Background: an optimization exercise with open tools, aiming at small area, a short achievable clock period and few clock cycles. Do not read the settings as production practice.
In this exercise RTL edits were held to simulation tests only and were not proved equivalent to the original.

`flow/design.v`:
```
module regfile(
    input wire  clk,
    input wire  rst,
    input wire  we,
    input wire [4:0] waddr,
    input wire [31:0] wdata,
    input wire re1,
    input wire [4:0] raddr1,
    output reg [31:0] rdata1,
    input wire re2,
    input wire [4:0] raddr2,
    output reg [31:0] rdata2
);
    reg [31:0] regs[0:32 - 1];       
    always @ (posedge clk) begin
        if(rst == 1'b0) begin
            if((we == 1'b1) && (waddr != 5'h0)) begin
                regs [waddr] <= wdata;
            end
        end
    end
    always @ (*) begin
        if(rst == 1'b1) begin
            rdata1 <= 32'h00000000;
        end else if(raddr1 == 5'h0) begin
            rdata1 <= 32'h00000000;
        end else if((raddr1 == waddr) && (we == 1'b1) 
            && (re1 == 1'b1)) begin
            rdata1 <= wdata;
        end else if(re1 == 1'b1) begin
            rdata1 <= regs[raddr1];
        end else begin
            rdata1 <=  32'h00000000;
        end
    end
    always @ (*) begin
        if(rst == 1'b1) begin
            rdata2 <= 32'h00000000;
        end else if(raddr2 == 5'h0) begin
            rdata2 <= 32'h00000000;
        end else if((raddr2 == waddr) && (we == 1'b1) 
            && (re2 == 1'b1)) begin
            rdata2 <= wdata;
        end else if(re2 == 1'b1) begin
            rdata2 <= regs[raddr2];
        end else begin
            rdata2 <=  32'h00000000;
        end
    end
endmodule
module hilo_reg(
    input wire              clk,
    input wire              rst,
    input wire              we,
    input wire[31:0]     hi_i,
    input wire[31:0]     lo_i,
    output reg[31:0]     hi_o,
    output reg[31:0]     lo_o
);
    always @ (posedge clk) begin
        if(rst == 1'b1) begin
            hi_o    <=      32'h00000000;
            lo_o    <=      32'h00000000;
        end else if(we == 1'b1) begin
            hi_o    <=      hi_i;
            lo_o    <=      lo_i;
        end
    end
endmodule
module ctrl(
    input wire      rst,
    input wire      stallreq_from_id,
    input wire      stallreq_from_ex,
    output reg[5:0] stall
);
    always @ (*) begin
        if(rst == 1'b1) begin
            stall <= 6'b000000;    
        end else if(stallreq_from_ex == 1'b1) begin
            stall <= 6'b001111;    
        end else if(stallreq_from_id == 1'b1) begin
            stall <= 6'b000111;    
        end else begin
            stall <= 6'b000000;    
        end
    end
endmodule
module pc_reg(
    input wire                 clk,
    input wire                 rst,
    input wire[5:0]            stall,    
    input wire                 branch_flag_i,
    input wire[31:0]        branch_target_address_i,
    output reg[31:0]   pc,
    output reg                 ce
);
    always @ (posedge clk) begin
        if(rst == 1'b1) begin
            ce <= 1'b0;
        end else begin
            ce <= 1'b1;
        end
    end
    always @ (posedge clk) begin
        if(ce == 1'b0) begin
            pc <= 32'h00000000;
        end else if(stall[0] == 1'b0) begin
            if (branch_flag_i == 1'b1) begin
                pc <= branch_target_address_i;
            end else begin
                pc <= pc + 4'h4;
            end
        end
    end
endmodule
module if_id(
    input wire  clk,
    input wire  rst,
    input wire[31:0]    if_pc,
    input wire[31:0]        if_inst,
    input wire[5:0]             stall,
    output reg[31:0]    id_pc,
    output reg[31:0]        id_inst
);
    always @ (posedge clk) begin
        if(rst == 1'b1) begin
            id_pc   <= 32'h00000000;
            id_inst <= 32'h00000000;
        end else if(stall[1] == 1'b1 && stall[2] == 1'b0) begin
            id_pc   <= 32'h00000000;
            id_inst <= 32'h00000000;
        end else if(stall[1] == 1'b0)begin
            id_pc   <= if_pc;
            id_inst <= if_inst;
        end
    end
endmodule
module id(
    input   wire                    rst,
    input   wire [31:0]     pc_i,
    input   wire [31:0]         inst_i,
    input   wire [31:0]          reg1_data_i,     
    input   wire [31:0]          reg2_data_i,     
    input   wire                    mem_wreg_i,
    input   wire [31:0]          mem_wdata_i,
    input   wire [4:0]      mem_wd_i,
    input   wire                    ex_wreg_i,
    input   wire [31:0]          ex_wdata_i,
    input   wire [4:0]      ex_wd_i,
    input   wire                    is_in_delayslot_i,
    output  reg                     next_inst_in_delayslot_o,    
    output  reg                     branch_flag_o,               
    output  reg[31:0]            branch_target_address_o,     
    output  reg[31:0]            link_addr_o,                 
    output  reg                     is_in_delayslot_o,           
    output  reg                     reg1_read_o,      
    output  reg                     reg2_read_o,      
    output  reg [4:0]       reg1_addr_o,      
    output  reg [4:0]       reg2_addr_o,      
    output  reg [7:0]         aluop_o,          
    output  reg [2:0]        alusel_o,         
    output  reg [31:0]           reg1_o,           
    output  reg [31:0]           reg2_o,           
    output  reg [4:0]       wd_o,             
    output  reg                     wreg_o,           
    output  wire                    stallreq          
);
    wire [4:0] rd        = inst_i[15:11];
    wire [5:0] op  = inst_i[31:26];
    wire [4:0] op2 = inst_i[10:6];
    wire [5:0] op3 = inst_i[5:0];
    wire [4:0] op4 = inst_i[20:16];
    reg [31:0] imm;
    reg instvalid;
    assign stallreq = 1'b0;
    wire [31:0] pc_plus_8;
    wire [31:0] pc_plus_4;
    wire [31:0] imm_sll2_signedext;
    assign pc_plus_8 = pc_i + 8;     
    assign pc_plus_4 = pc_i + 4;     
    assign imm_sll2_signedext = {{14{inst_i[15]}}, inst_i[15:0], 2'b00};
    always @ (*) begin
        if(rst == 1'b1) begin
            aluop_o     <= 8'b00000000;
            alusel_o    <= 3'b000;
            wd_o        <= 5'b00000;
            wreg_o      <= 1'b0;
            instvalid   <= 1'b0;
            reg1_read_o <= 1'b0;
            reg2_read_o <= 1'b0;
            reg1_addr_o <= 5'b00000;
            reg2_addr_o <= 5'b00000;
            imm         <= 32'h0;
            link_addr_o <= 32'h00000000;
            branch_flag_o <= 1'b0;
            branch_target_address_o <= 32'h00000000;
            next_inst_in_delayslot_o <= 1'b0;
        end else begin
            aluop_o     <= 8'b00000000;
            alusel_o    <= 3'b000;
            wd_o        <= rd;
            wreg_o      <= 1'b0;
            instvalid   <= 1'b1;
            reg1_read_o <= 1'b0;
            reg2_read_o <= 1'b0;
            reg1_addr_o <= inst_i[25:21];
            reg2_addr_o <= inst_i[20:16];
            imm         <= 32'h00000000;
            link_addr_o <= 32'h00000000;
            branch_flag_o <= 1'b0;
            branch_target_address_o <= 32'h00000000;
            next_inst_in_delayslot_o <= 1'b0;
            case (op)
                6'b000000: begin
                    case (op2)
                        5'b00000: begin
                            case (op3)
                                6'b100101:    begin    
                                    wreg_o      <=      1'b1;
                                    aluop_o     <=      8'b00100101;
                                    alusel_o    <=      3'b001;
                                    reg1_read_o <=      1'b1;
                                    reg2_read_o <=      1'b1;
                                    instvalid   <=      1'b0;
                                end
                                6'b100100:   begin    
                                    wreg_o      <=      1'b1;
                                    aluop_o     <=      8'b00100100;
                                    alusel_o    <=      3'b001;
                                    reg1_read_o <=      1'b1;
                                    reg2_read_o <=      1'b1;
                                    instvalid   <=      1'b0;
                                end
                                6'b100110:   begin    
                                    wreg_o      <=      1'b1;
                                    aluop_o     <=      8'b00100110;
                                    alusel_o    <=      3'b001;
                                    reg1_read_o <=      1'b1;
                                    reg2_read_o <=      1'b1;
                                    instvalid   <=      1'b0;
                                end
                                6'b100111:   begin    
                                    wreg_o      <=      1'b1;
                                    aluop_o     <=      8'b00100111;
                                    alusel_o    <=      3'b001;
                                    reg1_read_o <=      1'b1;
                                    reg2_read_o <=      1'b1;
                                    instvalid   <=      1'b0;
                                end
                                6'b000100:  begin    
                                    wreg_o      <=      1'b1;
                                    aluop_o     <=      8'b01111100;
                                    alusel_o    <=      3'b010;
                                    reg1_read_o <=      1'b1;
                                    reg2_read_o <=      1'b1;
                                    instvalid   <=      1'b0;
                                end
                                6'b000110:  begin    
                                    wreg_o      <=      1'b1;
                                    aluop_o     <=      8'b00000010;
                                    alusel_o    <=      3'b010;
                                    reg1_read_o <=      1'b1;
                                    reg2_read_o <=      1'b1;
                                    instvalid   <=      1'b0;
                                end
                                6'b000111:  begin    
                                    wreg_o      <=      1'b1;
                                    aluop_o     <=      8'b00000011;
                                    alusel_o    <=      3'b010;
                                    reg1_read_o <=      1'b1;
                                    reg2_read_o <=      1'b1;
                                    instvalid   <=      1'b0;
                                end
                                6'b001111:  begin   
                                    wreg_o      <=      1'b0;
                                    aluop_o     <=      8'b00000000;
                                    alusel_o    <=      3'b000;
                                    reg1_read_o <=      1'b0;
                                    reg2_read_o <=      1'b1;
                                    instvalid   <=      1'b0;
                                end
                                6'b010000:  begin    
                                    wreg_o      <=      1'b1;
                                    aluop_o     <=      8'b00010000;
                                    alusel_o    <=      3'b011;
                                    reg1_read_o <=      1'b0;
                                    reg2_read_o <=      1'b0;
                                    instvalid   <=      1'b0;
                                end
                                6'b010010:  begin    
                                    wreg_o      <=      1'b1;
                                    aluop_o     <=      8'b00010010;
                                    alusel_o    <=      3'b011;
                                    reg1_read_o <=      1'b0;
                                    reg2_read_o <=      1'b0;
                                    instvalid   <=      1'b0;
                                end
                                6'b010001:  begin    
                                    wreg_o      <=      1'b0;
                                    aluop_o     <=      8'b00010001;
                                    alusel_o    <=      3'b011;
                                    reg1_read_o <=      1'b1;
                                    reg2_read_o <=      1'b0;
                                    instvalid   <=      1'b0;
                                end
                                6'b010011:  begin    
                                    wreg_o      <=      1'b0;
                                    aluop_o     <=      8'b00010011;
                                    alusel_o    <=      3'b011;
                                    reg1_read_o <=      1'b1;
                                    reg2_read_o <=      1'b0;
                                    instvalid   <=      1'b0;
                                end
                                6'b001011:  begin    
                                    aluop_o     <=      8'b00001011;
                                    alusel_o    <=      3'b011;
                                    reg1_read_o <=      1'b1;
                                    reg2_read_o <=      1'b1;
                                    instvalid   <=      1'b0;
                                    if(reg2_o != 32'h00000000) begin
                                        wreg_o  <=      1'b1;
                                    end else begin
                                        wreg_o  <=      1'b0;    
                                    end
                                end
                                6'b001010:  begin    
                                    aluop_o     <=      8'b00001010;
                                    alusel_o    <=      3'b011;
                                    reg1_read_o <=      1'b1;
                                    reg2_read_o <=      1'b1;
                                    instvalid   <=      1'b0;
                                    if(reg2_o == 32'h00000000) begin
                                        wreg_o  <=      1'b1;
                                    end else begin
                                        wreg_o  <=      1'b0;    
                                    end
                                end
                                6'b101010:   begin    
                                    wreg_o      <=      1'b1;
                                    aluop_o     <=      8'b00101010;
                                    alusel_o    <=      3'b100;
                                    reg1_read_o <=      1'b1;
                                    reg2_read_o <=      1'b1;
                                    instvalid   <=      1'b0;
                                end
                                6'b101011:  begin    
                                    wreg_o      <=      1'b1;
                                    aluop_o     <=      8'b00101011;
                                    alusel_o    <=      3'b100;
                                    reg1_read_o <=      1'b1;
                                    reg2_read_o <=      1'b1;
                                    instvalid   <=      1'b0;
                                end
                                6'b100000:   begin    
                                    wreg_o      <=      1'b1;
                                    aluop_o     <=      8'b00100000;
                                    alusel_o    <=      3'b100;
                                    reg1_read_o <=      1'b1;
                                    reg2_read_o <=      1'b1;
                                    instvalid   <=      1'b0;
                                end
                                6'b100001:  begin    
                                    wreg_o      <=      1'b1;
                                    aluop_o     <=      8'b00100001;
                                    alusel_o    <=      3'b100;
                                    reg1_read_o <=      1'b1;
                                    reg2_read_o <=      1'b1;
                                    instvalid   <=      1'b0;
                                end
                                6'b100010:   begin    
                                    wreg_o      <=      1'b1;
                                    aluop_o     <=      8'b00100010;
                                    alusel_o    <=      3'b100;
                                    reg1_read_o <=      1'b1;
                                    reg2_read_o <=      1'b1;
                                    instvalid   <=      1'b0;
                                end
                                6'b100011:  begin    
                                    wreg_o      <=      1'b1;
                                    aluop_o     <=      8'b00100011;
                                    alusel_o    <=      3'b100;
                                    reg1_read_o <=      1'b1;
                                    reg2_read_o <=      1'b1;
                                    instvalid   <=      1'b0;
                                end
                                6'b011000:  begin    
                                    wreg_o      <=      1'b0;
                                    aluop_o     <=      8'b00011000;
                                    reg1_read_o <=      1'b1;
                                    reg2_read_o <=      1'b1;
                                    instvalid   <=      1'b0;
                                end
                                6'b011001: begin    
                                    wreg_o      <=      1'b0;
                                    aluop_o     <=      8'b00011001;
                                    reg1_read_o <=      1'b1;
                                    reg2_read_o <=      1'b1;
                                    instvalid   <=      1'b0;
                                end
                                6'b011010:   begin    
                                    wreg_o      <=      1'b0;
                                    aluop_o     <=      8'b00011010;
                                    reg1_read_o <=      1'b1;
                                    reg2_read_o <=      1'b1;
                                    instvalid   <=      1'b0;
                                end
                                6'b011011:  begin    
                                    wreg_o      <=      1'b0;
                                    aluop_o     <=      8'b00011011;
                                    reg1_read_o <=      1'b1;
                                    reg2_read_o <=      1'b1;
                                    instvalid   <=      1'b0;
                                end
                                6'b001000:   begin     
                                    wreg_o      <=      1'b0;
                                    aluop_o     <=      8'b00001000;
                                    alusel_o    <=      3'b110;
                                    reg1_read_o <=      1'b1;
                                    reg2_read_o <=      1'b0;
                                    link_addr_o <=      32'h00000000;
                                    instvalid   <=      1'b0;
                                    branch_flag_o <=    1'b1;
                                    branch_target_address_o <= reg1_o;
                                    next_inst_in_delayslot_o <= 1'b1;
                                end
                                6'b001001: begin     
                                    wreg_o      <=      1'b1;
                                    aluop_o     <=      8'b00001001;
                                    alusel_o    <=      3'b110;
                                    reg1_read_o <=      1'b1;
                                    reg2_read_o <=      1'b0;
                                    wd_o        <=      rd;
                                    link_addr_o <=      pc_plus_8;
                                    instvalid   <=      1'b0;
                                    branch_flag_o <=    1'b1;
                                    branch_target_address_o <= reg1_o;
                                    next_inst_in_delayslot_o <= 1'b1;
                                end
                                default:    begin
                                end
                            endcase      
                        end
                        default:    begin
                        end
                    endcase      
                end
                6'b001101:   begin    
                    wreg_o      <=      1'b1;
                    aluop_o     <=      8'b00100101;
                    alusel_o    <=      3'b001;
                    reg1_read_o <=      1'b1;
                    reg2_read_o <=      1'b0;
                    imm         <=      {16'h0, inst_i[15:0]};
                    wd_o        <=      inst_i[20:16];
                    instvalid   <=      1'b0;
                end
                6'b001110:  begin    
                    wreg_o      <=      1'b1;
                    aluop_o     <=      8'b00100110;
                    alusel_o    <=      3'b001;
                    reg1_read_o <=      1'b1;
                    reg2_read_o <=      1'b0;
                    imm         <=      {16'h0, inst_i[15:0]};
                    wd_o        <=      inst_i[20:16];
                    instvalid   <=      1'b0;
                end
                6'b001100:  begin    
                    wreg_o      <=      1'b1;
                    aluop_o     <=      8'b00100100;
                    alusel_o    <=      3'b001;
                    reg1_read_o <=      1'b1;
                    reg2_read_o <=      1'b0;
                    imm         <=      {16'h0,inst_i[15:0]};
                    wd_o        <=      inst_i[20:16];
                    instvalid   <=      1'b0;
                end
                6'b001111:   begin    
                    wreg_o      <=      1'b1;
                    aluop_o     <=      8'b00100101;
                    alusel_o    <=      3'b001;
                    reg1_read_o <=      1'b1;
                    reg2_read_o <=      1'b0;
                    imm         <=      {inst_i[15:0],16'h0};
                    wd_o        <=      inst_i[20:16];
                    instvalid   <=      1'b0;
                end
                6'b110011:  begin    
                    wreg_o      <=      1'b0;
                    aluop_o     <=      8'b00000000;
                    alusel_o    <=      3'b000;
                    reg1_read_o <=      1'b0;
                    reg2_read_o <=      1'b0;
                    instvalid   <=      1'b0;
                end
                6'b001010:  begin    
                    wreg_o      <=      1'b1;
                    aluop_o     <=      8'b00101010;
                    alusel_o    <=      3'b100;
                    reg1_read_o <=      1'b1;
                    reg2_read_o <=      1'b0;
                    imm         <=      {{16{inst_i[15]}}, inst_i[15:0]};
                    wd_o        <=      inst_i[20:16];
                    instvalid   <=      1'b0;
                end
                6'b001011: begin    
                    wreg_o      <=      1'b1;
                    aluop_o     <=      8'b00101011;
                    alusel_o    <=      3'b100;
                    reg1_read_o <=      1'b1;
                    reg2_read_o <=      1'b0;
                    imm         <=      {{16{inst_i[15]}}, inst_i[15:0]};
                    wd_o        <=      inst_i[20:16];
                    instvalid   <=      1'b0;
                end
                6'b001000:  begin    
                    wreg_o      <=      1'b1;
                    aluop_o     <=      8'b01011001;
                    alusel_o    <=      3'b100;
                    reg1_read_o <=      1'b1;
                    reg2_read_o <=      1'b0;
                    imm         <=      {{16{inst_i[15]}}, inst_i[15:0]};
                    wd_o        <=      inst_i[20:16];
                    instvalid   <=      1'b0;
                end
                6'b001001: begin    
                    wreg_o      <=      1'b1;
                    aluop_o     <=      8'b01010110;
                    alusel_o    <=      3'b100;
                    reg1_read_o <=      1'b1;
                    reg2_read_o <=      1'b0;
                    imm         <=      {{16{inst_i[15]}}, inst_i[15:0]};
                    wd_o        <=      inst_i[20:16];
                    instvalid   <=      1'b0;
                end
                6'b000010:     begin    
                    wreg_o      <=      1'b0;
                    aluop_o     <=      8'b01001111;
                    alusel_o    <=      3'b110;
                    reg1_read_o <=      1'b0;
                    reg2_read_o <=      1'b0;
                    link_addr_o <=      32'h00000000;
                    branch_flag_o <=    1'b1;
                    instvalid   <=      1'b0;
                    next_inst_in_delayslot_o <= 1'b1;
                    branch_target_address_o  <= 
                        {pc_plus_4[31:28], inst_i[25:0], 2'b00};
                end
                6'b000011:   begin    
                    wreg_o      <=      1'b1;
                    aluop_o     <=      8'b01010000;
                    alusel_o    <=      3'b110;
                    reg1_read_o <=      1'b0;
                    reg2_read_o <=      1'b0;
                    wd_o        <=      5'b11111;
                    link_addr_o <=      pc_plus_8;
                    branch_flag_o <=    1'b1;
                    instvalid   <=      1'b0;
                    next_inst_in_delayslot_o <= 1'b1;
                    branch_target_address_o  <=
                        {pc_plus_4[31:28], inst_i[25:0], 2'b00};
                end
                6'b000100:   begin    
                    wreg_o      <=      1'b0;
                    aluop_o     <=      8'b01010001;
                    alusel_o    <=      3'b110;
                    reg1_read_o <=      1'b1;
                    reg2_read_o <=      1'b1;
                    instvalid   <=      1'b0;
                    if (reg1_o == reg2_o) begin
                        branch_flag_o <= 1'b1;
                        next_inst_in_delayslot_o <= 1'b1;
                        branch_target_address_o  <= pc_plus_4 + imm_sll2_signedext;
                    end
                end
                6'b000111:  begin    
                    wreg_o      <=      1'b0;
                    aluop_o     <=      8'b01010100;
                    alusel_o    <=      3'b110;
                    reg1_read_o <=      1'b1;
                    reg2_read_o <=      1'b0;
                    instvalid   <=      1'b0;
                    if ((reg1_o != 32'h00000000) && (reg1_o[31] == 1'b0)) begin
                        branch_flag_o <= 1'b1;
                        next_inst_in_delayslot_o <= 1'b1;
                        branch_target_address_o  <= pc_plus_4 + imm_sll2_signedext;
                    end
                end
                6'b000110:  begin    
                    wreg_o      <=      1'b0;
                    aluop_o     <=      8'b01010011;
                    alusel_o    <=      3'b110;
                    reg1_read_o <=      1'b1;
                    reg2_read_o <=      1'b0;
                    instvalid   <=      1'b0;
                    if ((reg1_o == 32'h00000000) || (reg1_o[31] == 1'b1)) begin
                        branch_flag_o <= 1'b1;
                        next_inst_in_delayslot_o <= 1'b1;
                        branch_target_address_o  <= pc_plus_4 + imm_sll2_signedext;
                    end
                end
                6'b000101:   begin    
                    wreg_o      <=      1'b0;
                    aluop_o     <=      8'b01010010;
                    alusel_o    <=      3'b110;
                    reg1_read_o <=      1'b1;
                    reg2_read_o <=      1'b1;
                    instvalid   <=      1'b0;
                    if (reg1_o != reg2_o) begin
                        branch_flag_o <= 1'b1;
                        next_inst_in_delayslot_o <= 1'b1;
                        branch_target_address_o  <= pc_plus_4 + imm_sll2_signedext;
                    end
                end
                6'b000001:   begin
                    case (op4)
                        5'b00001:  begin    
                            wreg_o      <=      1'b0;
                            aluop_o     <=      8'b01000001;
                            alusel_o    <=      3'b110;
                            reg1_read_o <=      1'b1;
                            reg2_read_o <=      1'b0;
                            instvalid   <=      1'b0;
                            if (reg1_o[31] == 1'b0) begin
                                branch_flag_o <= 1'b1;
                                next_inst_in_delayslot_o <= 1'b1;
                                branch_target_address_o  <= pc_plus_4 + imm_sll2_signedext;
                            end
                        end
                        5'b10001:  begin  
                            wreg_o      <=      1'b1;
                            aluop_o     <=      8'b01001011;
                            alusel_o    <=      3'b110;
                            reg1_read_o <=      1'b1;
                            reg2_read_o <=      1'b0;
                            link_addr_o <=      pc_plus_8;
                            wd_o        <=      5'b11111;
                            instvalid   <=      1'b0;
                            if (reg1_o[31] == 1'b0) begin
                                branch_flag_o <= 1'b1;
                                next_inst_in_delayslot_o <= 1'b1;
                                branch_target_address_o  <= pc_plus_4 + imm_sll2_signedext;
                            end
                        end
                        5'b00000:  begin    
                            wreg_o      <=      1'b0;
                            aluop_o     <=      8'b01001011;
                            alusel_o    <=      3'b110;
                            reg1_read_o <=      1'b1;
                            reg2_read_o <=      1'b0;
                            instvalid   <=      1'b0;
                            if (reg1_o[31] == 1'b1) begin
                                branch_flag_o <= 1'b1;
                                next_inst_in_delayslot_o <= 1'b1;
                                branch_target_address_o  <= pc_plus_4 + imm_sll2_signedext;
                            end
                        end
                        5'b10000: begin   
                            wreg_o      <=      1'b1;
                            aluop_o     <=      8'b01001011;
                            alusel_o    <=      3'b110;
                            reg1_read_o <=      1'b1;
                            reg2_read_o <=      1'b0;
                            instvalid   <=      1'b0;
                            link_addr_o <=      pc_plus_8;
                            wd_o        <=      5'b11111;
                            instvalid   <=      1'b0;
                            if (reg1_o[31] == 1'b1) begin
                                branch_flag_o <= 1'b1;
                                next_inst_in_delayslot_o <= 1'b1;
                                branch_target_address_o  <= pc_plus_4 + imm_sll2_signedext;
                            end
                        end
                        default: begin
                        end
                    endcase  
                end
                6'b011100: begin   
                    case (op3)
                        6'b100000:   begin    
                            wreg_o      <=      1'b1;
                            aluop_o     <=      8'b10110000;
                            alusel_o    <=      3'b100;
                            reg1_read_o <=      1'b1;
                            reg2_read_o <=      1'b0;
                            instvalid   <=      1'b0;
                        end
                        6'b100001:   begin    
                            wreg_o      <=      1'b1;
                            aluop_o     <=      8'b10110001;
                            alusel_o    <=      3'b100;
                            reg1_read_o <=      1'b1;
                            reg2_read_o <=      1'b0;
                            instvalid   <=      1'b0;
                        end
                        6'b000010:   begin    
                            wreg_o      <=      1'b1;
                            aluop_o     <=      8'b10101001;
                            alusel_o    <=      3'b100;
                            reg1_read_o <=      1'b1;
                            reg2_read_o <=      1'b1;
                            instvalid   <=      1'b0;
                        end
                        6'b000000:   begin   
                            wreg_o      <=      1'b0;
                            aluop_o     <=      8'b10100110;
                            alusel_o    <=      3'b101;
                            reg1_read_o <=      1'b1;
                            reg2_read_o <=      1'b1;
                            instvalid   <=      1'b0;
                        end
                        6'b000001:   begin  
                            wreg_o      <=      1'b0;
                            aluop_o     <=      8'b10101000;
                            alusel_o    <=      3'b101;
                            reg1_read_o <=      1'b1;
                            reg2_read_o <=      1'b1;
                            instvalid   <=      1'b0;
                        end
                        6'b000100:   begin   
                            wreg_o      <=      1'b0;
                            aluop_o     <=      8'b10101010;
                            alusel_o    <=      3'b101;
                            reg1_read_o <=      1'b1;
                            reg2_read_o <=      1'b1;
                            instvalid   <=      1'b0;
                        end
                        6'b000101:   begin
                            wreg_o      <=      1'b0;
                            aluop_o     <=      8'b10101011;
                            alusel_o    <=      3'b101;
                            reg1_read_o <=      1'b1;
                            reg2_read_o <=      1'b1;
                            instvalid   <=      1'b0;
                        end
                        default:    begin
                        end
                    endcase      
                end      
                default:    begin
                end
            endcase      
            if(inst_i[31:21] == 11'b00000000000) begin
                if(op3 == 6'b000000) begin    
                    wreg_o      <=      1'b1;
                    aluop_o     <=      8'b01111100;
                    alusel_o    <=      3'b010;
                    reg1_read_o <=      1'b0;
                    reg2_read_o <=      1'b1;
                    imm[4:0]    <=      inst_i[10:6];
                    wd_o        <=      rd;
                    instvalid   <=      1'b0;
                end else if(op3 == 6'b000010) begin   
                    wreg_o      <=      1'b1;
                    aluop_o     <=      8'b00000010;
                    alusel_o    <=      3'b010;
                    reg1_read_o <=      1'b0;
                    reg2_read_o <=      1'b1;
                    imm[4:0]    <=      inst_i[10:6];
                    wd_o        <=      rd;
                    instvalid   <=      1'b0;
                end else if(op3 == 6'b000011) begin   
                    wreg_o      <=      1'b1;
                    aluop_o     <=      8'b00000011;
                    alusel_o    <=      3'b010;
                    reg1_read_o <=      1'b0;
                    reg2_read_o <=      1'b1;
                    imm[4:0]    <=      inst_i[10:6];
                    wd_o        <=      rd;
                    instvalid   <=      1'b0;
                end
            end  
        end      
    end          
    always @ (*) begin
        if(rst == 1'b1) begin
            reg1_o  <=  32'h00000000;
        end else if((reg1_read_o == 1'b1) && (ex_wreg_i == 1'b1)             
                && (ex_wd_i == reg1_addr_o) && (ex_wd_i != 5'b00000)) begin
            reg1_o  <=  ex_wdata_i;
        end else if((reg1_read_o == 1'b1) && (mem_wreg_i == 1'b1)            
                && (mem_wd_i == reg1_addr_o) && (mem_wd_i != 5'b00000)) begin
            reg1_o  <=  mem_wdata_i;
        end else if(reg1_read_o == 1'b1) begin
            reg1_o  <=  reg1_data_i;
        end else if(reg1_read_o == 1'b0) begin
            reg1_o  <=  imm;
        end else begin
            reg1_o  <=  32'h00000000;
        end
    end
    always @ (*) begin
        if(rst == 1'b1) begin
            reg2_o  <=  32'h00000000;
        end else if((reg2_read_o == 1'b1) && (ex_wreg_i == 1'b1)
                && (ex_wd_i == reg2_addr_o) && (ex_wd_i != 5'b00000)) begin
            reg2_o  <=  ex_wdata_i;
        end else if((reg2_read_o == 1'b1) && (mem_wreg_i == 1'b1)
                && (mem_wd_i == reg2_addr_o) && (mem_wd_i != 5'b00000)) begin
            reg2_o  <=  mem_wdata_i;
        end else if(reg2_read_o == 1'b1) begin
            reg2_o  <=  reg2_data_i;
        end else if(reg2_read_o == 1'b0) begin
            reg2_o  <=  imm;
        end else begin
            reg2_o  <= 32'h00000000;
        end
    end
    always @ (*) begin
        if (rst == 1'b1) begin
            is_in_delayslot_o <= 1'b0;
        end else begin
            is_in_delayslot_o <= is_in_delayslot_i;
        end
    end
endmodule
module id_ex(
    input wire              clk,
    input wire              rst,
    input wire[7:0]    id_aluop,
    input wire[2:0]   id_alusel,
    input wire[31:0]      id_reg1,
    input wire[31:0]      id_reg2,
    input wire[4:0]  id_wd,
    input wire               id_wreg,
    input wire[5:0]          stall,
    input wire[31:0]      id_link_address,
    input wire               id_is_in_delayslot,
    input wire               next_inst_in_delayslot_i,
    output reg[31:0]      ex_link_address,
    output reg               ex_is_in_delayslot,
    output reg               is_in_delayslot_o,
    output reg[7:0]    ex_aluop,
    output reg[2:0]   ex_alusel,
    output reg[31:0]      ex_reg1,
    output reg[31:0]      ex_reg2,
    output reg[4:0]  ex_wd,
    output reg               ex_wreg
);
    always @ (posedge clk) begin
        if (rst == 1'b1) begin
            ex_aluop    <=    8'b00000000;
            ex_alusel   <=    3'b000;
            ex_reg1     <=    32'h00000000;
            ex_reg2     <=    32'h00000000;
            ex_wd       <=    5'b00000;
            ex_wreg     <=    1'b0;
            ex_link_address <= 32'h00000000;
            ex_is_in_delayslot <= 1'b0;
            is_in_delayslot_o  <= 1'b0;
        end else if(stall[2] == 1'b1 && stall[3] == 1'b0) begin
            ex_aluop    <=    8'b00000000;
            ex_alusel   <=    3'b000;
            ex_reg1     <=    32'h00000000;
            ex_reg2     <=    32'h00000000;
            ex_wd       <=    5'b00000;
            ex_wreg     <=    1'b0;
            ex_link_address <= 32'h00000000;
            ex_is_in_delayslot <= 1'b0;
        end else if(stall[2] == 1'b0) begin
            ex_aluop    <=    id_aluop;
            ex_alusel   <=    id_alusel;
            ex_reg1     <=    id_reg1;
            ex_reg2     <=    id_reg2;
            ex_wd       <=    id_wd;
            ex_wreg     <=    id_wreg;
            ex_link_address <= id_link_address;
            ex_is_in_delayslot <= id_is_in_delayslot;
            is_in_delayslot_o  <= next_inst_in_delayslot_i;
        end
    end
endmodule
module ex(
    input wire                  rst,
    input wire[7:0]       aluop_i,
    input wire[2:0]      alusel_i,
    input wire[31:0]         reg1_i,
    input wire[31:0]         reg2_i,
    input wire[4:0]     wd_i,
    input wire                  wreg_i,
    input wire[31:0]         hi_i,
    input wire[31:0]         lo_i,
    input wire[31:0]         wb_hi_i,
    input wire[31:0]         wb_lo_i,
    input wire                  wb_whilo_i,
    input wire[31:0]         mem_hi_i,        
    input wire[31:0]         mem_lo_i,        
    input wire                  mem_whilo_i,     
    input wire[63:0]   hilo_temp_i,
    input wire[1:0]             cnt_i,
    input wire[63:0]   div_result_i,    
    input wire                  div_ready_i,     
    input wire[31:0]         link_address_i,
    input wire                  is_in_delayslot_i,
    output reg[31:0]         div_opdata1_o,
    output reg[31:0]         div_opdata2_o,
    output reg                  div_start_o,
    output reg                  signed_div_o,
    output reg[63:0]   hilo_temp_o,
    output reg[1:0]             cnt_o,
    output reg                  stallreq,
    output reg[31:0]         hi_o,            
    output reg[31:0]         lo_o,            
    output reg                  whilo_o,         
    output reg[31:0]         wdata_o,
    output reg[4:0]     wd_o,
    output reg                  wreg_o
); 
    reg[31:0] logicout;
    reg[31:0] shiftres;
    reg[31:0] moveres;
    reg[31:0] HI;
    reg[31:0] LO;
    wire                    ov_sum;              
    wire                    reg1_eq_reg2;        
    wire                    reg1_lt_reg2;        
    reg [31:0]           arithmeticres;       
    wire[31:0]           reg2_i_mux;          
    wire[31:0]           reg1_i_not;          
    wire[31:0]           result_sum;          
    wire[31:0]           opdata1_mult;        
    wire[31:0]           opdata2_mult;        
    wire[63:0]     hilo_temp;           
    reg [63:0]     hilo_temp1;          
    reg [63:0]     mulres;              
    reg                     stallreq_for_madd_msub;
    reg                     stallreq_for_div;
    always @ (*) begin
        stallreq <= stallreq_for_madd_msub || stallreq_for_div;
    end
    always @ (*) begin
        if(rst == 1'b1) begin
            {HI, LO} <= {32'h00000000, 32'h00000000};    
        end else if(mem_whilo_i == 1'b1) begin
            {HI, LO} <= {mem_hi_i, mem_lo_i};    
        end else if (wb_whilo_i == 1'b1) begin
            {HI, LO} <= {wb_hi_i, wb_lo_i};    
        end else begin
            {HI, LO} <= {hi_i, lo_i};    
        end
    end
    always @ (*) begin
        if(rst == 1'b1) begin
            logicout <= 32'h00000000;
        end else begin
            case (aluop_i)
                8'b00100101: begin
                    logicout <= reg1_i | reg2_i;
                end
                8'b00100100: begin
                    logicout <= reg1_i & reg2_i;
                end
                8'b00100111: begin
                    logicout <= ~(reg1_i | reg2_i);
                end
                8'b00100110: begin
                    logicout <= reg1_i ^ reg2_i;
                end
                default: begin
                    logicout <= 32'h00000000;
                end
            endcase
        end
    end
    always @ (*) begin
        if(rst == 1'b1) begin
            shiftres <= 32'h00000000;
        end else begin
            case (aluop_i)
                8'b01111100: begin
                    shiftres <= reg2_i << reg1_i[4:0];    
                end
                8'b00000010: begin
                    shiftres <= reg2_i >> reg1_i[4:0];
                end
                8'b00000011: begin
                    shiftres <= ({32{reg2_i[31]}} << (6'd32 - {1'b0, reg1_i[4:0]}))
                                | reg2_i >> reg1_i[4:0];
                end
                default: begin
                    shiftres <= 32'h00000000;
                end
            endcase
        end
    end
    always @ (*) begin
        if(rst == 1'b1) begin
            moveres <= 32'h00000000;     
        end else begin
            moveres <= 32'h00000000;
            case (aluop_i)
                8'b00010000: begin
                    moveres <= HI;    
                end
                8'b00010010: begin
                    moveres <= LO;    
                end
                8'b00001010: begin
                    moveres <= reg1_i;
                end
                8'b00001011: begin
                    moveres <= reg1_i;
                end
                default: begin
                end
            endcase
        end
    end
    assign reg2_i_mux = ((aluop_i == 8'b00100010)  ||
                         (aluop_i == 8'b00100011) ||
                         (aluop_i == 8'b00101010)) ?
                         (~reg2_i) + 1 : reg2_i;
    assign result_sum = reg1_i + reg2_i_mux;
    assign ov_sum = ((!reg1_i[31] && !reg2_i_mux[31]) && result_sum[31]) || 
                    ((reg1_i[31] && reg2_i_mux[31]) && (!result_sum[31]));
    assign reg1_lt_reg2 = (aluop_i  ==  8'b00101010) ?
                            ((reg1_i[31]  &&  !reg2_i[31])  ||
                             (!reg1_i[31]  &&  !reg2_i[31]  &&  result_sum[31])  ||
                             (reg1_i[31]  && reg2_i[31]  &&  result_sum[31])) : (reg1_i < reg2_i);
    assign reg1_i_not = ~reg1_i;
    always @ (*) begin
        if(rst == 1'b1) begin
            arithmeticres <= 32'h00000000;    
        end else begin
            case (aluop_i)
                8'b00101010, 8'b00101011: begin
                    arithmeticres <= reg1_lt_reg2;    
                end
                8'b00100000, 8'b00100001, 8'b01011001, 8'b01010110: begin
                    arithmeticres <= result_sum;    
                end
                8'b00100010, 8'b00100011: begin
                    arithmeticres <= result_sum;
                end
                8'b10101001: begin
                    arithmeticres <= mulres[31:0];
                end
                8'b10110000: begin
                    arithmeticres <= reg1_i[31] ? 0 : reg1_i[30] ? 1 :
                                     reg1_i[29] ? 2 : reg1_i[28] ? 3 :
                                     reg1_i[27] ? 4 : reg1_i[26] ? 5 :
                                     reg1_i[25] ? 6 : reg1_i[24] ? 7 :
                                     reg1_i[23] ? 8 : reg1_i[22] ? 9 :
                                     reg1_i[21] ? 10: reg1_i[20] ? 11:
                                     reg1_i[19] ? 12: reg1_i[18] ? 13:
                                     reg1_i[17] ? 14: reg1_i[16] ? 15:
                                     reg1_i[15] ? 16: reg1_i[14] ? 17:
                                     reg1_i[13] ? 18: reg1_i[12] ? 19:
                                     reg1_i[11] ? 20: reg1_i[10] ? 21:
                                     reg1_i[9]  ? 22: reg1_i[8]  ? 23:
                                     reg1_i[7]  ? 24: reg1_i[6]  ? 25:
                                     reg1_i[5]  ? 26: reg1_i[4]  ? 27:
                                     reg1_i[3]  ? 28: reg1_i[2]  ? 29:
                                     reg1_i[1]  ? 30: reg1_i[0]  ? 31:32;
                end
                8'b10110001: begin
                    arithmeticres <= (
                        reg1_i_not[31] ? 0 :
                        reg1_i_not[30] ? 1 :
                        reg1_i_not[29] ? 2 :
                        reg1_i_not[28] ? 3 :
                        reg1_i_not[27] ? 4 :
                        reg1_i_not[26] ? 5 :
                        reg1_i_not[25] ? 6 :
                        reg1_i_not[24] ? 7 :
                        reg1_i_not[23] ? 8 :
                        reg1_i_not[22] ? 9 :
                        reg1_i_not[21] ? 10:
                        reg1_i_not[20] ? 11:
                        reg1_i_not[19] ? 12:
                        reg1_i_not[18] ? 13:
                        reg1_i_not[17] ? 14:
                        reg1_i_not[16] ? 15:
                        reg1_i_not[15] ? 16:
                        reg1_i_not[14] ? 17:
                        reg1_i_not[13] ? 18:
                        reg1_i_not[12] ? 19:
                        reg1_i_not[11] ? 20:
                        reg1_i_not[10] ? 21:
                        reg1_i_not[9]  ? 22:
                        reg1_i_not[8]  ? 23:
                        reg1_i_not[7]  ? 24:
                        reg1_i_not[6]  ? 25:
                        reg1_i_not[5]  ? 26:
                        reg1_i_not[4]  ? 27:
                        reg1_i_not[3]  ? 28:
                        reg1_i_not[2]  ? 29:
                        reg1_i_not[1]  ? 30:
                        reg1_i_not[0]  ? 31:32
                    );
                end
                default: begin
                    arithmeticres <= 32'h00000000;    
                end
            endcase
        end
    end
    assign opdata1_mult = (((aluop_i == 8'b10101001)  || 
                            (aluop_i == 8'b00011000) ||
                            (aluop_i == 8'b10100110) ||
                            (aluop_i == 8'b10101010))&& 
                            (reg1_i[31] == 1'b1)) ? (~reg1_i + 1) : reg1_i;
    assign opdata2_mult = (((aluop_i == 8'b10101001)  || 
                            (aluop_i == 8'b00011000) ||
                            (aluop_i == 8'b10100110) ||
                            (aluop_i == 8'b10101010))&&
                            (reg2_i[31] == 1'b1)) ? (~reg2_i + 1) : reg2_i;
    assign hilo_temp = opdata1_mult * opdata2_mult;
    always @ (*) begin
        if(rst == 1'b1) begin
            mulres <= {32'h00000000, 32'h00000000};    
        end else if((aluop_i == 8'b00011000) || 
                    (aluop_i == 8'b10101001)  ||
                    (aluop_i == 8'b10100110) ||
                    (aluop_i == 8'b10101010)) begin
            if(reg1_i[31] ^ reg2_i[31] == 1'b1) begin
                mulres <= ~hilo_temp + 1;    
            end else begin
                mulres <= hilo_temp;    
            end
        end else begin
            mulres <= hilo_temp;    
        end
    end
    always @ (*) begin
        if(rst == 1'b1) begin
            hilo_temp_o <= {32'h00000000, 32'h00000000};
            cnt_o       <= 2'b00;
            hilo_temp1  <= {32'h00000000, 32'h00000000};
            stallreq_for_madd_msub <= 1'b0;
        end else begin
            hilo_temp_o <= {32'h00000000, 32'h00000000};
            cnt_o       <= 2'b00;
            hilo_temp1  <= {32'h00000000, 32'h00000000};
            stallreq_for_madd_msub <= 1'b0;
            case (aluop_i)
                8'b10100110, 8'b10101000: begin   
                    if(cnt_i == 2'b00) begin         
                        hilo_temp_o <= mulres;
                        cnt_o       <= 2'b01;
                        hilo_temp1  <= {32'h00000000, 32'h00000000};
                        stallreq_for_madd_msub <= 1'b1;
                    end else if(cnt_i == 2'b01) begin            
                        hilo_temp_o <= {32'h00000000, 32'h00000000};
                        cnt_o       <=  2'b10;
                        hilo_temp1  <= hilo_temp_i + {HI, LO};
                        stallreq_for_madd_msub <= 1'b0;
                    end
                end
                8'b10101010, 8'b10101011: begin   
                    if(cnt_i == 2'b00) begin         
                        hilo_temp_o <= ~mulres + 1;
                        cnt_o       <= 2'b01;
                        stallreq_for_madd_msub <= 1'b1;
                    end else if(cnt_i == 2'b01) begin    
                        hilo_temp_o <=  ~mulres + 1;
                        cnt_o       <= 2'b10;
                        hilo_temp1  <= hilo_temp_i + {HI, LO};
                        stallreq_for_madd_msub <= 1'b0;
                    end
                end
            endcase
        end
    end
    always @ (*) begin
        if(rst == 1'b1) begin
            stallreq_for_div <=     1'b0;
            div_opdata1_o    <=     32'h00000000;
            div_opdata2_o    <=     32'h00000000;
            div_start_o      <=     1'b0;
            signed_div_o     <=     1'b0;
        end else begin
            stallreq_for_div <=     1'b0;
            div_opdata1_o    <=     32'h00000000;
            div_opdata2_o    <=     32'h00000000;
            div_start_o      <=     1'b0;
            signed_div_o     <=     1'b0;
            case (aluop_i)
                8'b00011010: begin
                    if(div_ready_i == 1'b0) begin
                        div_opdata1_o    <=     reg1_i;
                        div_opdata2_o    <=     reg2_i;
                        div_start_o      <=     1'b1;
                        signed_div_o     <=     1'b1;
                        stallreq_for_div <=     1'b1;
                    end else if(div_ready_i == 1'b1) begin
                        div_opdata1_o    <=     reg1_i;
                        div_opdata2_o    <=     reg2_i;
                        div_start_o      <=     1'b0;    
                        signed_div_o     <=     1'b1;
                        stallreq_for_div <=     1'b0;     
                    end else begin
                        div_opdata1_o    <=     32'h00000000;    
                        div_opdata2_o    <=     32'h00000000;    
                        div_start_o      <=     1'b0;
                        signed_div_o     <=     1'b0;
                        stallreq_for_div <=     1'b0;
                    end 
                end
                8'b00011011: begin
                    if(div_ready_i == 1'b0) begin
                        div_opdata1_o    <=     reg1_i;
                        div_opdata2_o    <=     reg2_i;
                        div_start_o      <=     1'b1;
                        signed_div_o     <=     1'b0;
                        stallreq_for_div <=     1'b1;
                    end else if(div_ready_i == 1'b1) begin
                        div_opdata1_o    <=     reg1_i;
                        div_opdata2_o    <=     reg2_i;
                        div_start_o      <=     1'b0;    
                        signed_div_o     <=     1'b0;
                        stallreq_for_div <=     1'b0;     
                    end else begin
                        div_opdata1_o    <=     32'h00000000;    
                        div_opdata2_o    <=     32'h00000000;    
                        div_start_o      <=     1'b0;
                        signed_div_o     <=     1'b0;
                        stallreq_for_div <=     1'b0;
                    end 
                end
                default: begin
                end
            endcase  
        end
    end
    always @ (*) begin
        wd_o <= wd_i;
        if(((aluop_i == 8'b00100000) || (aluop_i == 8'b01011001) ||
            (aluop_i == 8'b00100010)) && (ov_sum == 1'b1)) begin         
            wreg_o <= 1'b0;    
        end else begin
            wreg_o <= wreg_i;
        end
        case (alusel_i)
            3'b001: begin
                wdata_o <= logicout;
            end
            3'b010: begin
                wdata_o <= shiftres;
            end
            3'b011: begin
                wdata_o <= moveres;
            end
            3'b100: begin
                wdata_o <= arithmeticres;    
            end
            3'b101: begin
                wdata_o <= mulres[31:0];    
            end
            3'b110: begin
                wdata_o <= link_address_i;
            end
            default: begin
                wdata_o <= 32'h00000000;
            end
        endcase
    end
    always @ (*) begin
        if(rst == 1'b1) begin
            whilo_o <=  1'b0;
            hi_o    <=  32'h00000000;
            lo_o    <=  32'h00000000; 
        end else if((aluop_i == 8'b10101010)  ||
                    (aluop_i == 8'b10101011)) begin
            whilo_o <=  1'b1;
            hi_o    <=  hilo_temp1[63:32];
            lo_o    <=  hilo_temp1[31:0];
        end else if((aluop_i == 8'b10100110)  ||
                    (aluop_i == 8'b10101000)) begin
            whilo_o <=  1'b1;
            hi_o    <=  hilo_temp1[63:32];
            lo_o    <=  hilo_temp1[31:0];
        end else if ((aluop_i == 8'b00011000) ||
                     (aluop_i == 8'b00011001)) begin
            whilo_o <= 1'b1;
            hi_o    <= mulres[63:32];
            lo_o    <= mulres[31:0];
        end else if (aluop_i == 8'b00010001) begin
            whilo_o <=  1'b1;
            hi_o    <=  reg1_i;
            lo_o    <=  LO; 
        end else if (aluop_i == 8'b00010011) begin
            whilo_o <=  1'b1;
            hi_o    <=  HI;
            lo_o    <=  reg1_i;
        end else if ((aluop_i == 8'b00011010)  ||
                     (aluop_i == 8'b00011011)) begin
            whilo_o <=  1'b1;
            hi_o    <=  div_result_i[63:32];
            lo_o    <=  div_result_i[31:0]; 
        end else begin
            whilo_o <=  1'b0;
            hi_o    <=  32'h00000000;
            lo_o    <=  32'h00000000;
        end
    end
endmodule
module ex_mem(
    input wire                  clk,
    input wire                  rst,
    input wire[4:0]     ex_wd,
    input wire[31:0]         ex_wdata,
    input wire                  ex_wreg,
    input wire[31:0]         ex_hi,
    input wire[31:0]         ex_lo,
    input wire                  ex_whilo,
    input wire[5:0]             stall,
    input wire[63:0]   hilo_i,
    input wire[1:0]             cnt_i,
    output reg[63:0]   hilo_o,
    output reg[1:0]             cnt_o,
    output reg[31:0]         mem_hi,
    output reg[31:0]         mem_lo,
    output reg                  mem_whilo,
    output reg[4:0]     mem_wd,
    output reg[31:0]         mem_wdata,
    output reg                  mem_wreg
);
    always @ (posedge clk) begin
        if(rst == 1'b1) begin
            mem_wd      <=      32'h00000000;
            mem_wreg    <=      1'b0;
            mem_wdata   <=      32'h00000000;
            mem_hi      <=      32'h00000000;
            mem_lo      <=      32'h00000000;
            mem_whilo   <=      1'b0;
            hilo_o      <=      {32'h00000000, 32'h00000000};
            cnt_o       <=      2'b00;
        end else if(stall[3] == 1'b1 && stall[4] == 1'b0) begin
            mem_wd      <=      32'h00000000;
            mem_wreg    <=      1'b0;
            mem_wdata   <=      32'h00000000;
            mem_hi      <=      32'h00000000;
            mem_lo      <=      32'h00000000;
            mem_whilo   <=      1'b0;
            hilo_o      <=      hilo_i;
            cnt_o       <=      cnt_i;
        end else if(stall[3] == 1'b0) begin
            mem_wd      <=      ex_wd;
            mem_wdata   <=      ex_wdata;
            mem_wreg    <=      ex_wreg;
            mem_hi      <=      ex_hi;
            mem_lo      <=      ex_lo;
            mem_whilo   <=      ex_whilo;
            hilo_o      <=      {32'h00000000, 32'h00000000};
            cnt_o       <=      2'b00;
        end else begin
            hilo_o      <=      hilo_i;
            cnt_o       <=      cnt_i;
        end
    end
endmodule
module div(
    input wire       rst,
    input wire       clk,
    input wire       signed_div_i,
    input wire[31:0] opdata1_i,
    input wire[31:0] opdata2_i,
    input wire       start_i,
    input wire       annul_i,
    output reg[63:0] result_o,
    output reg       ready_o
);
    wire[32:0]  div_temp;
    reg [5:0]   cnt;
    reg [64:0]  dividend;
    reg [1:0]   state;
    reg [31:0]  divisor;
    reg [31:0]  temp_op1;
    reg [31:0]  temp_op2;
    assign div_temp = {1'b0, dividend[63:32]} - {1'b0, divisor};
    always @ (posedge clk) begin
        if(rst == 1'b1) begin
            state       <=  2'b00;
            ready_o     <=  1'b0;
            result_o    <=  {32'h00000000,32'h00000000};
        end else begin
            case (state)
                2'b00: begin                                  
                    if(start_i == 1'b1 && annul_i == 1'b0) begin
                        if(opdata2_i == 32'h00000000) begin
                            state   <=  2'b01;              
                        end else begin
                            state   <=  2'b10;                  
                            cnt     <=  6'b000000;
                            if(signed_div_i == 1'b1 && opdata1_i[31] == 1'b1) begin
                                temp_op1 = ~opdata1_i + 1;       
                            end else begin
                                temp_op1 = opdata1_i;    
                            end
                            if(signed_div_i == 1'b1 && opdata2_i[31] == 1'b1) begin
                                temp_op2 = ~opdata2_i + 1;       
                            end else begin
                                temp_op2 = opdata2_i;    
                            end
                            dividend        <=  {32'h00000000, 32'h00000000};
                            dividend[32:1]  <=  temp_op1;
                            divisor         <=  temp_op2;
                        end
                    end else begin                               
                        ready_o  <= 1'b0;
                        result_o <= {32'h00000000, 32'h00000000};
                    end
                end
                2'b01: begin
                    dividend <= {32'h00000000, 32'h00000000};
                    state    <= 2'b11;
                end
               2'b10: begin
                    if(annul_i == 1'b0) begin
                        if(cnt != 6'b100000) begin
                            if(div_temp[32] == 1'b1) begin
                                dividend <= {dividend[63:0], 1'b0};
                            end else begin
                                dividend <= {div_temp[31:0], dividend[31:0], 1'b1};
                            end
                            cnt <= cnt +1;
                        end else begin       
                            if((signed_div_i == 1'b1) &&
                               (opdata1_i[31] ^ opdata2_i[31])) begin
                                dividend[31:0]  <= ~dividend[31:0] + 1;
                            end   
                            if((signed_div_i == 1'b1) &&
                               (opdata1_i[31] ^ dividend[64])) begin
                                dividend[64:33] <= ~dividend[64:33] +1;   
                            end
                            state <= 2'b11;
                            cnt   <= 6'b000000;
                        end
                    end else begin
                        state <= 2'b00;   
                    end   
                end
                2'b11: begin
                    ready_o      <= 1'b1;
                    result_o     <= {dividend[64:33], dividend[31:0]};
                    if(start_i == 1'b0) begin
                        state    <= 2'b00;
                        ready_o  <= 1'b0;
                        result_o <= {32'h00000000, 32'h00000000};
                    end
                end
            endcase
        end
    end
endmodule
module mem(
    input wire                  rst,
    input wire[4:0]     wd_i,
    input wire[31:0]         wdata_i,
    input wire                  wreg_i,
    input wire[31:0]         hi_i,
    input wire[31:0]         lo_i,
    input wire                  whilo_i,
    output reg[31:0]         hi_o,
    output reg[31:0]         lo_o,
    output reg                  whilo_o,
    output reg[4:0]     wd_o,
    output reg[31:0]         wdata_o,
    output reg                  wreg_o
);
    always @ (*) begin
        if(rst == 1'b1) begin
            wd_o        <=      5'b00000;
            wdata_o     <=      32'h00000000;
            wreg_o      <=      1'b0;
            hi_o        <=      32'h00000000;
            lo_o        <=      32'h00000000;
            whilo_o     <=      1'b0;
        end else begin
            wd_o        <=      wd_i;
            wdata_o     <=      wdata_i;
            wreg_o      <=      wreg_i;
            hi_o        <=      hi_i;
            lo_o        <=      lo_i;
            whilo_o     <=      whilo_i;
        end
    end
endmodule
module mem_wb (
    input wire                  clk,
    input wire                  rst,
    input wire[4:0]     mem_wd,
    input wire[31:0]         mem_wdata,
    input wire                  mem_wreg,
    input wire[31:0]         mem_hi,
    input wire[31:0]         mem_lo,
    input wire                  mem_whilo,
    input wire[5:0]             stall,
    output reg[31:0]         wb_hi,
    output reg[31:0]         wb_lo,
    output reg                  wb_whilo,
    output reg[4:0]     wb_wd,
    output reg[31:0]         wb_wdata,
    output reg                  wb_wreg
);
    always @ (posedge clk) begin
        if(rst == 1'b1) begin
            wb_wd       <=      5'b00000;
            wb_wdata    <=      32'h00000000;
            wb_wreg     <=      1'b0;
            wb_hi       <=      32'h00000000;
            wb_lo       <=      32'h00000000;
            wb_whilo    <=      1'b0;
        end else if(stall[4] == 1'b1 && stall[5] == 1'b0) begin
            wb_wd       <=      5'b00000;
            wb_wdata    <=      32'h00000000;
            wb_wreg     <=      1'b0;
            wb_hi       <=      32'h00000000;
            wb_lo       <=      32'h00000000;
            wb_whilo    <=      1'b0;
        end else if(stall[4] == 1'b0) begin
            wb_wd       <=      mem_wd;
            wb_wdata    <=      mem_wdata;
            wb_wreg     <=      mem_wreg;
            wb_hi       <=      mem_hi;
            wb_lo       <=      mem_lo;
            wb_whilo    <=      mem_whilo;
        end
    end
endmodule
module Sirius(
    input wire              clk,
    input wire              rst,
    input wire[31:0]     rom_data_i,      
    output wire[31:0]    rom_addr_o,    
    output wire             rom_ce_o,       
    output wire             debug_wb_we,
    output wire[4:0] debug_wb_waddr,
    output wire[31:0]    debug_wb_wdata,
    output wire             debug_hilo_we,
    output wire[31:0]    debug_hi,
    output wire[31:0]    debug_lo
);
    wire[31:0]  pc;
    wire[31:0]  id_pc_i;
    wire[31:0]      id_inst_i;
    wire                reg1_read;
    wire                reg2_read;
    wire[31:0]       reg1_data;
    wire[31:0]       reg2_data;
    wire[4:0]   reg1_addr;
    wire[4:0]   reg2_addr;
    wire[5:0]           stall;
    wire                signed_div;
    wire[31:0]          div_opdata_1;
    wire[31:0]          div_opdata_2;
    wire                div_start;
    wire                is_in_delayslot_i;
    wire                is_in_delayslot_o;
    wire                next_inst_in_delayslot_o;
    wire                id_branch_flag_o;
    wire[31:0]       branch_target_address;
    wire stallreq_from_id;
    wire[7:0]     id_aluop_o;
    wire[2:0]    id_alusel_o;
    wire[31:0]       id_reg1_o;
    wire[31:0]       id_reg2_o;
    wire                id_wreg_o;
    wire[4:0]   id_wd_o;
    wire                id_is_in_delayslot_o;
    wire[31:0]       id_link_address_o;
    wire[31:0]       id_inst_o;
    wire[7:0]     ex_aluop_i;
    wire[2:0]    ex_alusel_i;
    wire[31:0]       ex_reg1_i;
    wire[31:0]       ex_reg2_i;
    wire                ex_wreg_i;
    wire[4:0]   ex_wd_i;
    wire                ex_is_in_delayslot_i;
    wire[31:0]       ex_link_address_i;
    wire[31:0]       ex_inst_i;
    wire                stallreq_from_ex;
    wire[63:0] hilo_temp_to_ex;
    wire[1:0]           cnt_to_ex;
    wire[63:0]          div_result;
    wire                div_ready;
    wire[4:0]   ex_wd_o;
    wire                ex_wreg_o;
    wire[31:0]       ex_wdata_o;
    wire[63:0] hilo_temp_to_ex_mem;
    wire[1:0]           cnt_to_ex_mem;
    wire[31:0]       ex_hi_i;
    wire[31:0]       ex_lo_i;
    wire                ex_whilo_i;
    wire[4:0]   mem_wd_i;
    wire                mem_wreg_i;
    wire[31:0]       mem_wdata_i;
    wire[31:0]       ex_hi_o;
    wire[31:0]       ex_lo_o;
    wire                ex_whilo_o;
    wire[4:0]   mem_wd_o;
    wire                mem_wreg_o;
    wire[31:0]       mem_wdata_o;
    wire[31:0]       wb_hi_i;
    wire[31:0]       wb_lo_i;
    wire                wb_whilo_i;
    wire[4:0]   wb_wd_i;
    wire                wb_wreg_i;
    wire[31:0]       wb_wdata_i;
    wire[31:0]       wb_hi_o;
    wire[31:0]       wb_lo_o;
    wire                wb_whilo_o;
    wire[31:0]       hi_o;
    wire[31:0]       lo_o;
    div div0(
        .rst(rst),
        .clk(clk),
        .signed_div_i(signed_div),
        .opdata1_i(div_opdata_1),
        .opdata2_i(div_opdata_2),
        .start_i(div_start),
        .annul_i(1'b0),
        .result_o(div_result),
        .ready_o(div_ready)
    );
    ctrl ctrl0(
        .rst(rst),
        .stallreq_from_id(stallreq_from_id),
        .stallreq_from_ex(stallreq_from_ex),
        .stall(stall)
    );
    regfile regfile0(
        .clk(clk),
        .rst(rst),
        .we(wb_wreg_i),
        .waddr(wb_wd_i),
        .wdata(wb_wdata_i),
        .re1(reg1_read),
        .raddr1(reg1_addr),
        .rdata1(reg1_data),
        .re2(reg2_read),
        .raddr2(reg2_addr),
        .rdata2(reg2_data)
    );
    pc_reg pc_reg0(
        .clk(clk),
        .rst(rst),
        .stall(stall),
        .branch_flag_i(id_branch_flag_o),
        .branch_target_address_i(branch_target_address),
        .pc(pc),
        .ce(rom_ce_o)
    );    
    assign rom_addr_o = pc;
    if_id if_id0(
        .clk(clk),
        .rst(rst),
        .if_pc(pc),
        .if_inst(rom_data_i),
        .stall(stall),
        .id_pc(id_pc_i),
        .id_inst(id_inst_i)
    );
    id id0(
        .rst(rst),
        .pc_i(id_pc_i),
        .inst_i(id_inst_i),
        .reg1_data_i(reg1_data),
        .reg2_data_i(reg2_data),
        .ex_wreg_i(ex_wreg_o),
        .ex_wdata_i(ex_wdata_o),
        .ex_wd_i(ex_wd_o),
        .mem_wreg_i(mem_wreg_o),
        .mem_wdata_i(mem_wdata_o),
        .mem_wd_i(mem_wd_o),
        .is_in_delayslot_i(is_in_delayslot_i),
        .reg1_read_o(reg1_read),
        .reg2_read_o(reg2_read),
        .reg1_addr_o(reg1_addr),
        .reg2_addr_o(reg2_addr),
        .aluop_o(id_aluop_o),
        .alusel_o(id_alusel_o),
        .reg1_o(id_reg1_o),
        .reg2_o(id_reg2_o),
        .wd_o(id_wd_o),
        .wreg_o(id_wreg_o),
        .next_inst_in_delayslot_o(next_inst_in_delayslot_o),
        .branch_flag_o(id_branch_flag_o),
        .branch_target_address_o(branch_target_address),
        .link_addr_o(id_link_address_o),
        .is_in_delayslot_o(id_is_in_delayslot_o),
        .stallreq(stallreq_from_id)
    );
    id_ex id_ex0(
        .clk(clk),
        .rst(rst),
        .id_aluop(id_aluop_o),
        .id_alusel(id_alusel_o),
        .id_reg1(id_reg1_o),
        .id_reg2(id_reg2_o),
        .id_wd(id_wd_o),
        .id_wreg(id_wreg_o),
        .id_link_address(id_link_address_o),
        .id_is_in_delayslot(id_is_in_delayslot_o),
        .next_inst_in_delayslot_i(next_inst_in_delayslot_o),
        .stall(stall),
        .ex_aluop(ex_aluop_i),
        .ex_alusel(ex_alusel_i),
        .ex_reg1(ex_reg1_i),
        .ex_reg2(ex_reg2_i),
        .ex_wd(ex_wd_i),
        .ex_wreg(ex_wreg_i),
        .ex_link_address(ex_link_address_i),
        .ex_is_in_delayslot(ex_is_in_delayslot_i),
        .is_in_delayslot_o(is_in_delayslot_i)
    );
    ex ex0(
        .rst(rst),
        .aluop_i(ex_aluop_i),
        .alusel_i(ex_alusel_i),
        .reg1_i(ex_reg1_i),
        .reg2_i(ex_reg2_i),
        .wd_i(ex_wd_i),
        .wreg_i(ex_wreg_i),
        .hi_i(hi_o),
        .lo_i(lo_o),
        .wb_hi_i(wb_hi_o),
        .wb_lo_i(wb_lo_o),
        .wb_whilo_i(wb_whilo_o),
        .mem_hi_i(wb_hi_i),
        .mem_lo_i(wb_lo_i),
        .mem_whilo_i(wb_whilo_i),
        .hilo_temp_i(hilo_temp_to_ex),
        .cnt_i(cnt_to_ex),
        .div_result_i(div_result),
        .div_ready_i(div_ready),
        .link_address_i(ex_link_address_i),
        .is_in_delayslot_i(ex_is_in_delayslot_i),
        .div_opdata1_o(div_opdata_1),
        .div_opdata2_o(div_opdata_2),
        .div_start_o(div_start),
        .signed_div_o(signed_div),
        .hilo_temp_o(hilo_temp_to_ex_mem),
        .cnt_o(cnt_to_ex_mem),
        .stallreq(stallreq_from_ex),
        .hi_o(ex_hi_i),
        .lo_o(ex_lo_i),
        .whilo_o(ex_whilo_i),
        .wd_o(ex_wd_o),
        .wreg_o(ex_wreg_o),
        .wdata_o(ex_wdata_o)
    );
    ex_mem ex_mem0(
        .clk(clk),
        .rst(rst),
        .ex_wd(ex_wd_o),
        .ex_wreg(ex_wreg_o),
        .ex_wdata(ex_wdata_o),
        .ex_hi(ex_hi_i),
        .ex_lo(ex_lo_i),
        .ex_whilo(ex_whilo_i),
        .stall(stall),
        .hilo_i(hilo_temp_to_ex_mem),
        .cnt_i(cnt_to_ex_mem),
        .hilo_o(hilo_temp_to_ex),
        .cnt_o(cnt_to_ex),
        .mem_hi(ex_hi_o),
        .mem_lo(ex_lo_o),
        .mem_whilo(ex_whilo_o),
        .mem_wd(mem_wd_i),
        .mem_wreg(mem_wreg_i),
        .mem_wdata(mem_wdata_i)
    );
    mem mem0(
        .rst(rst),
        .wd_i(mem_wd_i),
        .wreg_i(mem_wreg_i),
        .wdata_i(mem_wdata_i),
        .hi_i(ex_hi_o),
        .lo_i(ex_lo_o),
        .whilo_i(ex_whilo_o),
        .hi_o(wb_hi_i),
        .lo_o(wb_lo_i),
        .whilo_o(wb_whilo_i),
        .wd_o(mem_wd_o),
        .wreg_o(mem_wreg_o),
        .wdata_o(mem_wdata_o)
    );
    mem_wb mem_wb0(
        .clk(clk),
        .rst(rst),
        .mem_wd(mem_wd_o),
        .mem_wreg(mem_wreg_o),
        .mem_wdata(mem_wdata_o),
        .mem_hi(wb_hi_i),
        .mem_lo(wb_lo_i),
        .mem_whilo(wb_whilo_i),
        .stall(stall),
        .wb_hi(wb_hi_o),
        .wb_lo(wb_lo_o),
        .wb_whilo(wb_whilo_o),
        .wb_wd(wb_wd_i),
        .wb_wreg(wb_wreg_i),
        .wb_wdata(wb_wdata_i)
    );
    hilo_reg hilo_reg0(
        .clk(clk),
        .rst(rst),
        .we(wb_whilo_o),
        .hi_i(wb_hi_o),
        .lo_i(wb_lo_o),
        .hi_o(hi_o),
        .lo_o(lo_o)
    );
    assign debug_wb_we     = wb_wreg_i;
    assign debug_wb_waddr  = wb_wd_i;
    assign debug_wb_wdata  = wb_wdata_i;
    assign debug_hilo_we   = wb_whilo_o;
    assign debug_hi        = wb_hi_o;
    assign debug_lo        = wb_lo_o;
endmodule
```
`flow/config.mk`:
```
export PLATFORM = sky130hd
export DESIGN_NAME = Sirius
export DESIGN_NICKNAME = Sirius
export VERILOG_FILES = /design/flow/design.v
export SDC_FILE = /design/flow/constraint.sdc
export NUM_CORES = 4
export LEC_CHECK = 0
export CAP_MARGIN = 20
export CORE_MARGIN = 2
export CORE_UTILIZATION = 40
export PLACE_DENSITY = 0.6
export SLEW_MARGIN = 20
```
`flow/run.sh`:
```
#!/bin/bash
# synth_recipe.tcl (not shown) runs the flow's synth.tcl, then flattens the netlist and writes it again
# the make line also repeats each setting of config.mk as NAME=value (left out here)
make -C /OpenROAD-flow-scripts/flow DESIGN_CONFIG=/design/flow/config.mk WORK_HOME=/design/flow/orfs CLKGATE_MAP_FILE= SYNTH_SCRIPT=/design/flow/synth_recipe.tcl finish
```
`flow/constraint.sdc`:
```
create_clock -name core_clock -period 18.0 [get_ports {clk}]
set_input_delay 3.6000 -clock core_clock [delete_from_list [all_inputs] [get_ports {clk}]]
set_output_delay 3.6000 -clock core_clock [all_outputs]
set_load 0.01 [all_outputs]
```
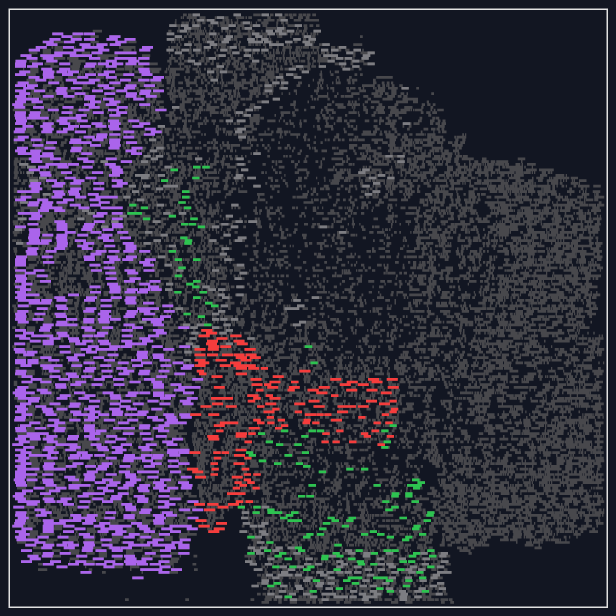
Figure 1: hierarchy map of the flops.
Scale: 1 px per um. Other sequential cells in the stronger grey, the rest of the logic in the fainter grey.
regfile0: drawn in purple, sequential cells 1024, where a vertical strip on the left. div0: drawn in red, sequential cells 170. ex_mem0: drawn in green, sequential cells 169.
Another 377 sequential cells are not coloured.
post-layout util: 44.6%
Die ar.: 356000 um2
Final Instance Count excl. Fillers: 19360

==> results.json <==
{
  "timing.final.ws_setup_ns": 1.59,
  "synth_seq_cells": 1740,
  "seq_area_um2": 46200,
  "met2_usage_pct": 56.9,
  "crit_type": "reg -> reg",
  "synth_compound_area_share_pct": 14.7,
  "worstPathArrival_ns": 17.15,
  "power_density_nw_per_um2": 62.5,
  "worst-path-buf-inv": 5,
  "dp_hpwl_um": 507000,
  "initial_utilization_pct": 40.2,
  "design.portCount": 170,
  "synthCells": 14692,
  "cts_tree": "yes",
  "dp.cells": 18995,
  "r2r_start": "id_ex0.ex_reg2[6]",
  "use_met3_pct": 8.94,
  "min_path_type": "reg -> reg",
  "track_usage_pct": 37.7,
  "slowest_delay_ns": 0.73,
  "yosysTopAreaCellShare_pct": 24.1,
  "mostFrequentLayoutCells": "nand2_1 (1925), nor2_1 (1342), edfxtp_1 (1127)",
  "async_flop_share_pct": 0,
  "fin_skew_ns": 0.0964,
  "area.growth.synth_to_final_pct": 10.9,
  "cts_sinks": 1740,
  "sequentialPower_mw": 4.34,
  "tns_ns": 0,
  "finalSetupViolations": 0,
  "r2r_end": "pc_reg0.pc[8]",
  "fillCellCount": 33592,
  "ys_types": 120,
  "rows": 217,
  "use_met1_pct": 46.3,
  "min_from": "ex_mem0.mem_wdata[17]",
  "pg_clk_mw": 3.91,
  "grt_pass1_vias": 120363,
  "worstMarginPinSlew_ns": 1.36,
  "start_kind": "register",
  "worstPathMaxFanout": 32,
  "post-route-period-util_pct": 91.2,
  "clock-root-buffer": "clkbuf_16",
  "dr_total_vias": 125847,
  "worstRegToRegCells": 45,
  "die_y_um": 596,
  "regToRegSetupSlack_ns": 1.59,
  "wl_per_cell_um": 35.6,
  "powerComb_mw": 1.48,
  "drt_iter0_markers": 17813,
  "wl_met1_um": 249000,
  "ys.flop_type": "edfxtp_1",
  "p_int_mw": 6.86,
  "grt_pass1_wl_um": 952000,
  "whs_path_depth": 2,
  "gp_congestion": 1.08,
  "holdWs_ns": 0.418,
  "top_register": "regfile0.regs",
  "grt.overflow.total": 0,
  "routed_wirelength_um": 689000,
  "fin_nets": 16061,
  "cp_top_family": "simple AND/OR/NAND/NOR gates",
  "synth_warnings": 12,
  "slowest_stage": "xnor2_1",
  "cap_violations": 0,
  "relSlewSlack_pct": 9.04,
  "power.leakage_nw": 59.6,
  "power_frac_comb_pct": 15.2,
  "dr_wl_met3_um": 74000,
  "multi_input_area_um2": 87800,
  "synth_top_family_by_area": "adder cells",
  "reg_top3": "regfile0.regs (1024), div0.dividend (65)",
  "synth-xor-area-share_pct": 3.75,
  "cts_made_buffers": 185,
  "wl_met2_um": 298000,
  "cp.depth": 45,
  "p_switching_mw": 2.88,
  "port_buffers": 169,
  "swShare_pct": 29.5,
  "required_ns": 18.74,
  "antenna_found_initial": 45,
  "min_period_ns": 16.41,
  "power_leader": "registers",
  "grt-busiest-layer": "met2",
  "synthMuxAreaShare_pct": 9.39,
  "final_area_um2": 156000,
  "routed.top_layer": "met5",
  "clk_latency_ns": 0.92,
  "cp-startpoint": "id_ex0.ex_reg2[6]",
  "grt_max_degree": 125,
  "rsz0062_at_grt": "false",
  "synth_fa_ha_area_share_pct": 17.6,
  "yosys-top-cells-area": "edfxtp_1 (24%), fa_1 (13%), dfxtp_1 (8.7%)",
  "cts_hold_buf": 0,
  "ir_drop_uv": 103,
  "clkPwrFrac_pct": 40.2,
  "status": "timing/DRC/antenna clean",
  "path_clk_slew_ns": 0.07,
  "cts_setup_buffers": 0,
  "ant_nets": 0,
  "cts_max_level": 4
}
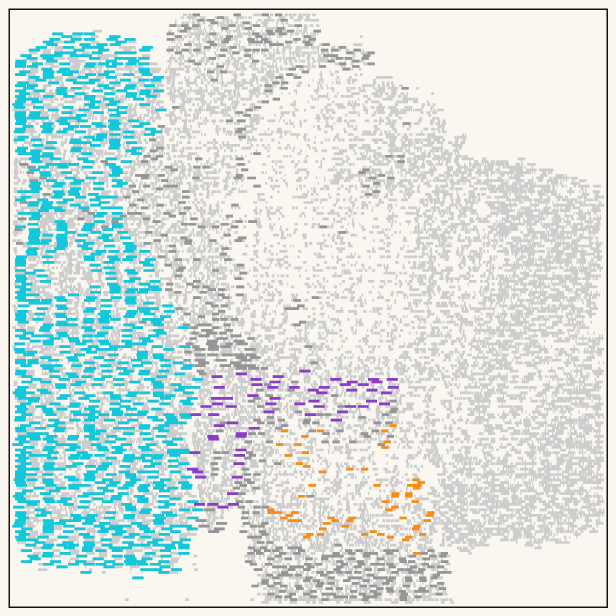
Figure 2: where the registers sit.
Scale: 1 px per um. Other sequential cells in the stronger grey, the rest of the logic in the fainter grey.
ex_mem0.hilo_o: drawn in orange, sequential cells 64, where south. div0.dividend: drawn in purple, sequential cells 65. regfile0.regs: drawn in cyan, sequential cells 1024, where a vertical strip on the left.

==> cell type report <==
| type | instances | area share, % |
|---|---|---|
| clock buffers | 229 | 3.20 |
| inverters | 1092 | 2.64 |
| flip-flops and latches | 1740 | 29.6 |
| diodes | 30 | 0.0482 |
| multi-input cells | 10856 | 56.4 |
| repair buffers | 714 | 3.78 |
| clock inverters | 100 | 0.607 |
| well taps | 4599 | 3.69 |
==> worst min-delay path by stage <==
stage	endpoint	slack (ns)
6_report	mem_wb0.wb_wdata[17]	0.42
2_1_floorplan	mem_wb0.wb_hi[31]	0.42
3_5_place_dp	mem_wb0.wb_lo[31]	0.43
3_3_place_gp	mem_wb0.wb_hi[22]	0.42
5_1_grt	mem_wb0.wb_wdata[19]	0.44
4_1_cts	mem_wb0.wb_wdata[8]	0.42
==> synthesized netlist by cell type, types with 353 or more instances <==
master / count
fa_1: 900
xnor2_1: 460
clkbuf_1: 791
inv_1: 1076
edfxtp_1: 1127
ha_1: 538
nand2_1: 1927
dfxtp_1: 613
nor2_1: 1392
mux4_2: 391
a21oi_1: 695
mux2i_1: 353
o21ai_0: 554

==> separate check: timing with driven ports <==
Ports are ideal in the flow. The routed layout listed here was re-timed in OpenROAD. Step 1 sets driving cells, clkbuf_16 on the clock port and buf_2 on the other inputs (assumed; they add their load-dependent delay and slew). Step 2 also shifts input and output timing later by t, the mid clock arrival at the registers, as if the neighbouring blocks saw the same clock. Three values: ideal, step 1, step 2; two values: the first two.
t (ns): 0.962
setup WS [ns]: 1.586 / 1.586 / 1.586
latest minus earliest clock arrival (ns): 0.096 / 0.097
After both steps this run still meets setup and hold. The setup slack of this run moves by 0.000 ns with the drivers and by 0.000 ns with both steps.
